Background: an optimization exercise with open tools, aiming at small area. Do not read the settings as production practice.
Function was checked by simulation only, so behaviour that the tests miss may differ from the original.
The series may have gaps, and a smaller design here may also do less where the tests do not look.

Fig. 1: run 1, the metal 1 layer
Supply wires on this layer in gray.
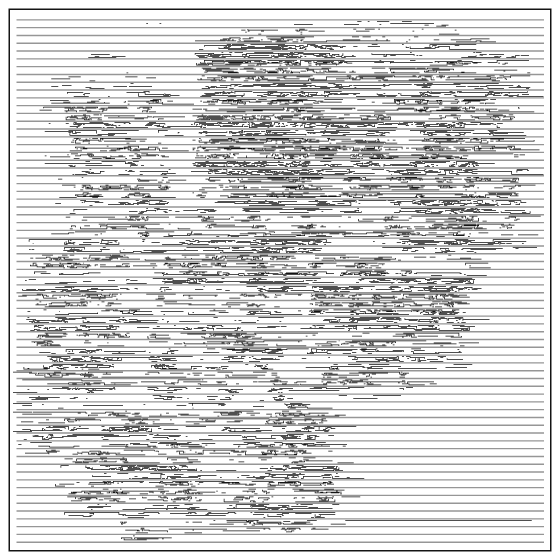
Fig. 2: run 1, M2 wires
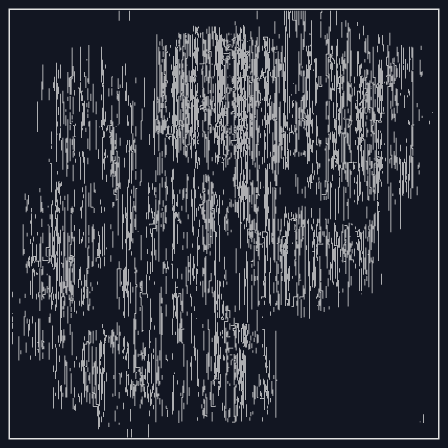
Fig. 3: run 1, met3 routing
Scale bar: 50 um.
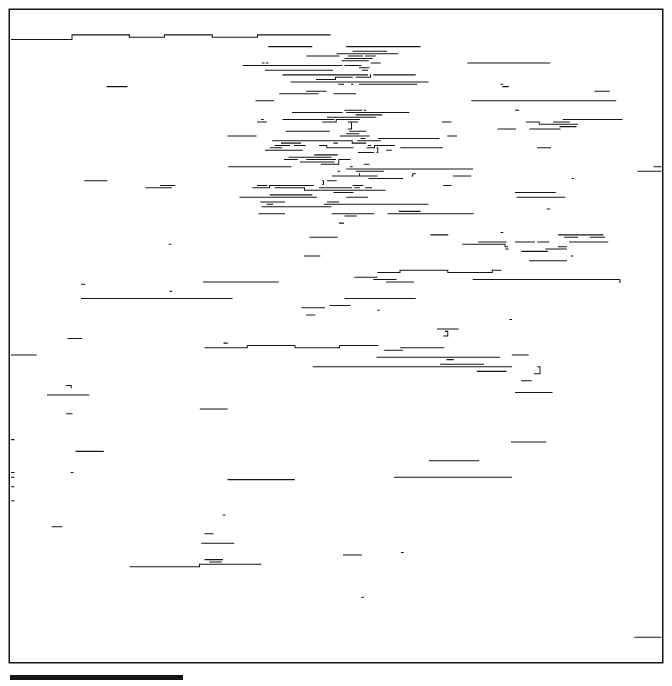
### flow/data.hex
0000
0001
00CF
0000
00C1
0030
00ED
0064
0003
0012
0081
00E8
0085
0010
007A
00CB
0039
002C
0000
0034
0002
00F7
0020
00EA
0000
0000
00C0
001B
00C1
0001
00C5
0030
0030
00C7
00B7
0036
0048
003A
0055
00B1
0000
001A
00B6
000A
00A2
00F2
0000
0026
0001
00E0
000F
002A
0028
0008
000E
0008
0054
00A9
0043
000A
000F
0000
0000
0000
0000
00E1
0000
0015
0017
0007
0011
0006
002B
0056
003C
0005
0010
000F
003F
003F
000F
002B
0000
0000
0001
003F
002A
0000
0000
0000
00EF
0011
0029
0036
0008
002A
0000
0000
0000
00EF
002B
0000
0000
0001
003F
002C
F800
FFFF
002A
0000
0000
0000
0014
002B
0000
0000
0000
0014
002C
FFE0
0000
002C
F800
FFFF
0000
0000
0000
0000
0000
0000
0000
0000
0000
0000
0000
0000
0000
0000
0000
0000
0000
0000
0000
0000
0000
0000
0000
0000
0000
0000
0000
0000
0000
0000
0000
0000
0000
0000
0000
0000
0000
0000
0000
0000
0000
0000
0000
0000
0000
0000
0000
0000
0000
0000
0000
0000
0000
0000
0000
0000
0000
0000
0000
0000
0000
0000
0000
0000
0000
0000
0000
0000
0000
0000
0000
0000
0000
0000
0000
0000
0000
0000
0000
0000
0000
0000
0000
0000
0000
0000
0000
0000
0000
0000
0000
0000
0000
0000
0000
0000
0000
0000
0000
0000
0000
0000
0000
0000
0000
0000
0000
0000
0000
0000
0000
0000
0000
0000
0000
0000
0000
0000
0000
0000
0000
0000
0000
0000
0000
0000
0000
0000
0000
0000
0000
0000
### flow/config.mk
export PLATFORM = sky130hd
export DESIGN_NAME = LCD_instance
export DESIGN_NICKNAME = LCD_instance
export VERILOG_FILES = /design/flow/design.v
export SDC_FILE = /design/flow/constraint.sdc
export NUM_CORES = 4
export LEC_CHECK = 0
export CAP_MARGIN = 20
export CORE_MARGIN = 2
export CORE_UTILIZATION = 40
export SLEW_MARGIN = 20
### flow/sign.hex
0
1
0
1
1
1
0
1
1
1
1
0
1
1
1
0
1
1
1
1
1
0
1
0
1
1
0
1
0
1
0
1
1
0
1
0
1
0
1
0
1
1
0
1
1
0
1
0
1
0
1
1
1
1
1
1
1
1
1
1
1
1
1
1
1
0
1
1
1
1
1
1
1
1
1
1
1
1
1
1
1
0
1
1
1
1
0
1
1
1
1
0
0
0
1
0
1
1
1
1
0
1
1
1
1
0
1
1
0
1
1
1
1
0
1
1
1
1
0
1
1
0
1
1
1
1
0
1
1
1
1
0
1
1
0
0
0
0
0
0
0
0
0
0
0
0
0
0
0
0
0
0
0
0
0
0
0
0
0
0
0
0
0
0
0
0
0
0
0
0
0
0
0
0
0
0
0
0
0
0
0
0
0
0
0
0
0
0
0
0
0
0
0
0
0
0
0
0
0
0
0
0
0
0
0
0
0
0
0
0
0
0
0
0
0
0
0
0
0
0
0
0
0
0
0
0
0
0
0
0
0
0
0
0
0
0
0
0
0
0
0
0
0
0
0
0
0
0
0
0
0
0
0
0
0
0
### flow/constraint.sdc
create_clock -name core_clock -period 10.0 [get_ports {clk}]
set_input_delay 2.0000 -clock core_clock [delete_from_list [all_inputs] [get_ports {clk}]]
set_output_delay 2.0000 -clock core_clock [all_outputs]
set_load 0.01 [all_outputs]
### flow/run.sh
#!/bin/bash
# synth_recipe.tcl (not shown) runs the flow's synth.tcl, then flattens the netlist and writes it again
# the make line also repeats each setting of config.mk as NAME=value (left out here)
make -C /OpenROAD-flow-scripts/flow DESIGN_CONFIG=/design/flow/config.mk WORK_HOME=/design/flow/orfs CLKGATE_MAP_FILE= SYNTH_SCRIPT=/design/flow/synth_recipe.tcl finish
### flow/design.v
 module Keyboard(
    input                  clk,
    input                  rstn,
    input        [3 :0]    col,
    output       [3 :0]    row,
    output       [15:0]    key_pulse
);
wire  [15:0]  key;
keyboard_scan keyboard_scan(
     .clk(clk)
    ,.rstn(rstn)
    ,.col(col)
    ,.row(row)
    ,.key(key)
);
keyboard_filter keyboard_filter(
     .clk(clk)
    ,.rstn(rstn)
    ,.key_in(key)
    ,.key_pulse(key_pulse)
);
endmodule
module keyboard_scan(
    input                clk,
    input                rstn,
    input        [3 :0]  col,
    output  reg  [3 :0]  row,
    output  reg  [15:0]  key  
);
reg [31:0] cnt;
reg scan_clk;
always@(posedge clk) begin
    if (!rstn) begin
        cnt <= 0;
        scan_clk <= 1'b0;
    end else begin
        if(cnt == 2499) begin
            cnt <= 0;
            scan_clk <= ~scan_clk;
        end else begin
            cnt <= cnt + 1;
        end         
    end
end
wire [3:0] row_nxt = {row[2:0],row[3]} ;
wire scan_rise = rstn & (cnt == 2499) & ~scan_clk;
wire scan_fall = rstn & (cnt == 2499) & scan_clk;
always@(posedge clk , negedge rstn) begin
    if (!rstn) begin
        row <= 4'b1110;
    end else if (scan_rise) begin
        row <= row_nxt;
    end
end
always@(posedge clk , negedge rstn) begin
    if (!rstn) begin
        key <= 16'hffff;
    end else if (scan_fall) begin
        case(row)
            4'b1110 : key[3:0] <= col;
            4'b1101 : key[7:4] <= col;
            4'b1011 : key[11:8] <= col;
            4'b0111 : key[15:12] <= col;
            default : key <= 0;
        endcase
    end
end
endmodule
module keyboard_filter(
    input           clk,
    input           rstn,
    input  [15: 0]  key_in,
    output [15: 0]  key_pulse  
);
wire [15: 0] key;
assign key = ~key_in;
reg  [19 : 0] treg0;
reg  [19 : 0] treg1;
reg  [19 : 0] treg2;
reg  [19 : 0] treg3;
reg  [19 : 0] treg4;
reg  [19 : 0] treg5;
reg  [19 : 0] treg6;
reg  [19 : 0] treg7;
reg  [19 : 0] treg8;
reg  [19 : 0] treg9;
reg  [19 : 0] treg10;
reg  [19 : 0] treg11;
reg  [19 : 0] treg12;
reg  [19 : 0] treg13;
reg  [19 : 0] treg14;
reg  [19 : 0] treg15;
wire [19 : 0] treg0_nxt = treg0 + 1'b1;
wire [19 : 0] treg1_nxt = treg1 + 1'b1;
wire [19 : 0] treg2_nxt = treg2 + 1'b1;
wire [19 : 0] treg3_nxt = treg3 + 1'b1;
wire [19 : 0] treg4_nxt = treg4 + 1'b1;
wire [19 : 0] treg5_nxt = treg5 + 1'b1;
wire [19 : 0] treg6_nxt = treg6 + 1'b1;
wire [19 : 0] treg7_nxt = treg7 + 1'b1;
wire [19 : 0] treg8_nxt = treg8 + 1'b1;
wire [19 : 0] treg9_nxt = treg9 + 1'b1;
wire [19 : 0] treg10_nxt = treg10 + 1'b1;
wire [19 : 0] treg11_nxt = treg11 + 1'b1;
wire [19 : 0] treg12_nxt = treg12 + 1'b1;
wire [19 : 0] treg13_nxt = treg13 + 1'b1;
wire [19 : 0] treg14_nxt = treg14 + 1'b1;
wire [19 : 0] treg15_nxt = treg15 + 1'b1;
always @ (posedge clk or negedge rstn) begin
    if (~rstn) begin
        treg0 <= 20'b0;
        treg1 <= 20'b0;
        treg2 <= 20'b0;
        treg3 <= 20'b0;
        treg4 <= 20'b0;
        treg5 <= 20'b0;
        treg6 <= 20'b0;
        treg7 <= 20'b0;
        treg8 <= 20'b0;
        treg9 <= 20'b0;
        treg10 <= 20'b0;
        treg11 <= 20'b0;
        treg12 <= 20'b0;
        treg13 <= 20'b0;
        treg14 <= 20'b0;
        treg15 <= 20'b0;        
    end
    else begin
        if (key[0]) begin 
            if (treg0 != 20'hfffff)
                treg0 <= treg0_nxt;
        end
        else begin
            treg0 <= 20'b0;
        end
        if (key[1]) begin
            if (treg1 != 20'hfffff)
                treg1 <= treg1_nxt;
        end
        else begin   
            treg1 <= 20'b0;
        end
        if (key[2]) begin
            if (treg2 != 20'hfffff)
                treg2 <= treg2_nxt;
        end
        else begin
            treg2 <= 20'b0;
        end
        if (key[3]) begin
            if (treg3 != 20'hfffff) 
                treg3 <= treg3_nxt;
        end
        else begin        
            treg3 <= 20'b0;
        end
        if (key[4]) begin 
            if (treg4 != 20'hfffff)
                treg4 <= treg4_nxt;
        end
        else begin
            treg4 <= 20'b0;
        end
        if (key[5]) begin 
            if (treg5 != 20'hfffff)
                treg5 <= treg5_nxt;
        end
        else begin
            treg5 <= 20'b0;
        end
        if (key[6]) begin 
            if (treg6 != 20'hfffff)
                treg6 <= treg6_nxt;
        end
        else begin
            treg6 <= 20'b0;
        end
        if (key[7]) begin 
            if (treg7 != 20'hfffff)
                treg7 <= treg7_nxt;
        end
        else begin
            treg7 <= 20'b0;
        end
        if (key[8]) begin 
            if (treg8 != 20'hfffff)
                treg8 <= treg8_nxt;
        end
        else begin
            treg8 <= 20'b0;
        end
        if (key[9]) begin
            if (treg9 != 20'hfffff)
                treg9 <= treg9_nxt;
        end
        else begin   
            treg9 <= 20'b0;
        end
        if (key[10]) begin
            if (treg10 != 20'hfffff)
                treg10 <= treg10_nxt;
        end
        else begin
            treg10 <= 20'b0;
        end
        if (key[11]) begin
            if (treg11 != 20'hfffff) 
                treg11 <= treg11_nxt;
        end
        else begin        
            treg11 <= 20'b0;
        end
        if (key[12]) begin 
            if (treg12 != 20'hfffff)
                treg12 <= treg12_nxt;
        end
        else begin
            treg12 <= 20'b0;
        end
        if (key[13]) begin 
            if (treg13 != 20'hfffff)
                treg13 <= treg13_nxt;
        end
        else begin
            treg13 <= 20'b0;
        end
        if (key[14]) begin 
            if (treg14 != 20'hfffff)
                treg14 <= treg14_nxt;
        end
        else begin
            treg14 <= 20'b0;
        end
        if (key[15]) begin 
            if (treg15 != 20'hfffff)
                treg15 <= treg15_nxt;
        end
        else begin
            treg15 <= 20'b0;
        end                
    end
end
assign key_pulse[15] = (treg15 != 20'hfffff) & (treg15_nxt == 20'hfffff); 
assign key_pulse[14] = (treg14 != 20'hfffff) & (treg14_nxt == 20'hfffff);
assign key_pulse[13] = (treg13 != 20'hfffff) & (treg13_nxt == 20'hfffff);
assign key_pulse[12] = (treg12 != 20'hfffff) & (treg12_nxt == 20'hfffff);
assign key_pulse[11] = (treg11 != 20'hfffff) & (treg11_nxt == 20'hfffff); 
assign key_pulse[10] = (treg10 != 20'hfffff) & (treg10_nxt == 20'hfffff);
assign key_pulse[9] = (treg9 != 20'hfffff) & (treg9_nxt == 20'hfffff);
assign key_pulse[8] = (treg8 != 20'hfffff) & (treg8_nxt == 20'hfffff);
assign key_pulse[7] = (treg7 != 20'hfffff) & (treg7_nxt == 20'hfffff); 
assign key_pulse[6] = (treg6 != 20'hfffff) & (treg6_nxt == 20'hfffff);
assign key_pulse[5] = (treg5 != 20'hfffff) & (treg5_nxt == 20'hfffff);
assign key_pulse[4] = (treg4 != 20'hfffff) & (treg4_nxt == 20'hfffff);
assign key_pulse[3] = (treg3 != 20'hfffff) & (treg3_nxt == 20'hfffff); 
assign key_pulse[2] = (treg2 != 20'hfffff) & (treg2_nxt == 20'hfffff);
assign key_pulse[1] = (treg1 != 20'hfffff) & (treg1_nxt == 20'hfffff);
assign key_pulse[0] = (treg0 != 20'hfffff) & (treg0_nxt == 20'hfffff);
endmodule         
module WriteCtrl(
    input               clk,
    input               rstn,
    input               en,
    input               data_stop,
    output     reg      addr_en,
    output     reg      LCD_CS,
    output     reg      LCD_WR
);
localparam  IDLE  = 6'b000001;
localparam  WAIT  = 6'b000010;
localparam  WR_L  = 6'b000100;
localparam  WR_H  = 6'b001000;
localparam  ADDR  = 6'b010000;
reg [5:0] cur_state, nxt_state;
always @ (*) begin
    if (cur_state[0])
        nxt_state = en ? WAIT : IDLE;
    else if (cur_state[1]) 
        nxt_state = WR_L;
    else if (cur_state[2])
        nxt_state = WR_H;
    else if (cur_state[3])
        nxt_state = ADDR;
    else if (cur_state[4])
        nxt_state = data_stop ? IDLE : WAIT ;   
    else nxt_state = IDLE;
end
always @ (posedge clk or negedge rstn) begin
    if (~rstn) cur_state <= IDLE;
    else cur_state <= nxt_state;
end
always @(posedge clk or negedge rstn) begin
    if (~rstn) begin
        LCD_CS <= 1'b1;
        LCD_WR <= 1'b1;
        addr_en <= 1'b0;
    end else begin
        case (nxt_state)
            IDLE: begin 
                LCD_CS <= 1'b1;
                LCD_WR <= 1'b1;
                addr_en <= 1'b0;
            end
            WAIT: begin 
                LCD_CS <= 1'b0;
                LCD_WR <= 1'b1;
                addr_en <= 1'b0;
            end
            WR_L: begin 
                LCD_CS <= 1'b0;
                LCD_WR <= 1'b0;
                addr_en <= 1'b0;
            end
            WR_H: begin 
                LCD_CS <= 1'b0;
                LCD_WR <= 1'b1;
                addr_en <= 1'b0;
            end
            ADDR: begin 
                LCD_CS <= 1'b0;
                LCD_WR <= 1'b1;
                addr_en <= 1'b1; 
            end
            default: begin 
                LCD_CS <= 1'b1;
                LCD_WR <= 1'b1;
                addr_en<= 1'b0;
            end
        endcase
    end
end
endmodule 
module Color_Ctrl(
    input          clk,
    input          rstn,
    input          en,
    input          color_finish,
    input          delay_finish,
    input          clear_finish,
    output   reg   color_addr_rstn,
    output   reg   color_addr_change,
    output   reg   delay_en,
    output   reg   delay_rstn,
    output   reg   write_en
);
localparam IDLE           = 8'b00000001;
localparam ADDR_CHANGE    = 8'b00000010;
localparam COLOR_WRITE_EN = 8'b00000100;
localparam COLOR_WRITE    = 8'b00001000;
localparam DELAY          = 8'b00010000;
localparam COLOR_CLEAR_EN = 8'b00100000;
localparam COLOR_CLEAR    = 8'b01000000;
reg [7:0] cur_state,nxt_state;
always @(*) begin
    case (cur_state)
        IDLE:begin
            if(en) nxt_state = COLOR_WRITE_EN;
            else nxt_state = IDLE;
        end
        ADDR_CHANGE:begin 
            nxt_state = COLOR_WRITE_EN;
        end
        COLOR_WRITE_EN:begin
            nxt_state = COLOR_WRITE;
        end
        COLOR_WRITE: begin
            if (color_finish) nxt_state = DELAY;
            else nxt_state = COLOR_WRITE;
        end
        DELAY:begin
            if (delay_finish) nxt_state = COLOR_CLEAR_EN;
            else nxt_state = DELAY;
        end
        COLOR_CLEAR_EN:begin
            nxt_state = COLOR_CLEAR;
        end
        COLOR_CLEAR:begin
            if(clear_finish) nxt_state = ADDR_CHANGE;
            else nxt_state = COLOR_CLEAR;
        end
        default: nxt_state = IDLE;
    endcase
end
always @(posedge clk, negedge rstn) begin
    if(!rstn) cur_state <= IDLE;
    else cur_state <= nxt_state;
end
always @(negedge clk , negedge rstn) begin
    if (!rstn) begin
        color_addr_rstn   <= 1'b0;
        color_addr_change <= 1'b0;
        delay_en          <= 1'b0;
        delay_rstn        <= 1'b0;
        write_en          <= 1'b0;
    end else begin
        case (nxt_state)
            IDLE:begin
                color_addr_rstn   <= 1'b0;
                color_addr_change <= 1'b0;
                delay_en          <= 1'b0;
                delay_rstn        <= 1'b0;
                write_en          <= 1'b0;
            end
            ADDR_CHANGE:begin
                color_addr_rstn   <= 1'b1;
                color_addr_change <= 1'b1;
                delay_en          <= 1'b0;
                delay_rstn        <= 1'b0;
                write_en          <= 1'b0;
            end  
            COLOR_WRITE_EN:begin
                color_addr_rstn   <= 1'b0;
                color_addr_change <= 1'b0;
                delay_en          <= 1'b0;
                delay_rstn        <= 1'b0;
                write_en          <= 1'b1;
            end            
            COLOR_WRITE:begin
                color_addr_rstn   <= 1'b1;
                color_addr_change <= 1'b0;
                delay_en          <= 1'b0;
                delay_rstn        <= 1'b0;
                write_en          <= 1'b0;
            end
            DELAY:begin
                color_addr_rstn   <= 1'b1;
                color_addr_change <= 1'b0;
                delay_en          <= 1'b1;
                delay_rstn        <= 1'b1;
                write_en          <= 1'b0;               
            end
            COLOR_CLEAR_EN:begin
                color_addr_rstn   <= 1'b1;
                color_addr_change <= 1'b0;
                delay_en          <= 1'b0;
                delay_rstn        <= 1'b1;
                write_en          <= 1'b1;
            end
            COLOR_CLEAR:begin
                color_addr_rstn   <= 1'b1;
                color_addr_change <= 1'b0;
                delay_en          <= 1'b0;
                delay_rstn        <= 1'b0;
                write_en          <= 1'b0;
            end 
            default:begin
                color_addr_rstn   <= 1'b0;
                color_addr_change <= 1'b0;
                delay_en          <= 1'b0;
                delay_rstn        <= 1'b0;
                write_en          <= 1'b0;
            end
        endcase
    end
end
endmodule
module Addr_Ini # (
    parameter ADDR_WIDTH = 17
)(
    input                       clk,
    input                       rstn,
    input                       cnt_en,
    output         reg          Initial_finish,
    output [ADDR_WIDTH-1 : 0]   addr
);
reg [ADDR_WIDTH-1 : 0] cnt;
wire[ADDR_WIDTH-1 : 0] cnt_nxt = cnt + 1'b1;
always @ (posedge clk or negedge rstn) begin
    if (~rstn) begin 
        cnt <= {ADDR_WIDTH{1'b0}};
    end else begin
        if (cnt_en)    cnt <= cnt_nxt; 
        else             cnt <= cnt;
    end
end
assign addr = ( cnt <= 17'd105 ) ? cnt : (cnt < 17'd76906 ? 17'd106 : cnt - 17'd76800 );
always @(posedge clk , negedge rstn) begin
    if (!rstn) begin
        Initial_finish = 1'b0;
    end else begin
        if (addr == 17'd107) begin
            Initial_finish = 1'b1;
        end
    end
end
endmodule
module Addr_Color #(
    parameter ADDR_WIDTH = 17
)(
    input                          clk,
    input                          rstn,
    input                          en,
    output                         color_finish,
    output                         clear_finish,
    output      [ADDR_WIDTH-1:0]   addr 
);
reg [ADDR_WIDTH-1 : 0] cnt;
wire[ADDR_WIDTH-1 : 0] cnt_nxt = cnt < 17'd933 ? cnt + 1'b1 : 17'd107;
always @ (posedge clk or negedge rstn) begin
    if (~rstn) begin 
        cnt <= 17'd107;
    end else begin
        if (en) cnt <= cnt_nxt; 
    end
end
assign addr =  cnt < 17'd119  ? cnt : 
                     cnt < 17'd519 ? 17'd119 : 
                        cnt < 17'd533  ? cnt - 17'd400: 
                            cnt < 17'd933 ? 17'd132 : cnt - 17'd800 ;
assign color_finish = addr == 17'd120; 
assign clear_finish = addr == 17'd133;
endmodule
module Addr_Parameter(
    input                clk,
    input                rstn,
    input                en,
    output  reg  [15:0]  col_start,
    output  reg  [15:0]  row_start
);
wire [15:0] col_start_nxt = ( col_start == 16'd220 ) ? 16'd0 : col_start + 16'd20;
wire [15:0] row_start_nxt = ( col_start == 16'd220 ) ? ( row_start == 16'd300  ? 16'd0 : row_start + 16'd20 ): row_start;
always @(posedge clk , negedge rstn) begin
    if (!rstn) begin
        col_start <= 16'b0;
        row_start <= 16'b0;
    end else begin
        if (en) begin
            col_start <= col_start_nxt;
            row_start <= row_start_nxt;
        end
    end
end
endmodule
module BlockROM16 # (
    parameter ADDR_WIDTH = 17,
    parameter DATA_WIDTH = 16
)(
    input                         clk,
    input  [ADDR_WIDTH-1 : 0]     addr,
    output reg [DATA_WIDTH-1 : 0] data
);
reg [DATA_WIDTH-1 : 0] mem[255 : 0];
initial begin
    $readmemh("data.hex", mem);
end
always @ (posedge clk) begin
    data <= mem[addr[7:0]];
end
endmodule
module BlockROM1 # (
    parameter ADDR_WIDTH = 17,
    parameter DATA_WIDTH = 1
)(
    input                         clk,
    input  [ADDR_WIDTH-1 : 0]     addr,
    output reg [DATA_WIDTH-1 : 0] data
);
reg [DATA_WIDTH-1 : 0] mem[255 : 0];
initial begin
    $readmemh("sign.hex", mem);
end
always @ (posedge clk) begin
    data <= mem[addr[7:0]];
end
endmodule
module Delay # (
    parameter delay_time = 249999
)(
    input      clk,
    input      rstn,
    input      en,
    output     delay_finish
);
reg  [29:0]cnt;
wire [29:0]cnt_nxt = ( cnt == delay_time ) ? 30'b0 : cnt + 1'b1;
always @(posedge clk , negedge rstn) begin
    if (!rstn) begin
        cnt <= 30'b0;
    end else begin
        if(en) cnt <= cnt_nxt;
    end
end
assign delay_finish = ( cnt == delay_time ) ? 1'b1 : 1'b0;
endmodule
module LCD_instance(
    input                 clk,
    input                 rstn,
    input       [3:0]     col,
    output      [3:0]     row,
    output                LCD_CS,
    output                LCD_RST,
    output                LCD_RS,
    output                LCD_WR,
    output                LCD_RD,
    output  reg  [15:0]   LCD_DATA,
    output                LCD_BLK
);
localparam  ADDR_WIDTH = 17;
assign LCD_RST    = rstn;
assign LCD_RD     = 1'b1;
assign LCD_BLK    = 1'b1;
wire [15:0] key_pulse;
Keyboard Keyboard(
        .clk(clk)
       ,.rstn(rstn)
       ,.col(col)
       ,.row(row)
       ,.key_pulse(key_pulse)
);
wire Initial_finish;
wire ini_addr_en;
wire LCD_CS_1;
wire LCD_WR_1;
WriteCtrl INI_WriteCtrl(
     .clk               (clk)
    ,.rstn              (rstn)
    ,.en                (key_pulse[0])
    ,.data_stop         (Initial_finish)
    ,.addr_en           (ini_addr_en)
    ,.LCD_CS            (LCD_CS_1)
    ,.LCD_WR            (LCD_WR_1)
);
wire color_finish;
wire delay_finish;
wire clear_finish;
wire color_addr_rstn;
wire color_addr_change;
wire delay_en;
wire delay_rstn;
wire write_en;
Color_Ctrl Color_Ctrl(
     .clk               (clk)
    ,.rstn              (rstn)
    ,.en                (key_pulse[1]&&Initial_finish)
    ,.color_finish      (color_finish)
    ,.delay_finish      (delay_finish)
    ,.clear_finish      (clear_finish)
    ,.color_addr_rstn   (color_addr_rstn)
    ,.color_addr_change (color_addr_change)
    ,.delay_en          (delay_en)
    ,.delay_rstn        (delay_rstn)
    ,.write_en          (write_en)
);
wire color_addr_en;
wire LCD_CS_2;
wire LCD_WR_2;
WriteCtrl Color_WriteCtrl(
     .clk               (clk)
    ,.rstn              (rstn)
    ,.en                (write_en)
    ,.data_stop         (color_finish||clear_finish)
    ,.addr_en           (color_addr_en)
    ,.LCD_CS            (LCD_CS_2)
    ,.LCD_WR            (LCD_WR_2)
);
assign LCD_CS = Initial_finish ? LCD_CS_2 : LCD_CS_1;
assign LCD_WR = Initial_finish ? LCD_WR_2 : LCD_WR_1;
wire [ADDR_WIDTH-1:0] ini_addr;
Addr_Ini # (
     .ADDR_WIDTH  (ADDR_WIDTH)
)   Addr_Ini (
     .clk             (clk)
    ,.rstn            (rstn)
    ,.cnt_en          (ini_addr_en)
    ,.Initial_finish  (Initial_finish)
    ,.addr            (ini_addr)
);
wire [ADDR_WIDTH-1:0] color_addr;
Addr_Color # (
     .ADDR_WIDTH  (ADDR_WIDTH)
)   Addr_Color (
     .clk             (clk)
    ,.rstn            (color_addr_rstn)
    ,.en              (color_addr_en)
    ,.color_finish    (color_finish)
    ,.clear_finish    (clear_finish)
    ,.addr            (color_addr)
);
wire [ADDR_WIDTH-1:0] addr;
assign addr = Initial_finish ? color_addr : ini_addr;
wire [15:0] col_start;
wire [15:0] row_start;
Addr_Parameter Addr_Parameter(
     .clk(clk)
    ,.rstn(rstn)
    ,.en(color_addr_change)
    ,.col_start(col_start)
    ,.row_start(row_start)
);
wire [15:0] col_end = col_start + 16'd19;
wire [15:0] row_end = row_start + 16'd19;
wire [15:0] B_DATA;
BlockROM16 # (
     .ADDR_WIDTH  (ADDR_WIDTH) 
    ,.DATA_WIDTH  (16)
)     BlockROM_Data (
     .clk         (clk)
    ,.addr        (addr)
    ,.data        (B_DATA)
);
always @(*) begin
    case (addr)
        17'd108 : LCD_DATA = 16'h002A;
        17'd109 : LCD_DATA = {8'b0,col_start[15:8]};
        17'd110 : LCD_DATA = {8'b0,col_start[7:0]};
        17'd111 : LCD_DATA = {8'b0,col_end[15:8]};
        17'd112 : LCD_DATA = {8'b0,col_end[7:0]};
        17'd113 : LCD_DATA = 16'h002B;
        17'd114 : LCD_DATA = {8'b0,row_start[15:8]};
        17'd115 : LCD_DATA = {8'b0,row_start[7:0]};
        17'd116 : LCD_DATA = {8'b0,row_end[15:8]};
        17'd117 : LCD_DATA = {8'b0,row_end[7:0]};
        17'd118 : LCD_DATA = 16'h002C;
        17'd119 : LCD_DATA = 16'hFFE0;
        17'd120 : LCD_DATA = 16'hFFE0;      
        17'd121 : LCD_DATA = 16'h002A;
        17'd122 : LCD_DATA = {8'b0,col_start[15:8]};
        17'd123 : LCD_DATA = {8'b0,col_start[7:0]};
        17'd124 : LCD_DATA = {8'b0,col_end[15:8]};
        17'd125 : LCD_DATA = {8'b0,col_end[7:0]};
        17'd126 : LCD_DATA = 16'h002B;
        17'd127 : LCD_DATA = {8'b0,row_start[15:8]};
        17'd128 : LCD_DATA = {8'b0,row_start[7:0]};
        17'd129 : LCD_DATA = {8'b0,row_end[15:8]};
        17'd130 : LCD_DATA = {8'b0,row_end[7:0]};
        17'd131 : LCD_DATA = 16'h002C;
        17'd132 : LCD_DATA = 16'hF800;
        17'd133 : LCD_DATA = 16'hF800;
        default: LCD_DATA = B_DATA;
    endcase
end
BlockROM1 # (
     .ADDR_WIDTH  (ADDR_WIDTH)
    ,.DATA_WIDTH  (1)
)     BlockROM_Flag (
     .clk         (clk)
    ,.addr        (addr)
    ,.data        (LCD_RS) 
);
Delay # (
    .delay_time(2000)
) Delay(
     .clk(clk)
    ,.rstn(delay_rstn)
    ,.en(delay_en)
    ,.delay_finish(delay_finish)
);
endmodule
==> flow_summary.json, run 1 <==
{
  "critical_path_class": "reg -> out",
  "tritoncts": "done",
  "min_period_ns": 9.00,
  "fin_hold_ws_ns": 0.457,
  "tns_ns": 0,
  "preCtsSetupSlack_ns": 1.57,
  "seq_cells": 211,
  "layout_common_cells": "nand2_1, nor2_1, dfrtp_1",
  "multi_input_gates": 1259,
  "vias": 12000,
  "post_cts_buffers": 0,
  "coreArea_um2": 33500,
  "first_global_vias": 11300,
  "register_area_um2": 5080,
  "worstPathCellList": "inv_1 -> ha_1 -> or3b_1 -> a211o_1 -> or3b_1 -> a32oi_1 -> buf_4 -> clkinv_1 -> ha_1 -> and3_1 -> o2bb2ai_1 -> or4_4 -> nor4_4 -> a21o_1 -> clkdlybuf4s50_1",
  "syn_to_final_growth_pct": 10.1,
  "layout-drive-gt1-share_pct": 7.39,
  "synth_seq_cells": 211,
  "cts-htree-levels": 1,
  "cts_buffer_depth": 3,
  "synth.mux.area_fraction_pct": 0.938,
  "synth-seq-area-share_pct": 37.4,
  "die_x_um": 188,
  "path_delay_family": "simple AND/OR/NAND/NOR gates",
  "synth_xor_area_share_pct": 8.56,
  "yosys.area_share.simple_pct": 25.6,
  "die-area_um2": 35500,
  "antenna_found_initial": 0,
  "outcome": "no timing/DRC/antenna violations",
  "ys_async_sr_fraction_pct": 79.1,
  "fin_util_pct": 44.7,
  "postLayoutCellArea_um2": 15000,
  "place_hpwl_um": 23300,
  "period_share_pct": 90.0,
  "multi_input_area_um2": 7840,
  "multi_input_area_share_pct": 52.4,
  "grt_max_degree": 80,
  "fp.dieH_um": 188,
  "r2r-end": "Color_Ctrl.delay_rstn$_DFF_NN0_",
  "fin_nets": 1628,
  "rrSetupSlack_ns": 1.49,
  "seq_share_pct": 33.9,
  "nWellTaps": 448,
  "cts_buffers": 26,
  "finalClockSkew_ns": 0.0222,
  "fillers": 3330,
  "largest_reg_flops": 32,
  "hold_depth": 1,
  "max_freq_mhz": 111,
  "avgSynthCellArea_um2": 8.34,
  "route.detailed.drc": 0,
  "relSlewSlack_pct": 29.0,
  "crit_fanout": 19
}
## Picture notes: Fig. 1
longest straight run: 64.9 um
main direction: horizontal
wire length on this layer: 16500 um

## Picture notes: Fig. 2
wire length on this layer: 15300 um
share of all routed wire: 44%
longest straight run: 64.9 um

## Picture notes: Fig. 3
wire length on this layer: 1930 um
longest straight run: 57.3 um

run 1: how the worst max path moves through the flow:
stage | end | slack [ns] | depth (start not counted)
final | LCD_DATA[8] | 1.00 | 15
after global routing | LCD_DATA[9] | 0.65 | 15
after CTS | LCD_DATA[8] | 1.02 | 15
after detailed placement | Color_Ctrl.delay_rstn$_DFF_NN0_ | 1.57 | 9
after global placement | Color_Ctrl.delay_rstn$_DFF_NN0_ | 1.60 | 9
after floorplan | Color_Ctrl.write_en$_DFF_NN0_ | 2.07 | 12
run 1: routing by layer:
| metal | GRT usage, % | part of all wire, % |
|---|---|---|
| met1 | 27.5 | 48 |
| met2 | 30.2 | 44 |
| met3 | 3.13 | 5.6 |
| met4 | 5.80 | 2.6 |
| met5 | 0 | 0 |
run 1: synth_stat cells, drive strengths merged, types with 31 or more instances:
cell / count / area [um2]
nand2: 167 / 643
dfrtp: 145 / 3630
xnor2: 71 / 622
o21ai: 96 / 484
inv: 46 / 173
nand3: 93 / 465
nor4: 36 / 246
nor3: 42 / 215
ha: 32 / 400
xor2: 62 / 543
and3: 41 / 257
a21oi: 110 / 554
buf: 31 / 196
nor2: 153 / 587
nand4: 31 / 194
clkbuf: 83 / 312
dfxtp: 44 / 881
Fig. 4: run 1, met4 routing
Scale bar: 50 um. Supply wires on this layer in gray.
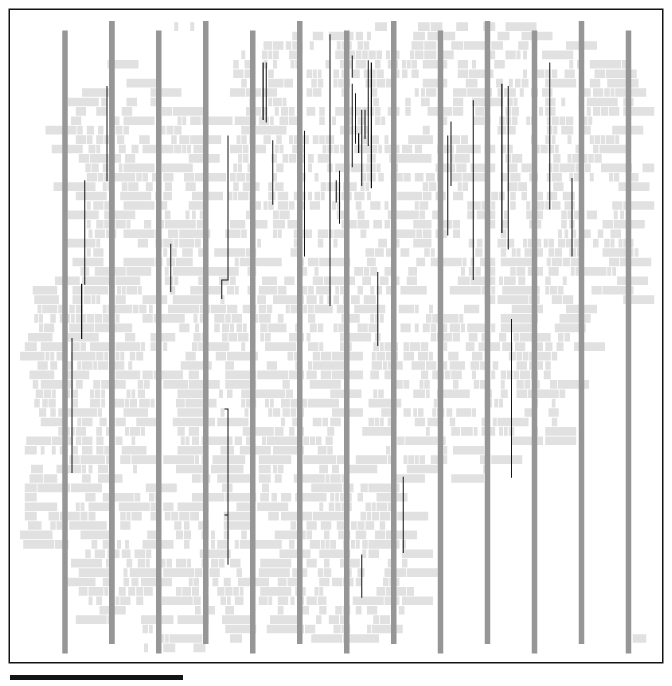

## Run 2: files that changed since run 1, shown whole
removed: flow/data.hex
removed: flow/sign.hex
==> flow/design.v <==
module BlockROM16(
    input      [7:0]  addr,
    output reg [15:0] data
);
always @(*) begin
    case (addr)
        8'd1: data = 16'h0001;
        8'd2: data = 16'h00CF;
        8'd4: data = 16'h00C1;
        8'd5: data = 16'h0030;
        8'd6: data = 16'h00ED;
        8'd7: data = 16'h0064;
        8'd8: data = 16'h0003;
        8'd9: data = 16'h0012;
        8'd10: data = 16'h0081;
        8'd11: data = 16'h00E8;
        8'd12: data = 16'h0085;
        8'd13: data = 16'h0010;
        8'd14: data = 16'h007A;
        8'd15: data = 16'h00CB;
        8'd16: data = 16'h0039;
        8'd17: data = 16'h002C;
        8'd19: data = 16'h0034;
        8'd20: data = 16'h0002;
        8'd21: data = 16'h00F7;
        8'd22: data = 16'h0020;
        8'd23: data = 16'h00EA;
        8'd26: data = 16'h00C0;
        8'd27: data = 16'h001B;
        8'd28: data = 16'h00C1;
        8'd29: data = 16'h0001;
        8'd30: data = 16'h00C5;
        8'd31: data = 16'h0030;
        8'd32: data = 16'h0030;
        8'd33: data = 16'h00C7;
        8'd34: data = 16'h00B7;
        8'd35: data = 16'h0036;
        8'd36: data = 16'h0048;
        8'd37: data = 16'h003A;
        8'd38: data = 16'h0055;
        8'd39: data = 16'h00B1;
        8'd41: data = 16'h001A;
        8'd42: data = 16'h00B6;
        8'd43: data = 16'h000A;
        8'd44: data = 16'h00A2;
        8'd45: data = 16'h00F2;
        8'd47: data = 16'h0026;
        8'd48: data = 16'h0001;
        8'd49: data = 16'h00E0;
        8'd50: data = 16'h000F;
        8'd51: data = 16'h002A;
        8'd52: data = 16'h0028;
        8'd53: data = 16'h0008;
        8'd54: data = 16'h000E;
        8'd55: data = 16'h0008;
        8'd56: data = 16'h0054;
        8'd57: data = 16'h00A9;
        8'd58: data = 16'h0043;
        8'd59: data = 16'h000A;
        8'd60: data = 16'h000F;
        8'd65: data = 16'h00E1;
        8'd67: data = 16'h0015;
        8'd68: data = 16'h0017;
        8'd69: data = 16'h0007;
        8'd70: data = 16'h0011;
        8'd71: data = 16'h0006;
        8'd72: data = 16'h002B;
        8'd73: data = 16'h0056;
        8'd74: data = 16'h003C;
        8'd75: data = 16'h0005;
        8'd76: data = 16'h0010;
        8'd77: data = 16'h000F;
        8'd78: data = 16'h003F;
        8'd79: data = 16'h003F;
        8'd80: data = 16'h000F;
        8'd81: data = 16'h002B;
        8'd84: data = 16'h0001;
        8'd85: data = 16'h003F;
        8'd86: data = 16'h002A;
        8'd90: data = 16'h00EF;
        8'd91: data = 16'h0011;
        8'd92: data = 16'h0029;
        8'd93: data = 16'h0036;
        8'd94: data = 16'h0008;
        8'd95: data = 16'h002A;
        8'd99: data = 16'h00EF;
        8'd100: data = 16'h002B;
        8'd103: data = 16'h0001;
        8'd104: data = 16'h003F;
        8'd105: data = 16'h002C;
        8'd106: data = 16'hF800;
        8'd107: data = 16'hFFFF;
        8'd108: data = 16'h002A;
        8'd112: data = 16'h0014;
        8'd113: data = 16'h002B;
        8'd117: data = 16'h0014;
        8'd118: data = 16'h002C;
        8'd119: data = 16'hFFE0;
        8'd121: data = 16'h002C;
        8'd122: data = 16'hF800;
        8'd123: data = 16'hFFFF;
        default: data = 16'h0000;
    endcase
end
endmodule
module BlockROM1(
    input      [7:0] addr,
    output reg       data
);
always @(*) begin
    case (addr)
        8'd1: data = 1'b1;
        8'd3: data = 1'b1;
        8'd4: data = 1'b1;
        8'd5: data = 1'b1;
        8'd7: data = 1'b1;
        8'd8: data = 1'b1;
        8'd9: data = 1'b1;
        8'd10: data = 1'b1;
        8'd12: data = 1'b1;
        8'd13: data = 1'b1;
        8'd14: data = 1'b1;
        8'd16: data = 1'b1;
        8'd17: data = 1'b1;
        8'd18: data = 1'b1;
        8'd19: data = 1'b1;
        8'd20: data = 1'b1;
        8'd22: data = 1'b1;
        8'd24: data = 1'b1;
        8'd25: data = 1'b1;
        8'd27: data = 1'b1;
        8'd29: data = 1'b1;
        8'd31: data = 1'b1;
        8'd32: data = 1'b1;
        8'd34: data = 1'b1;
        8'd36: data = 1'b1;
        8'd38: data = 1'b1;
        8'd40: data = 1'b1;
        8'd41: data = 1'b1;
        8'd43: data = 1'b1;
        8'd44: data = 1'b1;
        8'd46: data = 1'b1;
        8'd48: data = 1'b1;
        8'd50: data = 1'b1;
        8'd51: data = 1'b1;
        8'd52: data = 1'b1;
        8'd53: data = 1'b1;
        8'd54: data = 1'b1;
        8'd55: data = 1'b1;
        8'd56: data = 1'b1;
        8'd57: data = 1'b1;
        8'd58: data = 1'b1;
        8'd59: data = 1'b1;
        8'd60: data = 1'b1;
        8'd61: data = 1'b1;
        8'd62: data = 1'b1;
        8'd63: data = 1'b1;
        8'd64: data = 1'b1;
        8'd66: data = 1'b1;
        8'd67: data = 1'b1;
        8'd68: data = 1'b1;
        8'd69: data = 1'b1;
        8'd70: data = 1'b1;
        8'd71: data = 1'b1;
        8'd72: data = 1'b1;
        8'd73: data = 1'b1;
        8'd74: data = 1'b1;
        8'd75: data = 1'b1;
        8'd76: data = 1'b1;
        8'd77: data = 1'b1;
        8'd78: data = 1'b1;
        8'd79: data = 1'b1;
        8'd80: data = 1'b1;
        8'd82: data = 1'b1;
        8'd83: data = 1'b1;
        8'd84: data = 1'b1;
        8'd85: data = 1'b1;
        8'd87: data = 1'b1;
        8'd88: data = 1'b1;
        8'd89: data = 1'b1;
        8'd90: data = 1'b1;
        8'd94: data = 1'b1;
        8'd96: data = 1'b1;
        8'd97: data = 1'b1;
        8'd98: data = 1'b1;
        8'd99: data = 1'b1;
        8'd101: data = 1'b1;
        8'd102: data = 1'b1;
        8'd103: data = 1'b1;
        8'd104: data = 1'b1;
        8'd106: data = 1'b1;
        8'd107: data = 1'b1;
        8'd109: data = 1'b1;
        8'd110: data = 1'b1;
        8'd111: data = 1'b1;
        8'd112: data = 1'b1;
        8'd114: data = 1'b1;
        8'd115: data = 1'b1;
        8'd116: data = 1'b1;
        8'd117: data = 1'b1;
        8'd119: data = 1'b1;
        8'd120: data = 1'b1;
        8'd122: data = 1'b1;
        8'd123: data = 1'b1;
        8'd124: data = 1'b1;
        8'd125: data = 1'b1;
        8'd127: data = 1'b1;
        8'd128: data = 1'b1;
        8'd129: data = 1'b1;
        8'd130: data = 1'b1;
        8'd132: data = 1'b1;
        8'd133: data = 1'b1;
        default: data = 1'b0;
    endcase
end
endmodule
module LCD_instance(
    input                 clk,
    input                 rstn,
    input       [3:0]     col,
    output      [3:0]     row,
    output                LCD_CS,
    output                LCD_RST,
    output                LCD_RS,
    output                LCD_WR,
    output                LCD_RD,
    output  reg  [15:0]   LCD_DATA,
    output                LCD_BLK
);
assign LCD_RST = rstn;
assign LCD_RD  = 1'b1;
assign LCD_BLK = 1'b1;
reg [11:0] scnt;             
reg        sclk;             
wire       scan_end = (scnt == 12'd2499);
always @(posedge clk) begin
    if (!rstn) begin
        scnt <= 12'd0;
        sclk <= 1'b0;
    end else if (scan_end) begin
        scnt <= 12'd0;
        sclk <= ~sclk;
    end else begin
        scnt <= scnt + 1'b1;
    end
end
reg [1:0] ridx;              
always @(posedge clk or negedge rstn) begin
    if (!rstn)                 ridx <= 2'd0;
    else if (scan_end & ~sclk) ridx <= ridx + 1'b1;
end
assign row = ~(4'b0001 << ridx);
wire sample = scan_end & sclk & (ridx == 2'd0);
wire kphase = (scnt == 12'd1074) & sclk & (ridx == 2'd2);
reg [5:0] kc0, kc1;
always @(posedge clk or negedge rstn) begin
    if (!rstn) begin
        kc0 <= 6'd0;
        kc1 <= 6'd0;
    end else if (sample) begin
        kc0 <= col[0] ? 6'd0 : kc0 + {5'd0, ~&kc0};
        kc1 <= col[1] ? 6'd0 : kc1 + {5'd0, ~&kc1};
    end
end
wire kp0 = kphase & (kc0 == 6'd53);
wire kp1 = kphase & (kc1 == 6'd53);
reg         Initial_finish;
reg         crst;            
reg  [16:0] X;
wire [7:0]  L = X[7:0];
wire [8:0]  H = X[16:8];
wire rep = (X >= 17'd106) && (X < 17'd76906);
wire [7:0] addr = Initial_finish ? (crst ? L : 8'd107) : (rep ? 8'd106 : L);
wire color_finish = (addr == 8'd120);
wire clear_finish = (addr == 8'd133);
reg       wact;
reg [1:0] wph;
wire      addr_en = wact & (wph == 2'd3);
wire      write_en;
wire      w_en    = Initial_finish ? write_en : kp0;
wire      w_stop  = Initial_finish & (color_finish | clear_finish);
wire      if_set  = ~Initial_finish & (addr == 8'd107);
always @(posedge clk or negedge rstn) begin
    if (!rstn) begin
        wact <= 1'b0;
        wph  <= 2'd0;
    end else if (if_set) begin
        wact <= 1'b0;
        wph  <= 2'd0;
    end else if (wact) begin
        wph <= wph + 1'b1;
        if ((wph == 2'd3) & w_stop) wact <= 1'b0;
    end else if (w_en) begin
        wact <= 1'b1;
    end
end
assign LCD_CS = ~wact;
assign LCD_WR = ~(wact & (wph == 2'd1));
always @(posedge clk or negedge rstn) begin
    if (!rstn)       Initial_finish <= 1'b0;
    else if (if_set) Initial_finish <= 1'b1;
end
localparam S_IDLE = 3'd0;
localparam S_CWE  = 3'd1;
localparam S_CW   = 3'd2;
localparam S_DLY  = 3'd3;
localparam S_CCE  = 3'd4;
localparam S_CC   = 3'd5;
localparam S_AC   = 3'd6;
reg [2:0] cst, nst;
reg [10:0] dcnt;
wire delay_finish = (dcnt == 11'd1999);
always @(*) begin
    case (cst)
        S_IDLE: nst = (kp1 & Initial_finish) ? S_CWE : S_IDLE;
        S_AC:   nst = S_CWE;
        S_CWE:  nst = S_CW;
        S_CW:   nst = color_finish ? S_DLY : S_CW;
        S_DLY:  nst = delay_finish ? S_CCE : S_DLY;
        S_CCE:  nst = S_CC;
        S_CC:   nst = clear_finish ? S_AC : S_CC;
        default: nst = S_IDLE;
    endcase
end
always @(posedge clk or negedge rstn) begin
    if (!rstn) cst <= S_IDLE;
    else       cst <= nst;
end
always @(negedge clk or negedge rstn) begin
    if (!rstn) crst <= 1'b0;
    else       crst <= ~((nst == S_IDLE) | (nst == S_CWE));
end
assign write_en = (nst == S_CWE) | (nst == S_CCE);
always @(posedge clk) begin
    dcnt <= (cst == S_DLY) ? dcnt + 1'b1 : 11'd0;
end
always @(posedge clk or negedge rstn) begin
    if (!rstn) begin
        X <= 17'd0;
    end else if (Initial_finish) begin
        if (!crst) begin
            X <= {9'd0, 8'd107};
        end else if (addr_en) begin
            if ((L == 8'd119) | (L == 8'd132)) begin
                if (H == 9'd400) begin
                    X[16:8] <= 9'd0;
                    X[7:0]  <= L + 1'b1;
                end else begin
                    X[16:8] <= H + 1'b1;
                end
            end else if (L == 8'd133) begin
                X[7:0] <= 8'd107;
            end else begin
                X[7:0] <= L + 1'b1;
            end
        end
    end else if (addr_en) begin
        X <= X + 1'b1;
    end
end
reg [3:0] ci, ri;
always @(posedge clk or negedge rstn) begin
    if (!rstn) begin
        ci <= 4'd0;
        ri <= 4'd0;
    end else if (nst == S_AC) begin
        if (ci == 4'd11) begin
            ci <= 4'd0;
            ri <= ri + 1'b1;
        end else begin
            ci <= ci + 1'b1;
        end
    end
end
wire [7:0] col_start = {ci, 4'b0} + {2'b0, ci, 2'b0};
wire [7:0] col_end   = col_start + 8'd19;
wire [8:0] row_start = {1'b0, ri, 4'b0} + {3'b0, ri, 2'b0};
wire [8:0] row_end   = row_start + 9'd19;
reg [7:0] addr_q;
always @(posedge clk) addr_q <= addr;
wire [15:0] B_DATA;
BlockROM16 BlockROM_Data(.addr(addr_q), .data(B_DATA));
BlockROM1  BlockROM_Flag(.addr(addr_q), .data(LCD_RS));
always @(*) begin
    case (addr)
        8'd108, 8'd121: LCD_DATA = 16'h002A;
        8'd109, 8'd122: LCD_DATA = 16'h0000;
        8'd110, 8'd123: LCD_DATA = {8'b0, col_start};
        8'd111, 8'd124: LCD_DATA = 16'h0000;
        8'd112, 8'd125: LCD_DATA = {8'b0, col_end};
        8'd113, 8'd126: LCD_DATA = 16'h002B;
        8'd114, 8'd127: LCD_DATA = {15'b0, row_start[8]};
        8'd115, 8'd128: LCD_DATA = {8'b0, row_start[7:0]};
        8'd116, 8'd129: LCD_DATA = {15'b0, row_end[8]};
        8'd117, 8'd130: LCD_DATA = {8'b0, row_end[7:0]};
        8'd118, 8'd131: LCD_DATA = 16'h002C;
        8'd119, 8'd120: LCD_DATA = 16'hFFE0;
        8'd132, 8'd133: LCD_DATA = 16'hF800;
        default:        LCD_DATA = B_DATA;
    endcase
end
endmodule
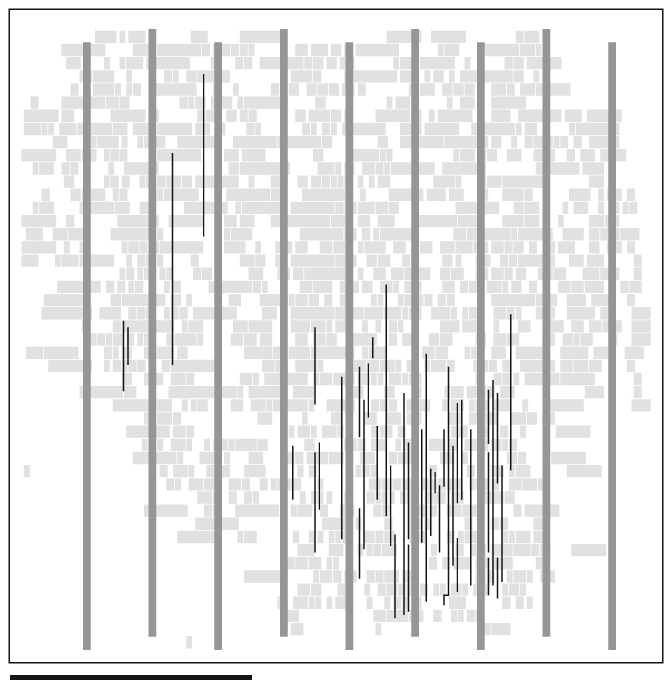
Fig. 5. Met4 routing (run 2).
Scale bar: 50 um. Supply wires on this layer in gray.
share of all routed wire: 4.1%
longest straight run: 51.0 um
nets with wire on the layer: 36
main direction: vertical

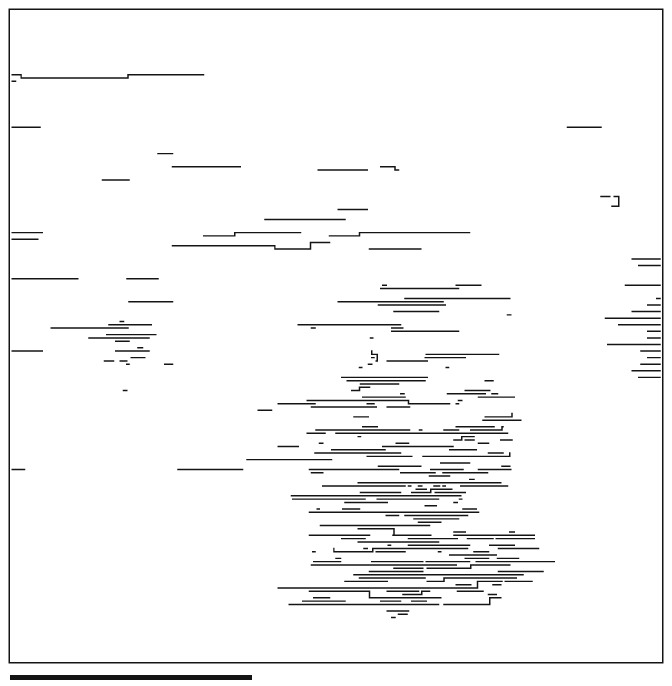
Fig. 6. Met3 routing (run 2).
Scale bar: 50 um.
wire length on this layer: 1810 um
share of all routed wire: 8.3%
met3 Use GR: 4.69%
Post-Route WL: 21700 um
DR vias: 7015

==> run 2 against run 1 <==
  * Now fails the layout checks on negative setup slack
  * Final area fell by 46%
  * Synthesized area is 50% lower
  * Global-route usage is 4.7 points higher
  * Worst hold slack worse by 0.011 ns
  * Die area shrank 49%
  * Synthesized cell count is 44% lower
  * Largest cell class unchanged
==> flow_summary.json, run 2 <==
{
  "syn_to_final_growth_pct": 19.0,
  "synth_xor_area_share_pct": 4.48,
  "worstPathCellList": "nor2b_2 -> a21oi_4 -> buf_4 -> buf_4 -> nand2_1 -> o41ai_2 -> nor4_4 -> buf_4 -> buf_6 -> a221o_1 -> buf_2",
  "seq_cells": 83,
  "synth-edff-count": 0,
  "busiest_layer": "met2",
  "fin_hold_ws_ns": 0.446,
  "setup_ws_ns": -0.0730,
  "pin_count": 32,
  "grt_first_pass_wirelength_um": 35100,
  "yosys.area_share.simple_pct": 27.6,
  "ys_top_cells_by_area": "dfrtp_1, dfxtp_1, ha_1",
  "row_count": 47,
  "fillers": 1616,
  "avgSynthCellArea_um2": 7.56,
  "cts-htree-levels": 3,
  "ys_async_sr_fraction_pct": 56.6,
  "wl_per_cell_um": 18.4,
  "critical_path.max_stage_delay_ns": 0.64,
  "finalClockSkew_ns": 0.00807,
  "place_hpwl_um": 15200,
  "cts_buffers": 9,
  "drt_iter0_markers": 741,
  "rrSetupSlack_ns": 1.01,
  "die-area_um2": 18200,
  "synth_seq_cells": 83,
  "layout_common_cells": "nand2_1, nor2_1, buf_4",
  "dp_cells": 1147,
  "hold_depth": 1,
  "so.violations": "negative setup slack",
  "synth-seq-area-share_pct": 27.7,
  "layout-drive-gt1-share_pct": 16.4,
  "tns_ns": -0.358,
  "synth_most_common_cell": "nor2_1",
  "crit_top_cell": "buf_4",
  "firstDrtPassIters": 6,
  "ff2ff_path_depth": 14,
  "fin_nets": 1003,
  "yosysTopAreaCellShare_pct": 16.8,
  "grt-ovfl-total": 0,
  "crit_path_end_kind": "output port",
  "worstMarginPinSlew_ns": 0.990,
  "start_util_pct": 41.1,
  "hold_buffers": 0,
  "synth.mux.area_fraction_pct": 1.26,
  "seq_share_pct": 23.3,
  "routed.top_layer": "met4",
  "worstPathArrival_ns": 8.07,
  "register_area_um2": 1900,
  "wl_met2_um": 9540,
  "synth_common_cells": "nor2_1, nand2_1, o21ai_0",
  "drt-met1-wl_um": 9500,
  "slew_viol_final": 0,
  "gp_congestion": 1.02,
  "final_common_cell": "nand2_1",
  "postLayoutCellArea_um2": 8140,
  "wl_met3_um": 1810,
  "nClkBuffers": 10,
  "dominant_cells": "multi-input combinational cells",
  "crit_fanout": 24,
  "met2_usage_pct": 36.8,
  "io_buffers": 27,
  "coreArea_um2": 16600,
  "cts_root_buffer": "clkbuf_16",
  "relSlewSlack_pct": 33.3,
  "cts_buffer_depth": 2,
  "grtUsageMet1_pct": 33.7,
  "path_delay_family": "compound AO/OA/AOI/OAI gates",
  "fp.dieH_um": 135,
  "multi_input_area_um2": 4700,
  "finalNonFillerCells": 1182,
  "die_x_um": 135,
  "critical_path_class": "reg -> out",
  "first_global_vias": 6528,
  "antenna_found_initial": 0,
  "synth_compound_area_share_pct": 25.1,
  "worst-path-stages": 11,
  "multi_input_area_share_pct": 57.7,
  "fin_util_pct": 48.9,
  "critPathBufInv": 5,
  "outcome": "complete, but fails checks",
  "synth_top_family_by_area": "simple AND/OR/NAND/NOR gates",
  "nWellTaps": 220,
  "route.detailed.drc": 0,
  "ys_warn_count": 3,
  "preCtsSetupSlack_ns": -0.250,
  "syn_inst": 905,
  "setup_violations": 7,
  "multi_input_gates": 728,
  "syn_area_um2": 6840,
  "grt_max_degree": 51,
  "inv_count": 34,
  "tritoncts": "done",
  "synth_top_cell_by_area": "dfrtp_1"
}
run 2: cell types whose count changed after synthesis, moves of 25 or more:
cell      previous run  this run
dfrtp_1            145        46
nor4_1              34         5
o21ai_0             91        65
nand2_1            166       106
nor2_1             150       107
nand3_1             93        41
xor2_1              62        14
clkbuf_1            83        35
xnor2_1             71        21
a21oi_1            109        64
and3_1              41        16
run 2: final timing paths:
path / end / from
min: dcnt[0]$_SDFF_PN0_ / dcnt[0]$_SDFF_PN0_
max in group asynchronous: crst$_DFF_NN0_ / rstn
min reg2reg: dcnt[0]$_SDFF_PN0_ / dcnt[0]$_SDFF_PN0_
min in group asynchronous: ridx[1]$_DFFE_PN0P_ / rstn
max: LCD_DATA[3] / crst$_DFF_NN0_
max reg2reg: crst$_DFF_NN0_ / X[6]$_DFFE_PN0P_
run 2: what timing repair did:
| action | in CTS | in global routing |
|---|---|---|
| gates resized for setup | 84 | 32 |
| buffers inserted | 15 | 4 |
| gates cloned | 0 | 0 |
| pin swaps | 17 | 14 |
| setup endpoints to repair | 16 | 16 |
Fig. 7: run 2, M2 wires
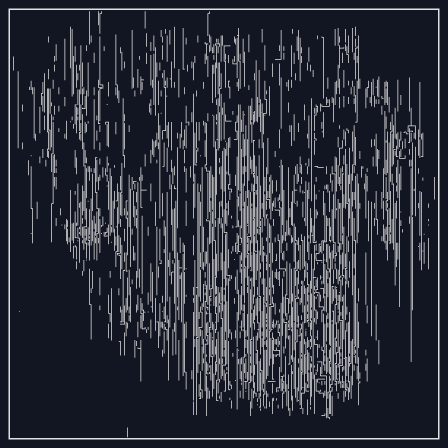

==> inputs of run 3 (changes only) <==
--- a/flow/design.v
+++ b/flow/design.v
@@ -225,5 +225,5 @@
     output                LCD_WR,
     output                LCD_RD,
-    output  reg  [15:0]   LCD_DATA,
+    output       [15:0]   LCD_DATA,
     output                LCD_BLK
 );
@@ -233,5 +233,6 @@
 reg [11:0] scnt;             
 reg        sclk;             
-wire       scan_end = (scnt == 12'd2499);
+wire       scan_end = (scnt == 12'd1316);           
+wire [11:0] scnt_step = {scnt[10:0], ~(scnt[11] ^ scnt[10])};
 always @(posedge clk) begin
     if (!rstn) begin
@@ -242,5 +243,5 @@
         sclk <= ~sclk;
     end else begin
-        scnt <= scnt + 1'b1;
+        scnt <= scnt_step;
     end
 end
@@ -252,5 +253,5 @@
 assign row = ~(4'b0001 << ridx);
 wire sample = scan_end & sclk & (ridx == 2'd0);
-wire kphase = (scnt == 12'd1074) & sclk & (ridx == 2'd2);
+wire kphase = (scnt == 12'd1048) & sclk & (ridx == 2'd2);   
 reg [5:0] kc0, kc1;
 always @(posedge clk or negedge rstn) begin
@@ -259,17 +260,22 @@
         kc1 <= 6'd0;
     end else if (sample) begin
-        kc0 <= col[0] ? 6'd0 : kc0 + {5'd0, ~&kc0};
-        kc1 <= col[1] ? 6'd0 : kc1 + {5'd0, ~&kc1};
+        kc0 <= col[0] ? 6'd0 : (kc0 == 6'd59) ? kc0 : {kc0[4:0], ~(kc0[5] ^ kc0[0])};
+        kc1 <= col[1] ? 6'd0 : (kc1 == 6'd59) ? kc1 : {kc1[4:0], ~(kc1[5] ^ kc1[0])};
     end
 end
-wire kp0 = kphase & (kc0 == 6'd53);
-wire kp1 = kphase & (kc1 == 6'd53);
+wire kp0 = kphase & (kc0 == 6'd61);
+wire kp1 = kphase & (kc1 == 6'd61);
 reg         Initial_finish;
 reg         crst;            
-reg  [16:0] X;
-wire [7:0]  L = X[7:0];
-wire [8:0]  H = X[16:8];
-wire rep = (X >= 17'd106) && (X < 17'd76906);
-wire [7:0] addr = Initial_finish ? (crst ? L : 8'd107) : (rep ? 8'd106 : L);
+reg  [7:0]  L;               
+reg  [10:0] H;               
+reg         rep;             
+wire [10:0] H_step = {H[9:0], ~(H[10] ^ H[1])};
+wire        H_300  = (H == 11'd952);     
+wire        H_400  = (H == 11'd1553);    
+wire        H_1999 = (H == 11'd1152);    
+wire       kill    = Initial_finish & ~crst;
+wire [7:0] addr_nc = (~Initial_finish & rep) ? 8'd106 : L;
+wire [7:0] addr    = kill ? 8'd107 : addr_nc;
 wire color_finish = (addr == 8'd120);
 wire clear_finish = (addr == 8'd133);
@@ -280,5 +286,5 @@
 wire      w_en    = Initial_finish ? write_en : kp0;
 wire      w_stop  = Initial_finish & (color_finish | clear_finish);
-wire      if_set  = ~Initial_finish & (addr == 8'd107);
+wire      if_set  = ~Initial_finish & ~rep & (L == 8'd107);
 always @(posedge clk or negedge rstn) begin
     if (!rstn) begin
@@ -309,6 +315,5 @@
 localparam S_AC   = 3'd6;
 reg [2:0] cst, nst;
-reg [10:0] dcnt;
-wire delay_finish = (dcnt == 11'd1999);
+wire delay_finish = H_1999;
 always @(*) begin
     case (cst)
@@ -329,32 +334,36 @@
 always @(negedge clk or negedge rstn) begin
     if (!rstn) crst <= 1'b0;
-    else       crst <= ~((nst == S_IDLE) | (nst == S_CWE));
-end
-assign write_en = (nst == S_CWE) | (nst == S_CCE);
-always @(posedge clk) begin
-    dcnt <= (cst == S_DLY) ? dcnt + 1'b1 : 11'd0;
+    else       crst <= ~((cst == S_IDLE) | (cst == S_AC) | (cst == 3'd7));    
 end
+assign write_en = ((cst == S_IDLE) & kp1 & Initial_finish) | (cst == S_AC) | ((cst == S_DLY) & delay_finish);    
+wire L_inc  = addr_en;
+wire [7:0] L_p1 = L + 1'b1;
+wire rep_c = (L == 8'd119) | (L == 8'd132);
 always @(posedge clk or negedge rstn) begin
     if (!rstn) begin
-        X <= 17'd0;
+        L   <= 8'd0;
+        H   <= 11'd0;
+        rep <= 1'b0;
     end else if (Initial_finish) begin
         if (!crst) begin
-            X <= {9'd0, 8'd107};
-        end else if (addr_en) begin
-            if ((L == 8'd119) | (L == 8'd132)) begin
-                if (H == 9'd400) begin
-                    X[16:8] <= 9'd0;
-                    X[7:0]  <= L + 1'b1;
-                end else begin
-                    X[16:8] <= H + 1'b1;
-                end
-            end else if (L == 8'd133) begin
-                X[7:0] <= 8'd107;
-            end else begin
-                X[7:0] <= L + 1'b1;
+            L <= 8'd107;
+            H <= 11'd0;
+        end else begin
+            if (cst == S_DLY)
+                H <= H_step;
+            else if (rep_c)
+                H <= addr_en ? (H_400 ? 11'd0 : H_step) : H;
+            else
+                H <= 11'd0;
+            if (addr_en) begin
+                if (rep_c & ~H_400) L <= L;
+                else if (L == 8'd133) L <= 8'd107;
+                else L <= L_p1;
             end
         end
     end else if (addr_en) begin
-        X <= X + 1'b1;
+        L <= L_p1;
+        if (L == 8'd255) H <= H_step;
+        if (L == 8'd105) rep <= ~H_300;
     end
 end
@@ -364,5 +373,5 @@
         ci <= 4'd0;
         ri <= 4'd0;
-    end else if (nst == S_AC) begin
+    end else if ((cst == S_CC) & clear_finish) begin    
         if (ci == 4'd11) begin
             ci <= 4'd0;
@@ -382,21 +391,23 @@
 BlockROM16 BlockROM_Data(.addr(addr_q), .data(B_DATA));
 BlockROM1  BlockROM_Flag(.addr(addr_q), .data(LCD_RS));
+reg [15:0] data_nc;
 always @(*) begin
-    case (addr)
-        8'd108, 8'd121: LCD_DATA = 16'h002A;
-        8'd109, 8'd122: LCD_DATA = 16'h0000;
-        8'd110, 8'd123: LCD_DATA = {8'b0, col_start};
-        8'd111, 8'd124: LCD_DATA = 16'h0000;
-        8'd112, 8'd125: LCD_DATA = {8'b0, col_end};
-        8'd113, 8'd126: LCD_DATA = 16'h002B;
-        8'd114, 8'd127: LCD_DATA = {15'b0, row_start[8]};
-        8'd115, 8'd128: LCD_DATA = {8'b0, row_start[7:0]};
-        8'd116, 8'd129: LCD_DATA = {15'b0, row_end[8]};
-        8'd117, 8'd130: LCD_DATA = {8'b0, row_end[7:0]};
-        8'd118, 8'd131: LCD_DATA = 16'h002C;
-        8'd119, 8'd120: LCD_DATA = 16'hFFE0;
-        8'd132, 8'd133: LCD_DATA = 16'hF800;
-        default:        LCD_DATA = B_DATA;
+    case (addr_nc)
+        8'd108, 8'd121: data_nc = 16'h002A;
+        8'd109, 8'd122: data_nc = 16'h0000;
+        8'd110, 8'd123: data_nc = {8'b0, col_start};
+        8'd111, 8'd124: data_nc = 16'h0000;
+        8'd112, 8'd125: data_nc = {8'b0, col_end};
+        8'd113, 8'd126: data_nc = 16'h002B;
+        8'd114, 8'd127: data_nc = {15'b0, row_start[8]};
+        8'd115, 8'd128: data_nc = {8'b0, row_start[7:0]};
+        8'd116, 8'd129: data_nc = {15'b0, row_end[8]};
+        8'd117, 8'd130: data_nc = {8'b0, row_end[7:0]};
+        8'd118, 8'd131: data_nc = 16'h002C;
+        8'd119, 8'd120: data_nc = 16'hFFE0;
+        8'd132, 8'd133: data_nc = 16'hF800;
+        default:        data_nc = B_DATA;
     endcase
 end
+assign LCD_DATA = kill ? B_DATA : data_nc;
 endmodule
--- a/flow/config.mk
+++ b/flow/config.mk
@@ -6,4 +6,5 @@
 export NUM_CORES = 4
 export LEC_CHECK = 0
+export ABC_AREA = 1
 export CAP_MARGIN = 20
 export CORE_MARGIN = 2
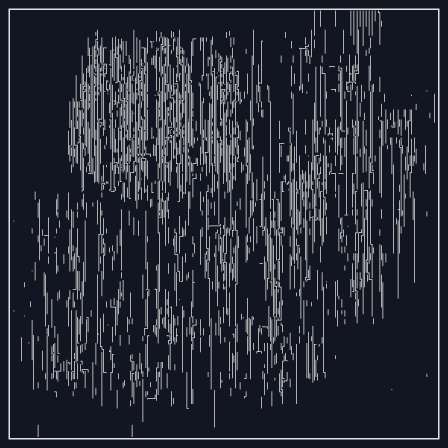
Fig. 8. M2 wires (run 3).
nets with wire on the layer: 788
wire length on this layer: 7680 um
longest straight run: 35.4 um
share of all routed wire: 43%
Post-Route WL: 18000 um
DR vias: 6559
GR Layer Usage met2: 32.9%

==> run 3 against run 2 <==
  * Now clean on timing, DRC and antenna
  * Utilization decreased by 3.1 points
  * Worst hold slack got worse by 0.014 ns
  * Synthesized cell count increased by 14%
  * Synthesized area decreased by 7.6%
  * Non-clock buffer count decreased by 68
  * Global-route usage decreased by 1.8 points
  * Critical path type unchanged
  * Largest cell class unchanged
==> flow_summary.json, run 3 <==
{
  "outcome": "no timing/DRC/antenna violations",
  "grt-ovfl-total": 0,
  "yosys.area_share.simple_pct": 41.5,
  "finalNonFillerCells": 1259,
  "synth_top_cell_by_area": "dfrtp_1",
  "ys_top_cells_by_area": "dfrtp_1, nand2_1, nand3_1",
  "critical_path.max_stage_delay_ns": 0.56,
  "preCtsSetupSlack_ns": 1.31,
  "synth_common_cells": "nand2_1, inv_1, nor2_1",
  "antenna_found_initial": 0,
  "cts_root_buffer": "clkbuf_16",
  "grt_max_degree": 51,
  "yosysTopAreaCellShare_pct": 19.4,
  "first_global_vias": 6080,
  "fp.dieH_um": 130,
  "synth-edff-count": 0,
  "layout-drive-gt1-share_pct": 4.29,
  "layout_common_cells": "nand2_1, inv_1, nor2_1",
  "cts_resized": 0,
  "synth.mux.area_fraction_pct": 0.178,
  "setup_ws_ns": 0.976,
  "place_hpwl_um": 13300,
  "crit_path_end_kind": "output port",
  "synth_seq_cells": 75,
  "setup_violations": 0,
  "fin_nets": 1079,
  "grt_first_pass_wirelength_um": 30100,
  "fillers": 1662,
  "io_buffers": 27,
  "hp-start": "scnt[7]$_SDFF_PP0_",
  "tns_ns": 0,
  "avgSynthCellArea_um2": 6.11,
  "row_count": 45,
  "start_util_pct": 41.2,
  "pin_count": 32,
  "tritoncts": "done",
  "worstHoldEndpoint": "scnt[8]$_SDFF_PP0_",
  "ys_async_sr_fraction_pct": 66.7,
  "cts_buffers": 9,
  "post_cts_buffers": 0
}
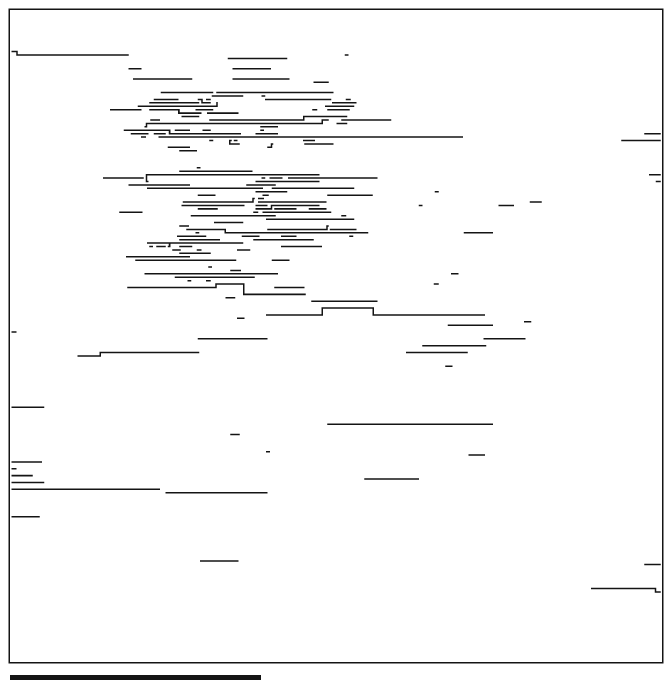
Fig. 9. Met3 routing (run 3).
Scale bar: 50 um.
longest straight run: 60.3 um
main direction: horizontal
wire length on this layer: 1270 um
share of all routed wire: 7.0%
nets with wire on the layer: 98
met3 Use GR: 4.95%

[run 3: cell count changes after synthesis, moves of 16 or more]
cell	change
nand2b_1	-19
nand2_1	+207
nand3_1	+67
clkbuf_1	-23
nor2_1	+18
inv_1	+99
a21oi_1	-40
a211oi_1	-16
xnor2_1	-18
[run 3: final cells by class]
type | instances | area [um2] | area share [%]
timing repair buffer | 33 | 310 | 4.43
sequential | 75 | 1750 | 25.0
clock buffer | 10 | 239 | 3.41
multi-input combinational | 787 | 3860 | 55.1
clock inverter | 6 | 71.3 | 1.02
tap | 211 | 264 | 3.77
inverter | 137 | 514 | 7.34
[run 3: metal layers]
metal | global-route usage, % | vias up | share of wire [%]
met4 | 8.67 | 0 | 3.3
met1 | 31.7 | 2910 | 47
met2 | 32.9 | 256 | 43
li1 | - | 3336 | -
met5 | 0 | - | 0
met3 | 4.95 | 57 | 7.0
[run 3: kinds of logic (layout without fill, tap and decap cells)]
group                      Yosys count  after routing
xor gates and xnor gates            14             14
AOI/OAI and AO/OA                  129            129
muxes                                1              1
buffers and inverters              173            186
DFF                                 75             75
adders and majority gates           30             30
and+or+nand+nor                    611            611
other                                1              2
Fig. 10: run 3, met4 routing
Scale bar: 50 um. Supply wires on this layer in gray.
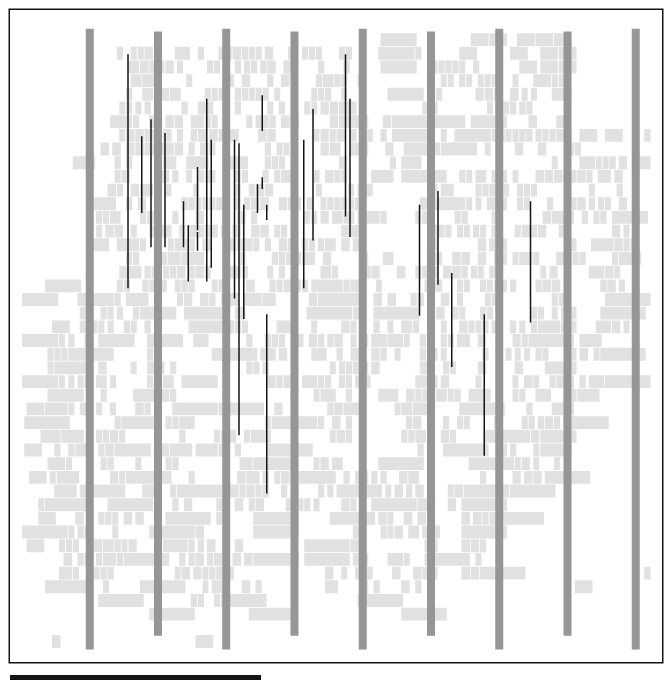

==> inputs of run 4 (changes only) <==
--- a/flow/config.mk
+++ b/flow/config.mk
@@ -9,4 +9,4 @@
 export CAP_MARGIN = 20
 export CORE_MARGIN = 2
-export CORE_UTILIZATION = 40
+export CORE_UTILIZATION = 70
 export SLEW_MARGIN = 20
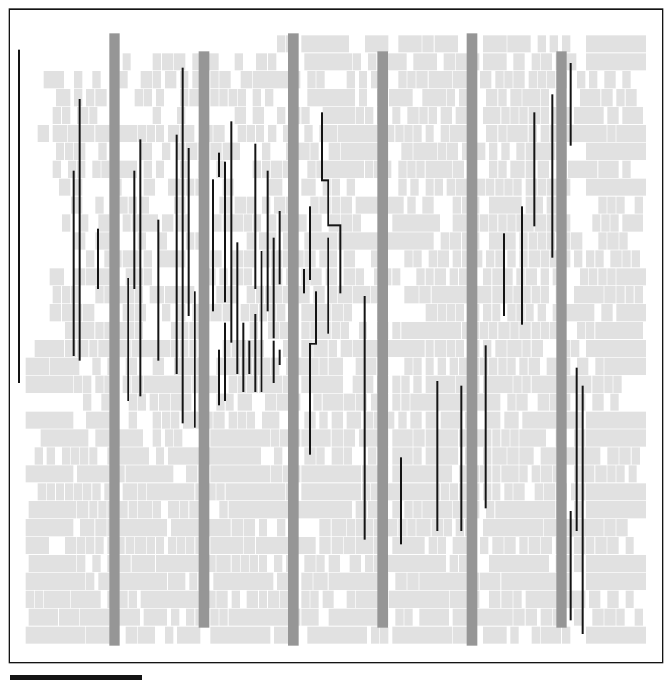
Fig. 11. Met4 routing (run 4).
Scale bar: 20 um. Supply wires on this layer in gray.
longest straight run: 53.7 um
share of all routed wire: 5.4%

==> run 4 against run 3 <==
  * Flip-flop and latch count unchanged
  * Still clean on timing, DRC and antenna
  * Worst hold slack gained 0.0049 ns
  * Critical endpoint is now LCD_DATA[11]
  * First-iteration DRC count up 3.4%
==> flow_summary.json, run 4 <==
{
  "outcome": "no timing/DRC/antenna violations",
  "place_hpwl_um": 12800,
  "register_area_um2": 1750,
  "die-area_um2": 9800,
  "syn_inst": 1034,
  "route.detailed.drc": 0,
  "ys_warn_count": 3,
  "tns_ns": 0,
  "crit_path_end_kind": "output port",
  "layout_common_cells": "nand2_1, inv_1, nor2_1",
  "routed.top_layer": "met4",
  "dp_cells": 1138,
  "cts_buffers": 9,
  "fin_hold_ws_ns": 0.437,
  "worstPathArrival_ns": 7.48,
  "synth_common_cells": "nand2_1, inv_1, nor2_1",
  "pin_count": 32,
  "gp_congestion": 1.03,
  "syn_to_final_growth_pct": 7.35,
  "post_cts_buffers": 0,
  "routed_wl_um": 18000,
  "vias": 6928,
  "io_buffers": 27,
  "fin_util_pct": 77.7,
  "finalClockSkew_ns": 0.0227,
  "coreArea_um2": 8720,
  "antenna_found_initial": 0,
  "setup_violations": 0,
  "critPathBufInv": 2,
  "drt-met1-wl_um": 6880,
  "synth_top_cell_by_area": "dfrtp_1",
  "grtUsageMet1_pct": 48.8,
  "synth_seq_cells": 75,
  "cts_root_buffer": "clkbuf_8",
  "wl_per_cell_um": 15.6,
  "ys_async_sr_fraction_pct": 66.7,
  "syn_area_um2": 6310,
  "synth-edff-count": 0,
  "multi_input_area_um2": 3860,
  "crit_fanout": 35,
  "die_x_um": 99.0,
  "finalNonFillerCells": 1154,
  "grt_first_pass_wirelength_um": 30100,
  "use_met3_pct": 6.45,
  "path_delay_family": "simple AND/OR/NAND/NOR gates",
  "fin_nets": 1077,
  "ys_top_cells_by_area": "dfrtp_1, nand2_1, nand3_1",
  "busiest_layer": "met2",
  "hold_buffers": 0,
  "tritoncts": "done",
  "fp.dieH_um": 99.0,
  "postLayoutCellArea_um2": 6780,
  "worstMarginPinSlew_ns": 0.826,
  "grt_max_degree": 53,
  "slew_viol_final": 0,
  "relSlewSlack_pct": 44.8,
  "grt-ovfl-total": 0,
  "layout-drive-gt1-share_pct": 4.21,
  "yosysTopAreaCellShare_pct": 19.4,
  "avgSynthCellArea_um2": 6.11,
  "drt_iter0_markers": 704,
  "cts_buffer_depth": 2,
  "wl_met2_um": 8280,
  "final_common_cell": "nand2_1",
  "setup_ws_ns": 0.524,
  "fillers": 683,
  "critical_path_class": "reg -> out",
  "firstDrtPassIters": 8,
  "row_count": 34
}
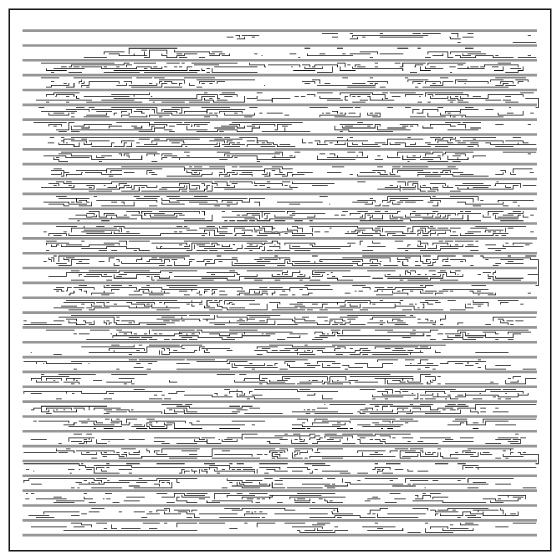
Fig. 12. The metal 1 layer (run 4).
Supply wires on this layer in gray.
main direction: horizontal
wire length on this layer: 6880 um
longest straight run: 27.6 um
nets with wire on the layer: 1001
share of all routed wire: 38%

[run 4: cell counts after synthesis]
Identical to the previous run, type by type.
[run 4: cell type report]
cell class / instances / share of cell area (%)
Multi-Input combinational cell: 787 / 56.9
Clock buffer: 12 / 2.77
Clock inverter: 4 / 0.535
Inverter: 137 / 7.59
Timing Repair Buffer: 31 / 4.36
Tap cell: 108 / 1.99
Sequential cell: 75 / 25.8
[run 4: final timing paths]
check	start	endpoint	slack, ns	cells past startpoint
setup / recovery	crst$_DFF_NN0_	LCD_DATA[11]	0.52	5
setup reg to reg	crst$_DFF_NN0_	register	1.60	12
hold reg to reg	scnt[1]$_SDFF_PP0_	scnt[2]$_SDFF_PP0_	0.44	2
hold / removal	scnt[1]$_SDFF_PP0_	scnt[2]$_SDFF_PP0_	0.44	2
min in group asynchronous	rstn	ridx[0]$_DFFE_PN0P_	1.74	2
max in group asynchronous	rstn	crst$_DFF_NN0_	2.90	2
[run 4: logic make-up after synthesis]
family          Yosys count  share of synthesized area, %
xor+xnor                 14                          1.94
mux                       1                         0.178
flops                    75                          27.7
simple gates            611                          41.5
buf+inv                 173                          11.2
fa+ha+maj                30                          6.18
other cells               1                        0.0594
compound gates          129                          11.2
Fig. 13: run 4, M2 wires
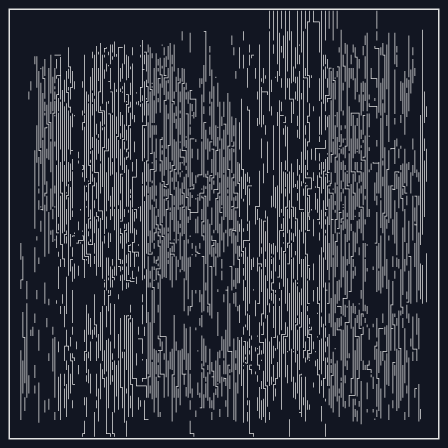

## Run 5: large edit since run 4, in outline
flow/design.v: 413 -> 997 lines; modules unchanged: 1
  BlockROM16: edited, 105 -> 673 lines
  BlockROM1: edited, 111 -> 127 lines
==> module BlockROM1 as of run 5 <==
module BlockROM1(addr, data);
  input [7:0] addr;
  wire [7:0] addr;
  output data;
  wire data;
  wire _000_;
  wire _001_;
  wire _002_;
  wire _003_;
  wire _004_;
  wire _005_;
  wire _006_;
  wire _007_;
  wire _008_;
  wire _009_;
  wire _010_;
  wire _011_;
  wire _012_;
  wire _013_;
  wire _014_;
  wire _015_;
  wire _016_;
  wire _017_;
  wire _018_;
  wire _019_;
  wire _020_;
  wire _021_;
  wire _022_;
  wire _023_;
  wire _024_;
  wire _025_;
  wire _026_;
  wire _027_;
  wire _028_;
  wire _029_;
  wire _030_;
  wire _031_;
  wire _032_;
  wire _033_;
  wire _034_;
  wire _035_;
  wire _036_;
  wire _037_;
  wire _038_;
  wire _039_;
  wire _040_;
  wire _041_;
  wire _042_;
  wire _043_;
  wire _044_;
  wire _045_;
  wire _046_;
  wire _047_;
  wire _048_;
  wire _049_;
  wire _050_;
  wire _051_;
  wire _052_;
  wire _053_;
  wire _054_;
  wire _055_;
  wire _056_;
  wire _057_;
  wire _058_;
  wire _059_;
  assign _000_ = ~addr[3];
  assign _001_ = ~addr[0];
  assign _002_ = ~addr[1];
  assign _003_ = ~addr[4];
  assign _004_ = ~addr[5];
  assign _005_ = ~addr[7];
  assign _006_ = addr[0] | ~(addr[2]);
  assign _007_ = addr[2] | ~(addr[0]);
  assign _008_ = addr[3] & ~(_007_);
  assign _009_ = _006_ & ~(_008_);
  assign _010_ = _002_ & ~(_009_);
  assign _011_ = _003_ & ~(_010_);
  assign _012_ = _011_ | ~(addr[5]);
  assign _013_ = addr[1] | ~(addr[2]);
  assign _014_ = addr[1] & ~(_001_);
  assign _015_ = addr[3] & ~(_014_);
  assign _016_ = _013_ & _015_;
  assign _017_ = _007_ | ~(_002_);
  assign _018_ = _000_ & ~(_017_);
  assign _019_ = _018_ | ~(_003_);
  assign _020_ = _016_ | ~(_019_);
  assign _021_ = _004_ & ~(_020_);
  assign _022_ = _021_ | ~(_012_);
  assign _023_ = _002_ | ~(_001_);
  assign _024_ = _006_ | ~(addr[1]);
  assign _025_ = _004_ & ~(_000_);
  assign _026_ = _025_ | ~(_024_);
  assign _027_ = _026_ | ~(addr[4]);
  assign _028_ = _017_ & ~(_027_);
  assign _029_ = _022_ & ~(_028_);
  assign _030_ = _005_ & ~(_029_);
  assign _031_ = _030_ | ~(addr[6]);
  assign _032_ = _001_ & ~(addr[2]);
  assign _033_ = _013_ & ~(addr[0]);
  assign _034_ = _033_ | ~(_000_);
  assign _035_ = _015_ | ~(_003_);
  assign _036_ = _034_ & ~(_035_);
  assign _037_ = addr[2] | ~(_023_);
  assign _038_ = _001_ & ~(addr[3]);
  assign _039_ = ~(_000_ ^ _001_);
  assign _040_ = _039_ | ~(addr[4]);
  assign _041_ = _040_ | ~(_037_);
  assign _042_ = _036_ | ~(_004_);
  assign _043_ = _041_ & ~(_042_);
  assign _044_ = _006_ & _037_;
  assign _045_ = _044_ | ~(addr[3]);
  assign _046_ = _038_ | ~(_003_);
  assign _047_ = _046_ | ~(_045_);
  assign _048_ = _018_ | ~(addr[5]);
  assign _049_ = _048_ | ~(_047_);
  assign _050_ = _043_ | ~(_049_);
  assign _051_ = ~(addr[6] | _050_);
  assign _052_ = _051_ | ~(_005_);
  assign _053_ = _032_ | ~(addr[1]);
  assign _054_ = addr[5] | ~(_003_);
  assign _055_ = _054_ | ~(_053_);
  assign _056_ = _055_ | ~(addr[7]);
  assign _057_ = _000_ & ~(_056_);
  assign _058_ = _052_ & ~(_057_);
  assign _059_ = _058_ | ~(_031_);
  assign data = ~_059_;
endmodule
==> flow/flow/run.sh (new file) <==
#!/bin/bash
# Own flow: the standard synthesis (unchanged), then its combinational
# logic re-mapped by ABC with an area-oriented script (the registers, their
# names and cell types are left as they are), then the standard layout
# from floorplan to finish.
set -euo pipefail
W=$(pwd)
R=$W/orfs/results/$FLOW_PLATFORM/LCD_instance/base
YOSYS=$FLOW_HOME/../tools/install/yosys/bin/yosys
[[ -x $YOSYS ]] || YOSYS=yosys

bash standard.sh synth > $W/flow_1_synth.log 2>&1

cp $R/1_2_yosys.v $W/standard_1_2_yosys.v
RESYN_LIB=$FLOW_HOME/platforms/$FLOW_PLATFORM/lib/sky130_fd_sc_hd__tt_025C_1v80.lib \
RESYN_IN=$W/standard_1_2_yosys.v \
RESYN_OUT=$W/resyn_1_2_yosys.v \
RESYN_ABC=$W/flow/resyn.abc \
RESYN_TOP=$FLOW_TOP \
  $YOSYS -c $W/flow/resyn.tcl > $W/flow_2_resyn.log 2>&1
cp $W/resyn_1_2_yosys.v $R/1_2_yosys.v

bash standard.sh finish > $W/flow_3_layout.log 2>&1
==> flow/flow/resyn.abc (new file) <==
strash
balance
 rewrite
 refactor
 balance
 rewrite
 rewrite -z
 balance
 refactor -z
 rewrite -z
 balance
 balance
 rewrite
 refactor
 balance
 rewrite
 rewrite -z
 balance
 refactor -z
 rewrite -z
 balance
 dch -f
 amap
 mfs2
 strash
 balance
 rewrite
 refactor
 balance
 rewrite
 rewrite -z
 balance
 refactor -z
 rewrite -z
 balance
 dch -f
 amap
==> flow/flow/resyn.tcl (new file) <==
# Re-map the combinational logic of the standard synthesis netlist for area.
# Registers (and their names and cell types) are kept as they are.
yosys -import
set lib $::env(RESYN_LIB)
set in  $::env(RESYN_IN)
set out $::env(RESYN_OUT)
set scr $::env(RESYN_ABC)
read_liberty -ignore_miss_func $lib
blackbox sky130_fd_sc_hd__df* sky130_fd_sc_hd__ed* sky130_fd_sc_hd__sdf* sky130_fd_sc_hd__dl* sky130_fd_sc_hd__sed*
read_verilog $in
hierarchy -top $::env(RESYN_TOP)
flatten
opt_clean -purge
read_liberty -lib -ignore_redef $lib
set du {}
foreach c {probe_p_8 probec_p_8 lpflow_bleeder_1 lpflow_clkbufkapwr_1 lpflow_clkbufkapwr_16 lpflow_clkbufkapwr_2 lpflow_clkbufkapwr_4 lpflow_clkbufkapwr_8 lpflow_clkinvkapwr_1 lpflow_clkinvkapwr_16 lpflow_clkinvkapwr_2 lpflow_clkinvkapwr_4 lpflow_clkinvkapwr_8 lpflow_inputiso0n_1 lpflow_inputiso0p_1 lpflow_inputiso1n_1 lpflow_inputiso1p_1 lpflow_isobufsrc_1 lpflow_isobufsrc_16 lpflow_isobufsrc_2 lpflow_isobufsrc_4 lpflow_isobufsrc_8 lpflow_isobufsrckapwr_16 lpflow_lsbuf_lh_hl_isowell_tap_1 lpflow_lsbuf_lh_hl_isowell_tap_2 lpflow_lsbuf_lh_hl_isowell_tap_4 lpflow_lsbuf_lh_isowell_4 lpflow_lsbuf_lh_isowell_tap_1 lpflow_lsbuf_lh_isowell_tap_2 lpflow_lsbuf_lh_isowell_tap_4} {
  lappend du -dont_use sky130_fd_sc_hd__$c
}
abc -liberty $lib {*}$du -script $scr
opt_clean -purge
splitnets
opt_clean -purge
hilomap -singleton -hicell sky130_fd_sc_hd__conb_1 HI -locell sky130_fd_sc_hd__conb_1 LO
insbuf -buf sky130_fd_sc_hd__buf_4 A X
opt_clean -purge
stat -liberty $lib
check -assert -mapped
write_verilog -noattr -nohex -nodec $out
==> flow/standard.sh (new file) <==
#!/bin/bash
# synth_recipe.tcl (not shown) runs the flow's synth.tcl, then flattens the netlist and writes it again
# the make line also repeats each setting of config.mk as NAME=value (left out here)
make -C /OpenROAD-flow-scripts/flow DESIGN_CONFIG=/design/flow/config.mk WORK_HOME=/design/flow/orfs CLKGATE_MAP_FILE= SYNTH_SCRIPT=/design/flow/synth_recipe.tcl "${@:-finish}"
removed: flow/run.sh
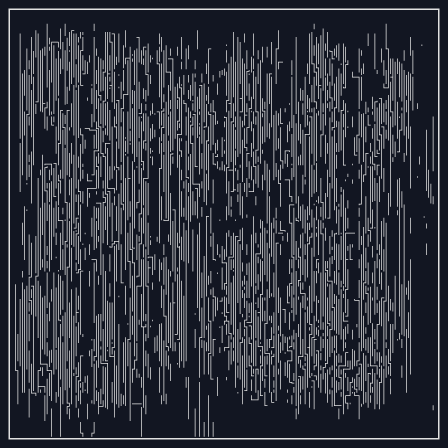
Fig. 14. M2 wires (run 5).
wire length on this layer: 7210 um
main direction: vertical
longest straight run: 32.3 um
share of all routed wire: 46%
Post-Route WL: 15700 um
GR Layer Usage met2: 67.4%

==> run 5 against run 4 <==
  * Die area down 22%
  * Worst setup slack worse by 0.22 ns
  * Worst hold slack lost 0.0031 ns
  * Non-clock buffer count grew 1
  * Flip-flop and latch count shrank 4
  * Utilization increased by 1.8 points
  * Synthesized cell count down 32%
  * Clock skew fell by 0.0035 ns
  * Cell count shrank 29%
  * Largest cell class unchanged
  * Final area down 20%
==> flow_summary.json, run 5 <==
{
  "dp_cells": 805,
  "postRouteAntennaNets": 0,
  "regMostFlops": "scnt",
  "cts-htree-levels": 3,
  "worst-path-stages": 8,
  "critPathLaunch": "crst$_DFF_NN0_",
  "wl_met3_um": 1720,
  "fin_util_pct": 79.6,
  "layout_common_cells": "nor2_1, clkinv_1, nand2_1",
  "setup_ws_ns": 0.301,
  "tns_ns": 0,
  "relSlewSlack_pct": 40.0,
  "rrSetupSlack_ns": 2.22,
  "cts_buffer_depth": 2,
  "critical_path.max_stage_delay_ns": 0.54,
  "fp.dieH_um": 87.7,
  "final_hold_viol_count": 0,
  "setup_violations": 0,
  "grtUsageMet1_pct": 53.9,
  "cts_buffers": 9,
  "clock-sinks": 71,
  "vias_per_cell": 6.93,
  "final_common_cell": "nor2_1",
  "syn_area_um2": 4900,
  "grt_first_pass_wirelength_um": 25400,
  "grt_max_degree": 53,
  "slew_viol_final": 0,
  "clk_pin_slew_ns": 0.08,
  "drt_iter0_markers": 1058,
  "post_cts_buffers": 0,
  "fin_hold_ws_ns": 0.434,
  "fin_nets": 726,
  "syn_to_final_growth_pct": 10.2,
  "grt-ovfl-total": 0,
  "preCtsSetupSlack_ns": 0.723,
  "postLayoutCellArea_um2": 5410,
  "insertion_delay_ns": 0.35,
  "placed_area_um2": 5160,
  "layout-drive-gt1-share_pct": 3.03,
  "pin_count": 32,
  "timing.rr.start": "crst$_DFF_NN0_",
  "die-area_um2": 7690,
  "crit_fanout": 10,
  "row_count": 30,
  "critPathBufInv": 4,
  "reg_top3": "scnt (12), H (11)",
  "worstMarginPinSlew_ns": 0.888,
  "use_met3_pct": 8.20,
  "finalNonFillerCells": 821,
  "ff2ff_path_depth": 15,
  "hold_buffers": 0,
  "hp-class": "reg -> reg",
  "route.detailed.drc": 0,
  "place_hpwl_um": 10700,
  "rsz0062_at_grt": "no",
  "gp_congestion": 1.13,
  "r2r-end": "ri[3]$_DFFE_PN0P_",
  "cts_root_buffer": "clkbuf_8",
  "ys_warn_count": 1,
  "finalClockSkew_ns": 0.0192,
  "required_ns": 8.00,
  "multi_input_area_um2": 2660,
  "largest_reg_flops": 12,
  "die_x_um": 87.7,
  "tritoncts": "done",
  "fillers": 429,
  "diodes": 0,
  "antenna_found_initial": 0,
  "max_cap_violations": 0,
  "register_area_um2": 1670,
  "critical_path_class": "reg -> out",
  "coreArea_um2": 6790,
  "outcome": "no timing/DRC/antenna violations",
  "cp_slowest_cell": "clkdlybuf4s50_1",
  "firstDrtPassIters": 6,
  "io_buffers": 27,
  "crit_path_end_kind": "output port",
  "avgSynthCellArea_um2": 7.01,
  "cp-endpoint": "LCD_DATA[13]",
  "first_global_vias": 5258,
  "path_delay_family": "buffers and inverters",
  "cts_resized": 0,
  "routed.top_layer": "met4",
  "grtUsageTotal_pct": 42.1,
  "worstPathCellList": "nor2_1 -> clkinv_1 -> o21ai_0 -> o21ai_0 -> buf_4 -> o41ai_1 -> buf_4 -> clkdlybuf4s50_1",
  "syn_inst": 699,
  "worstPathArrival_ns": 7.70,
  "busiest_layer": "met2",
  "start_util_pct": 72.2,
  "startpoint_type": "register"
}
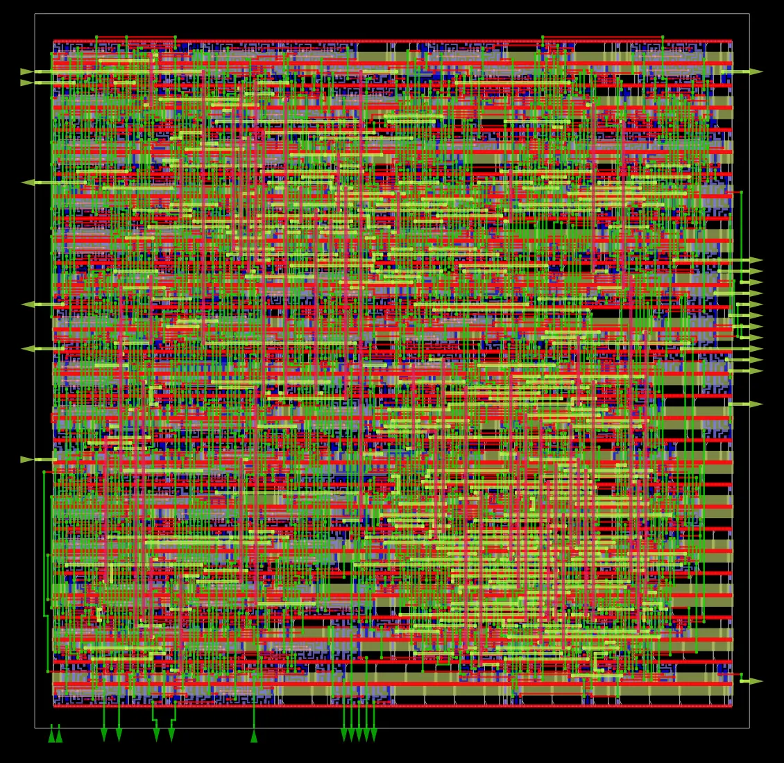
Fig. 15. Routing view (run 5).
routed length per placed instance: 19.1 um
met2 wire len: 7210 um
WL met1: 5850 um
DR vias: 5693

-- run 5: final cells by class --
cell class / count / area share [%]
multi-input cells: 497 / 49.2
flip-flops and latches: 71 / 30.9
inverters: 109 / 7.57
repair buffers: 32 / 5.60
clock buffers: 12 / 3.08
well taps: 96 / 2.22
clock inverters: 4 / 1.41
-- run 5: how the worst min path moves through the flow --
| stage | from | to | slack [ns] | cells past startpoint |
|---|---|---|---|---|
| 6_report | scnt[7]$_SDFF_PP0_ | scnt[8]$_SDFF_PP0_ | 0.43 | 2 |
| 3_5_place_dp | scnt[7]$_SDFF_PP0_ | scnt[8]$_SDFF_PP0_ | 0.43 | 2 |
| 4_1_cts | scnt[7]$_SDFF_PP0_ | scnt[8]$_SDFF_PP0_ | 0.43 | 2 |
| 3_3_place_gp | scnt[7]$_SDFF_PP0_ | scnt[8]$_SDFF_PP0_ | 0.42 | 2 |
| 5_1_grt | scnt[7]$_SDFF_PP0_ | scnt[8]$_SDFF_PP0_ | 0.46 | 2 |
| 2_1_floorplan | scnt[7]$_SDFF_PP0_ | scnt[8]$_SDFF_PP0_ | 0.40 | 2 |
Fig. 16: run 5, met3 routing
Scale bar: 20 um.
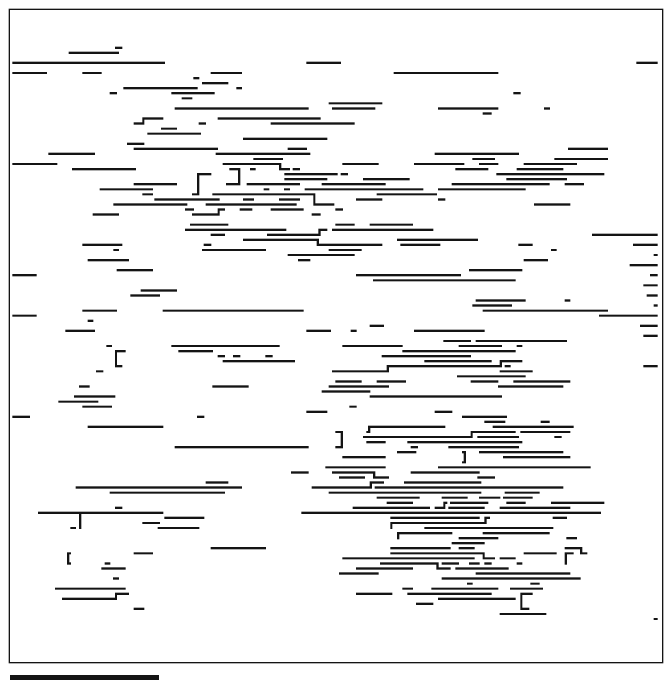

==> inputs of run 6 (changes only) <==
--- a/flow/design.v
+++ b/flow/design.v
@@ -892,10 +892,10 @@
 end
 localparam S_IDLE = 3'd0;
-localparam S_CWE  = 3'd1;
-localparam S_CW   = 3'd2;
-localparam S_DLY  = 3'd3;
-localparam S_CCE  = 3'd4;
-localparam S_CC   = 3'd5;
-localparam S_AC   = 3'd6;
+localparam S_CWE  = 3'd2;
+localparam S_CW   = 3'd3;
+localparam S_DLY  = 3'd4;
+localparam S_CCE  = 3'd5;
+localparam S_CC   = 3'd6;
+localparam S_AC   = 3'd1;
 reg [2:0] cst, nst;
 wire delay_finish = H_1999;
@@ -918,5 +918,5 @@
 always @(negedge clk or negedge rstn) begin
     if (!rstn) crst <= 1'b0;
-    else       crst <= ~((cst == S_IDLE) | (cst == S_AC) | (cst == 3'd7));    
+    else       crst <= (cst[2] | cst[1]) & ~(cst == 3'd7);    
 end
 assign write_en = ((cst == S_IDLE) & kp1 & Initial_finish) | (cst == S_AC) | ((cst == S_DLY) & delay_finish);    
@@ -966,8 +966,9 @@
     end
 end
-wire [7:0] col_start = {ci, 4'b0} + {2'b0, ci, 2'b0};
-wire [7:0] col_end   = col_start + 8'd19;
-wire [8:0] row_start = {1'b0, ri, 4'b0} + {3'b0, ri, 2'b0};
-wire [8:0] row_end   = row_start + 9'd19;
+wire       par_row = ((addr_nc >= 8'd114) & (addr_nc <= 8'd117)) | ((addr_nc >= 8'd127) & (addr_nc <= 8'd130));
+wire       par_end = (addr_nc == 8'd112) | (addr_nc == 8'd116) | (addr_nc == 8'd117) |
+                     (addr_nc == 8'd125) | (addr_nc == 8'd129) | (addr_nc == 8'd130);
+wire [3:0] par_idx = par_row ? ri : ci;
+wire [8:0] par_val = {1'b0, par_idx, 4'b0} + {3'b0, par_idx, 2'b0} + (par_end ? 9'd19 : 9'd0);
 reg [7:0] addr_q;
 always @(posedge clk) addr_q <= addr;
@@ -980,12 +981,12 @@
         8'd108, 8'd121: data_nc = 16'h002A;
         8'd109, 8'd122: data_nc = 16'h0000;
-        8'd110, 8'd123: data_nc = {8'b0, col_start};
+        8'd110, 8'd123: data_nc = {8'b0, par_val[7:0]};
         8'd111, 8'd124: data_nc = 16'h0000;
-        8'd112, 8'd125: data_nc = {8'b0, col_end};
+        8'd112, 8'd125: data_nc = {8'b0, par_val[7:0]};
         8'd113, 8'd126: data_nc = 16'h002B;
-        8'd114, 8'd127: data_nc = {15'b0, row_start[8]};
-        8'd115, 8'd128: data_nc = {8'b0, row_start[7:0]};
-        8'd116, 8'd129: data_nc = {15'b0, row_end[8]};
-        8'd117, 8'd130: data_nc = {8'b0, row_end[7:0]};
+        8'd114, 8'd127: data_nc = {15'b0, par_val[8]};
+        8'd115, 8'd128: data_nc = {8'b0, par_val[7:0]};
+        8'd116, 8'd129: data_nc = {15'b0, par_val[8]};
+        8'd117, 8'd130: data_nc = {8'b0, par_val[7:0]};
         8'd118, 8'd131: data_nc = 16'h002C;
         8'd119, 8'd120: data_nc = 16'hFFE0;
--- a/flow/flow/resyn.tcl
+++ b/flow/flow/resyn.tcl
@@ -22,5 +22,5 @@
 opt_clean -purge
 hilomap -singleton -hicell sky130_fd_sc_hd__conb_1 HI -locell sky130_fd_sc_hd__conb_1 LO
-insbuf -buf sky130_fd_sc_hd__buf_4 A X
+insbuf -buf sky130_fd_sc_hd__buf_1 A X
 opt_clean -purge
 stat -liberty $lib
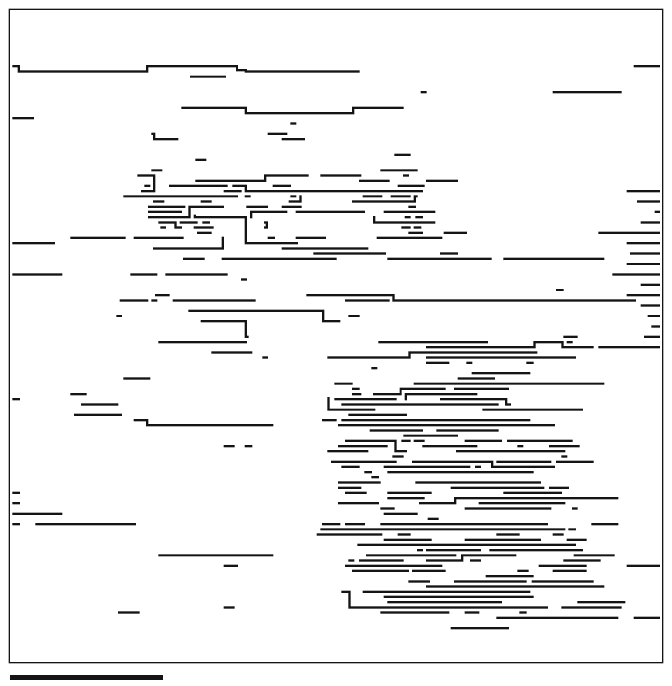
Fig. 17. Met3 routing (run 6).
Scale bar: 20 um.
wire length on this layer: 1630 um
share of all routed wire: 12%
longest straight run: 31.7 um
Post-Route WL: 13500 um
met3 Use GR: 11.4%
DR vias: 5278

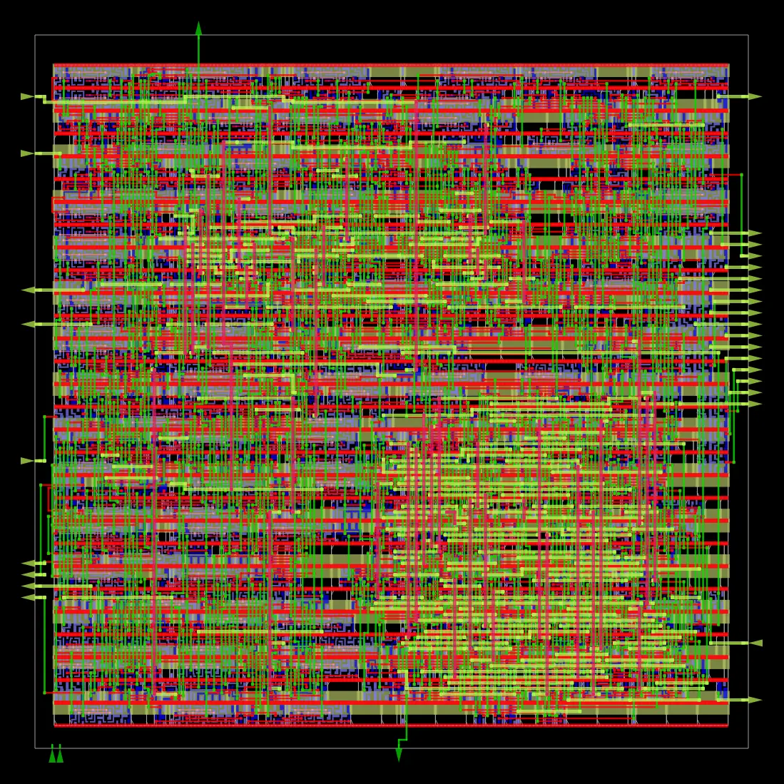
Fig. 18. Routing view (run 6).
Met3 Wirelength: 1630 um
top routing layer in use: met4
met2 wire len: 6050 um

==> run 6 against run 5 <==
  * Register-to-register slack better by 0.05 ns
  * Final area is 5.3% lower
  * Die area is 5.6% lower
  * Flip-flop and latch count stayed put
  * Worst hold slack better by 0.019 ns
  * Sequential share of layout area is 1.7 points higher
  * Count of clock-buffer cells in the layout is 3 lower
  * Cell count is 6.1% lower
  * Worst setup slack better by 0.090 ns
==> flow_summary.json, run 6 <==
{
  "layout-drive-gt1-share_pct": 2.88,
  "worstPathCellList": "nor2_1 -> clkinv_1 -> o31ai_1 -> clkinv_1 -> nor2_1 -> clkinv_1 -> o32ai_1 -> clkdlybuf4s50_1",
  "rsz0062_at_grt": "no",
  "syn_inst": 670,
  "largest_reg_flops": 12,
  "required_ns": 8.00,
  "place_hpwl_um": 9600,
  "final_hold_viol_count": 0,
  "die_x_um": 85.2,
  "hp-start": "scnt[1]$_SDFF_PP0_",
  "cts-htree-levels": 3,
  "worstMarginPinSlew_ns": 0.845,
  "diodes": 0,
  "tritoncts": "done",
  "critical_path_class": "reg -> out",
  "outcome": "no timing/DRC/antenna violations",
  "firstDrtPassIters": 9,
  "cts_resized": 0,
  "antenna_found_initial": 0,
  "die-area_um2": 7260,
  "tns_ns": 0,
  "grt-ovfl-total": 0,
  "slew_viol_final": 0,
  "fin_nets": 695,
  "grt_max_degree": 53,
  "finalClockSkew_ns": 0.0263,
  "ys_warn_count": 1,
  "syn_to_final_growth_pct": 10.9,
  "reg_top3": "scnt (12), H (11)",
  "hp-class": "reg -> reg",
  "gp_congestion": 1.06,
  "path_delay_family": "buffers and inverters",
  "worstPathArrival_ns": 7.61,
  "row_count": 29,
  "drt_iter0_markers": 793,
  "insertion_delay_ns": 0.36,
  "relSlewSlack_pct": 43.0,
  "critPathLaunch": "crst$_DFF_NN0_",
  "cts_buffers": 9,
  "drt-met1-wl_um": 5170,
  "regMostFlops": "scnt",
  "route.detailed.drc": 0,
  "cts_buffer_depth": 2,
  "wl_per_cell_um": 17.6,
  "layout_common_cells": "nor2_1, clkinv_1, dfrtp_1",
  "cts_root_buffer": "clkbuf_8",
  "critPathBufInv": 4,
  "setup_violations": 0,
  "met2_usage_pct": 59.2,
  "grt_first_pass_wirelength_um": 22200,
  "timing.rr.start": "crst$_DFF_NN0_",
  "vias_per_cell": 6.85,
  "grtUsageTotal_pct": 38.1,
  "cp_slowest_cell": "clkdlybuf4s50_1",
  "crit_top_cell": "clkinv_1",
  "clock-sinks": 71
}
[run 6: path summary, 6_finish.rpt]
path / cells past startpoint / slack, ns / end
worst min-delay path: 2 / 0.45 / scnt[2]$_SDFF_PP0_
min in group asynchronous: 2 / 1.83 / ri[1]$_DFFE_PN0P_
worst max-delay path: 8 / 0.39 / LCD_DATA[4]
max in group asynchronous: 1 / 3.50 / crst$_DFF_NN0_
worst min register to register: 2 / 0.45 / scnt[2]$_SDFF_PP0_
worst max register to register: 12 / 2.27 / ri[3]$_DFFE_PN0P_
[run 6: cell type report]
type	instances	area (um2)
clock buffers	9	124
well taps	77	96.3
flip-flops and latches	71	1670
fillers	414	1230
clock inverters	7	77.6
repair buffers	30	288
multi-input cells	483	2510
inverters	94	353
[run 6: stage by stage]
stage / setup slack [ns] / hold slack, ns / util, % / instance area [um2] / std cells
finish: 0.391 / 0.452 / 80.6 / 5120 / 771
floorplan: 1.22 / 0.403 / - / 4620 / 671
global placement: 0.836 / 0.417 / 77.5 / 4920 / 755
global route: 0.168 / 0.455 / 80.6 / 5120 / 771
CTS: 0.392 / 0.447 / 80.6 / 5120 / 771
detailed placement: 0.760 / 0.427 / 77.5 / 4920 / 755
Fig. 19: run 6, met4 routing
Scale bar: 20 um. Supply wires on this layer in gray.
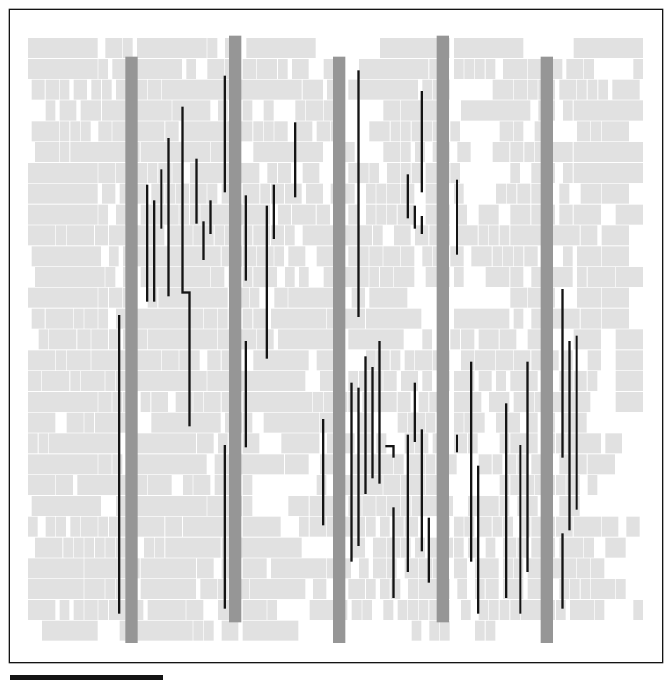

==> inputs of run 7 (changes only) <==
--- a/flow/design.v
+++ b/flow/design.v
@@ -892,10 +892,10 @@
 end
 localparam S_IDLE = 3'd0;
-localparam S_CWE  = 3'd2;
-localparam S_CW   = 3'd3;
-localparam S_DLY  = 3'd4;
-localparam S_CCE  = 3'd5;
-localparam S_CC   = 3'd6;
-localparam S_AC   = 3'd1;
+localparam S_CWE  = 3'd1;
+localparam S_CW   = 3'd2;
+localparam S_DLY  = 3'd3;
+localparam S_CCE  = 3'd4;
+localparam S_CC   = 3'd5;
+localparam S_AC   = 3'd6;
 reg [2:0] cst, nst;
 wire delay_finish = H_1999;
@@ -918,5 +918,5 @@
 always @(negedge clk or negedge rstn) begin
     if (!rstn) crst <= 1'b0;
-    else       crst <= (cst[2] | cst[1]) & ~(cst == 3'd7);    
+    else       crst <= ~((cst == S_IDLE) | (cst == S_AC) | (cst == 3'd7));    
 end
 assign write_en = ((cst == S_IDLE) & kp1 & Initial_finish) | (cst == S_AC) | ((cst == S_DLY) & delay_finish);    
@@ -966,9 +966,8 @@
     end
 end
-wire       par_row = ((addr_nc >= 8'd114) & (addr_nc <= 8'd117)) | ((addr_nc >= 8'd127) & (addr_nc <= 8'd130));
-wire       par_end = (addr_nc == 8'd112) | (addr_nc == 8'd116) | (addr_nc == 8'd117) |
-                     (addr_nc == 8'd125) | (addr_nc == 8'd129) | (addr_nc == 8'd130);
-wire [3:0] par_idx = par_row ? ri : ci;
-wire [8:0] par_val = {1'b0, par_idx, 4'b0} + {3'b0, par_idx, 2'b0} + (par_end ? 9'd19 : 9'd0);
+wire [7:0] col_start = {ci, 4'b0} + {2'b0, ci, 2'b0};
+wire [7:0] col_end   = col_start + 8'd19;
+wire [8:0] row_start = {1'b0, ri, 4'b0} + {3'b0, ri, 2'b0};
+wire [8:0] row_end   = row_start + 9'd19;
 reg [7:0] addr_q;
 always @(posedge clk) addr_q <= addr;
@@ -981,12 +980,12 @@
         8'd108, 8'd121: data_nc = 16'h002A;
         8'd109, 8'd122: data_nc = 16'h0000;
-        8'd110, 8'd123: data_nc = {8'b0, par_val[7:0]};
+        8'd110, 8'd123: data_nc = {8'b0, col_start};
         8'd111, 8'd124: data_nc = 16'h0000;
-        8'd112, 8'd125: data_nc = {8'b0, par_val[7:0]};
+        8'd112, 8'd125: data_nc = {8'b0, col_end};
         8'd113, 8'd126: data_nc = 16'h002B;
-        8'd114, 8'd127: data_nc = {15'b0, par_val[8]};
-        8'd115, 8'd128: data_nc = {8'b0, par_val[7:0]};
-        8'd116, 8'd129: data_nc = {15'b0, par_val[8]};
-        8'd117, 8'd130: data_nc = {8'b0, par_val[7:0]};
+        8'd114, 8'd127: data_nc = {15'b0, row_start[8]};
+        8'd115, 8'd128: data_nc = {8'b0, row_start[7:0]};
+        8'd116, 8'd129: data_nc = {15'b0, row_end[8]};
+        8'd117, 8'd130: data_nc = {8'b0, row_end[7:0]};
         8'd118, 8'd131: data_nc = 16'h002C;
         8'd119, 8'd120: data_nc = 16'hFFE0;
==> flow/run.sh (new file) <==
#!/bin/bash
# synth_recipe.tcl (not shown) runs the flow's synth.tcl, then flattens the netlist and writes it again
# the make line also repeats each setting of config.mk as NAME=value (left out here)
make -C /OpenROAD-flow-scripts/flow DESIGN_CONFIG=/design/flow/config.mk WORK_HOME=/design/flow/orfs CLKGATE_MAP_FILE= SYNTH_SCRIPT=/design/flow/synth_recipe.tcl finish
removed: flow/flow/run.sh
removed: flow/flow/resyn.abc
removed: flow/flow/resyn.tcl
removed: flow/standard.sh
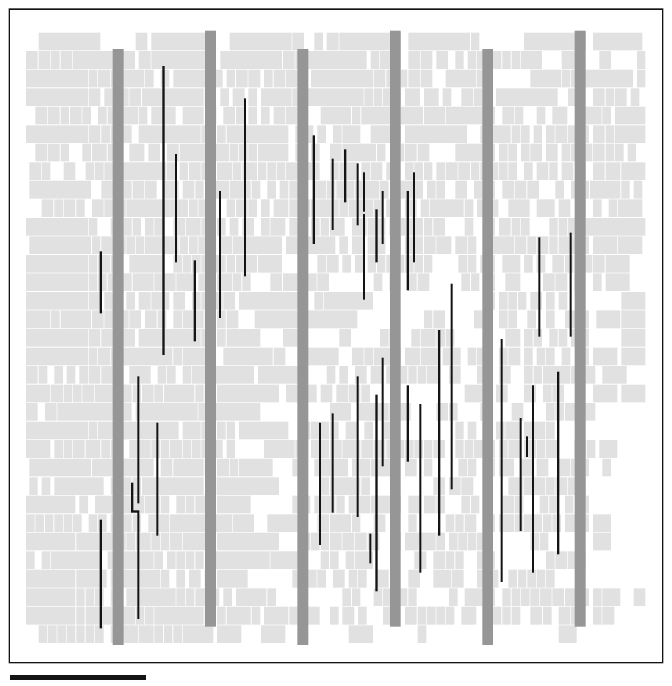
Fig. 20. Met4 routing (run 7).
Scale bar: 20 um. Supply wires on this layer in gray.
longest straight run: 42.2 um
share of all routed wire: 3.9%
nets with wire on the layer: 35

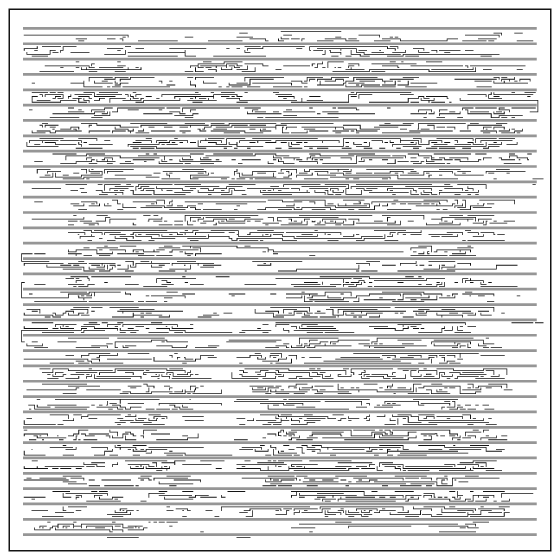
Fig. 21. The metal 1 layer (run 7).
Supply wires on this layer in gray.
wire length on this layer: 6560 um
share of all routed wire: 40%

==> run 7 against run 6 <==
  * Utilization decreased by 3.6 points
  * Die area increased by 26%
  * Critical path type unchanged
  * Flip-flop and latch count unchanged
  * Critical endpoint is now LCD_DATA[15]
  * Still clean
==> flow_summary.json, run 7 <==
{
  "outcome": "no timing/DRC/antenna violations",
  "finalClockSkew_ns": 0.0217,
  "cts_buffers": 9,
  "cts-htree-levels": 3,
  "synth-edff-count": 0,
  "grt_max_degree": 54,
  "synth_common_cells": "nand2_1, nor2_1, inv_1",
  "finalNonFillerCells": 1055,
  "row_count": 33,
  "fillers": 608,
  "register_area_um2": 1670,
  "wl_per_cell_um": 15.4,
  "hold_buffers": 0,
  "post_cts_buffers": 0,
  "gp_congestion": 1.06,
  "fin_util_pct": 77.0,
  "clock-sinks": 71,
  "largest_reg_flops": 12,
  "critPathLaunch": "crst$_DFF_NN0_",
  "die_x_um": 95.7,
  "syn_area_um2": 5890,
  "rsz0062_at_grt": "no",
  "yosysTopAreaCellShare_pct": 20.8,
  "ys_top_cells_by_area": "dfrtp_1, nand2_1, nand3_1",
  "ff2ff_path_depth": 9,
  "diodes": 0,
  "relSlewSlack_pct": 46.7,
  "slew_viol_final": 0,
  "antenna_found_initial": 0,
  "tritoncts": "done",
  "grtUsageTotal_pct": 36.9,
  "synth_seq_cells": 71,
  "io_buffers": 27,
  "critical_path_class": "reg -> out",
  "drt_iter0_markers": 781,
  "coreArea_um2": 8180,
  "crit_path_end_kind": "output port",
  "cts_resized": 0,
  "startpoint_type": "register",
  "setup_violations": 0,
  "ys_async_sr_fraction_pct": 70.4,
  "cts_root_buffer": "clkbuf_8",
  "layout-drive-gt1-share_pct": 6.00,
  "final_common_cell": "nand2_1",
  "hp-start": "scnt[6]$_SDFF_PP0_",
  "tns_ns": 0,
  "postRouteAntennaNets": 0,
  "fp.dieH_um": 95.7,
  "required_ns": 8.00,
  "synth_most_common_cell": "nand2_1",
  "reg_top3": "scnt (12), H (11)",
  "synth_top_cell_by_area": "dfrtp_1",
  "hold_depth": 2,
  "firstDrtPassIters": 7,
  "cp-endpoint": "LCD_DATA[15]",
  "worstHoldEndpoint": "scnt[7]$_SDFF_PP0_",
  "final_hold_viol_count": 0,
  "vias_per_cell": 6.03,
  "worstMarginPinSlew_ns": 0.798,
  "vias": 6360,
  "r2r-end": "ri[3]$_DFFE_PN0P_",
  "regMostFlops": "scnt",
  "fin_nets": 979,
  "syn_inst": 939,
  "rrSetupSlack_ns": 2.77,
  "hp-class": "reg -> reg",
  "clk_pin_slew_ns": 0.08,
  "multi_input_area_um2": 3570,
  "setup_ws_ns": 0.799,
  "syn_to_final_growth_pct": 6.90,
  "place_hpwl_um": 12000,
  "timing.rr.start": "crst$_DFF_NN0_",
  "routed_wl_um": 16300,
  "cts_buffer_depth": 2,
  "max_cap_violations": 0,
  "insertion_delay_ns": 0.35,
  "pin_count": 32,
  "die-area_um2": 9170
}
## run 7: worst max-delay path: stages (launching register included)
cell and delay (ns):
dfrtn_1 0.39, nor2_2 0.27, clkinv_1 0.15, nand2_2 0.19, nand2_1 0.07, o21ai_1 0.19, clkdlybuf4s50_1 0.60
## run 7: per-layer routing
metal | share of wire (%) | vias to the layer above | track usage (%)
li1 | - | 3066 | -
met1 | 40 | 2843 | 48.5
met2 | 47 | 375 | 58.4
met3 | 8.9 | 76 | 8.07
met4 | 3.9 | 0 | 16.5
met5 | 0 | - | 0
## run 7: cells by family after synthesis
family                   Yosys count  share of synthesized area, %
AO/OA/AOI/OAI                    140                          13.4
adder cells (fa/ha/maj)           28                          6.20
other                              1                        0.0636
flip-flops                        71                          28.4
XOR/XNOR                          12                          1.78
AND/OR/NAND/NOR                  529                          39.0
buffers and inverters            158                          11.2
## run 7: layout make-up
cell class / instances / area share [%]
clock inverter: 6 / 0.735
clock buffer: 10 / 2.03
multi-input combinational: 711 / 56.7
timing repair buffer: 32 / 4.81
tap: 105 / 2.09
inverter: 120 / 7.15
sequential: 71 / 26.5

==> layout pictures side by side <==
The metal 1 layer.
Supply wires on this layer in gray.
panel A
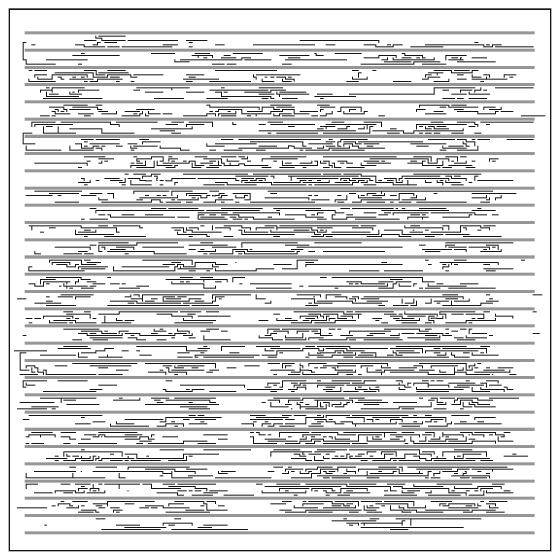
panel B
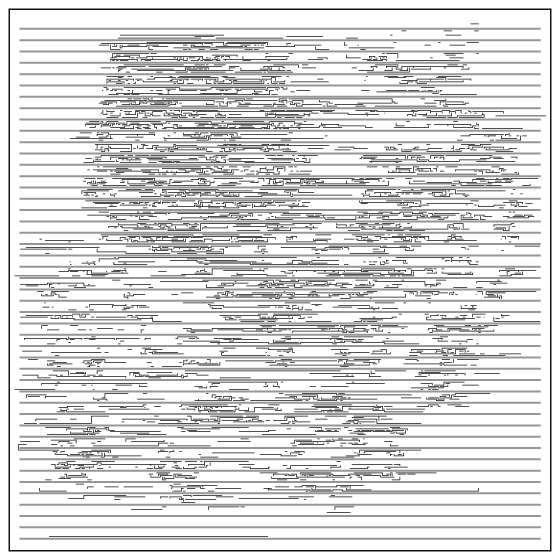
| from | picture |
|---|---|
| run 3 | panel B |
| run 6 | panel A |

Key to panel A:
main direction: horizontal
nets with wire on the layer: 645
longest straight run: 35.4 um
wire length on this layer: 5170 um
share of all routed wire: 38%


## Gallery

Routing view.
Plate I
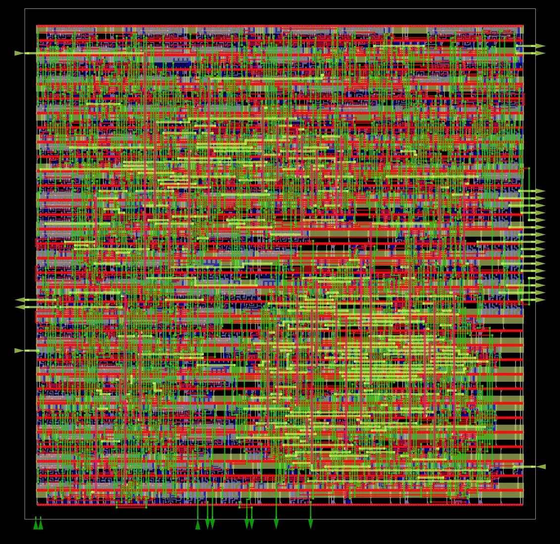
Plate II
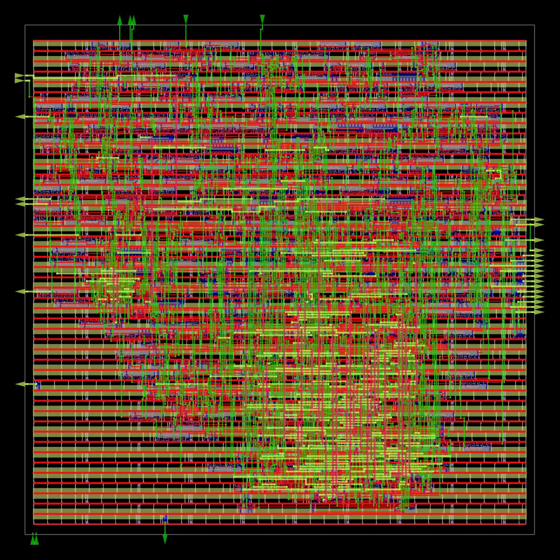
Plate III
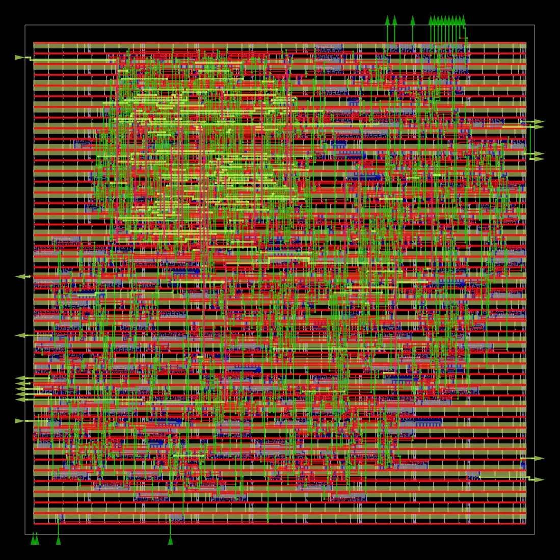
Plate IV
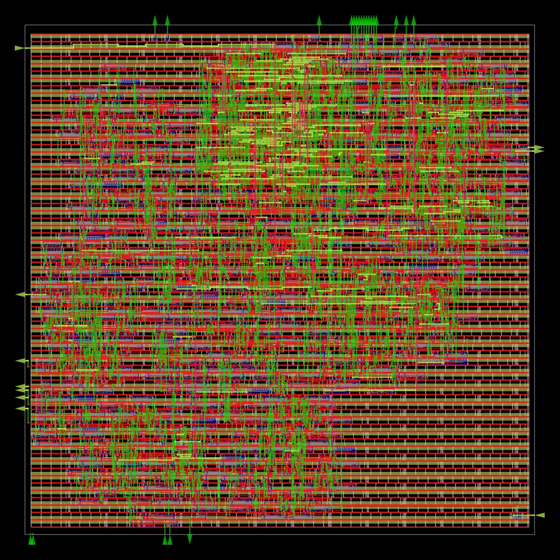
Plate V
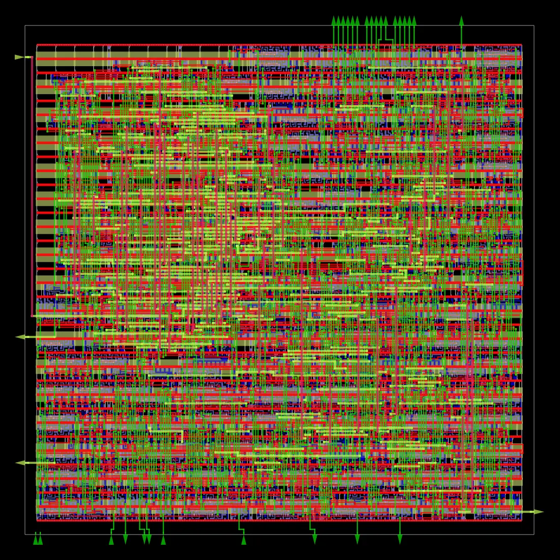
Plate V: run 4
Plate II: run 2
Plate IV: run 1
Plate III: run 3
Plate I: run 7

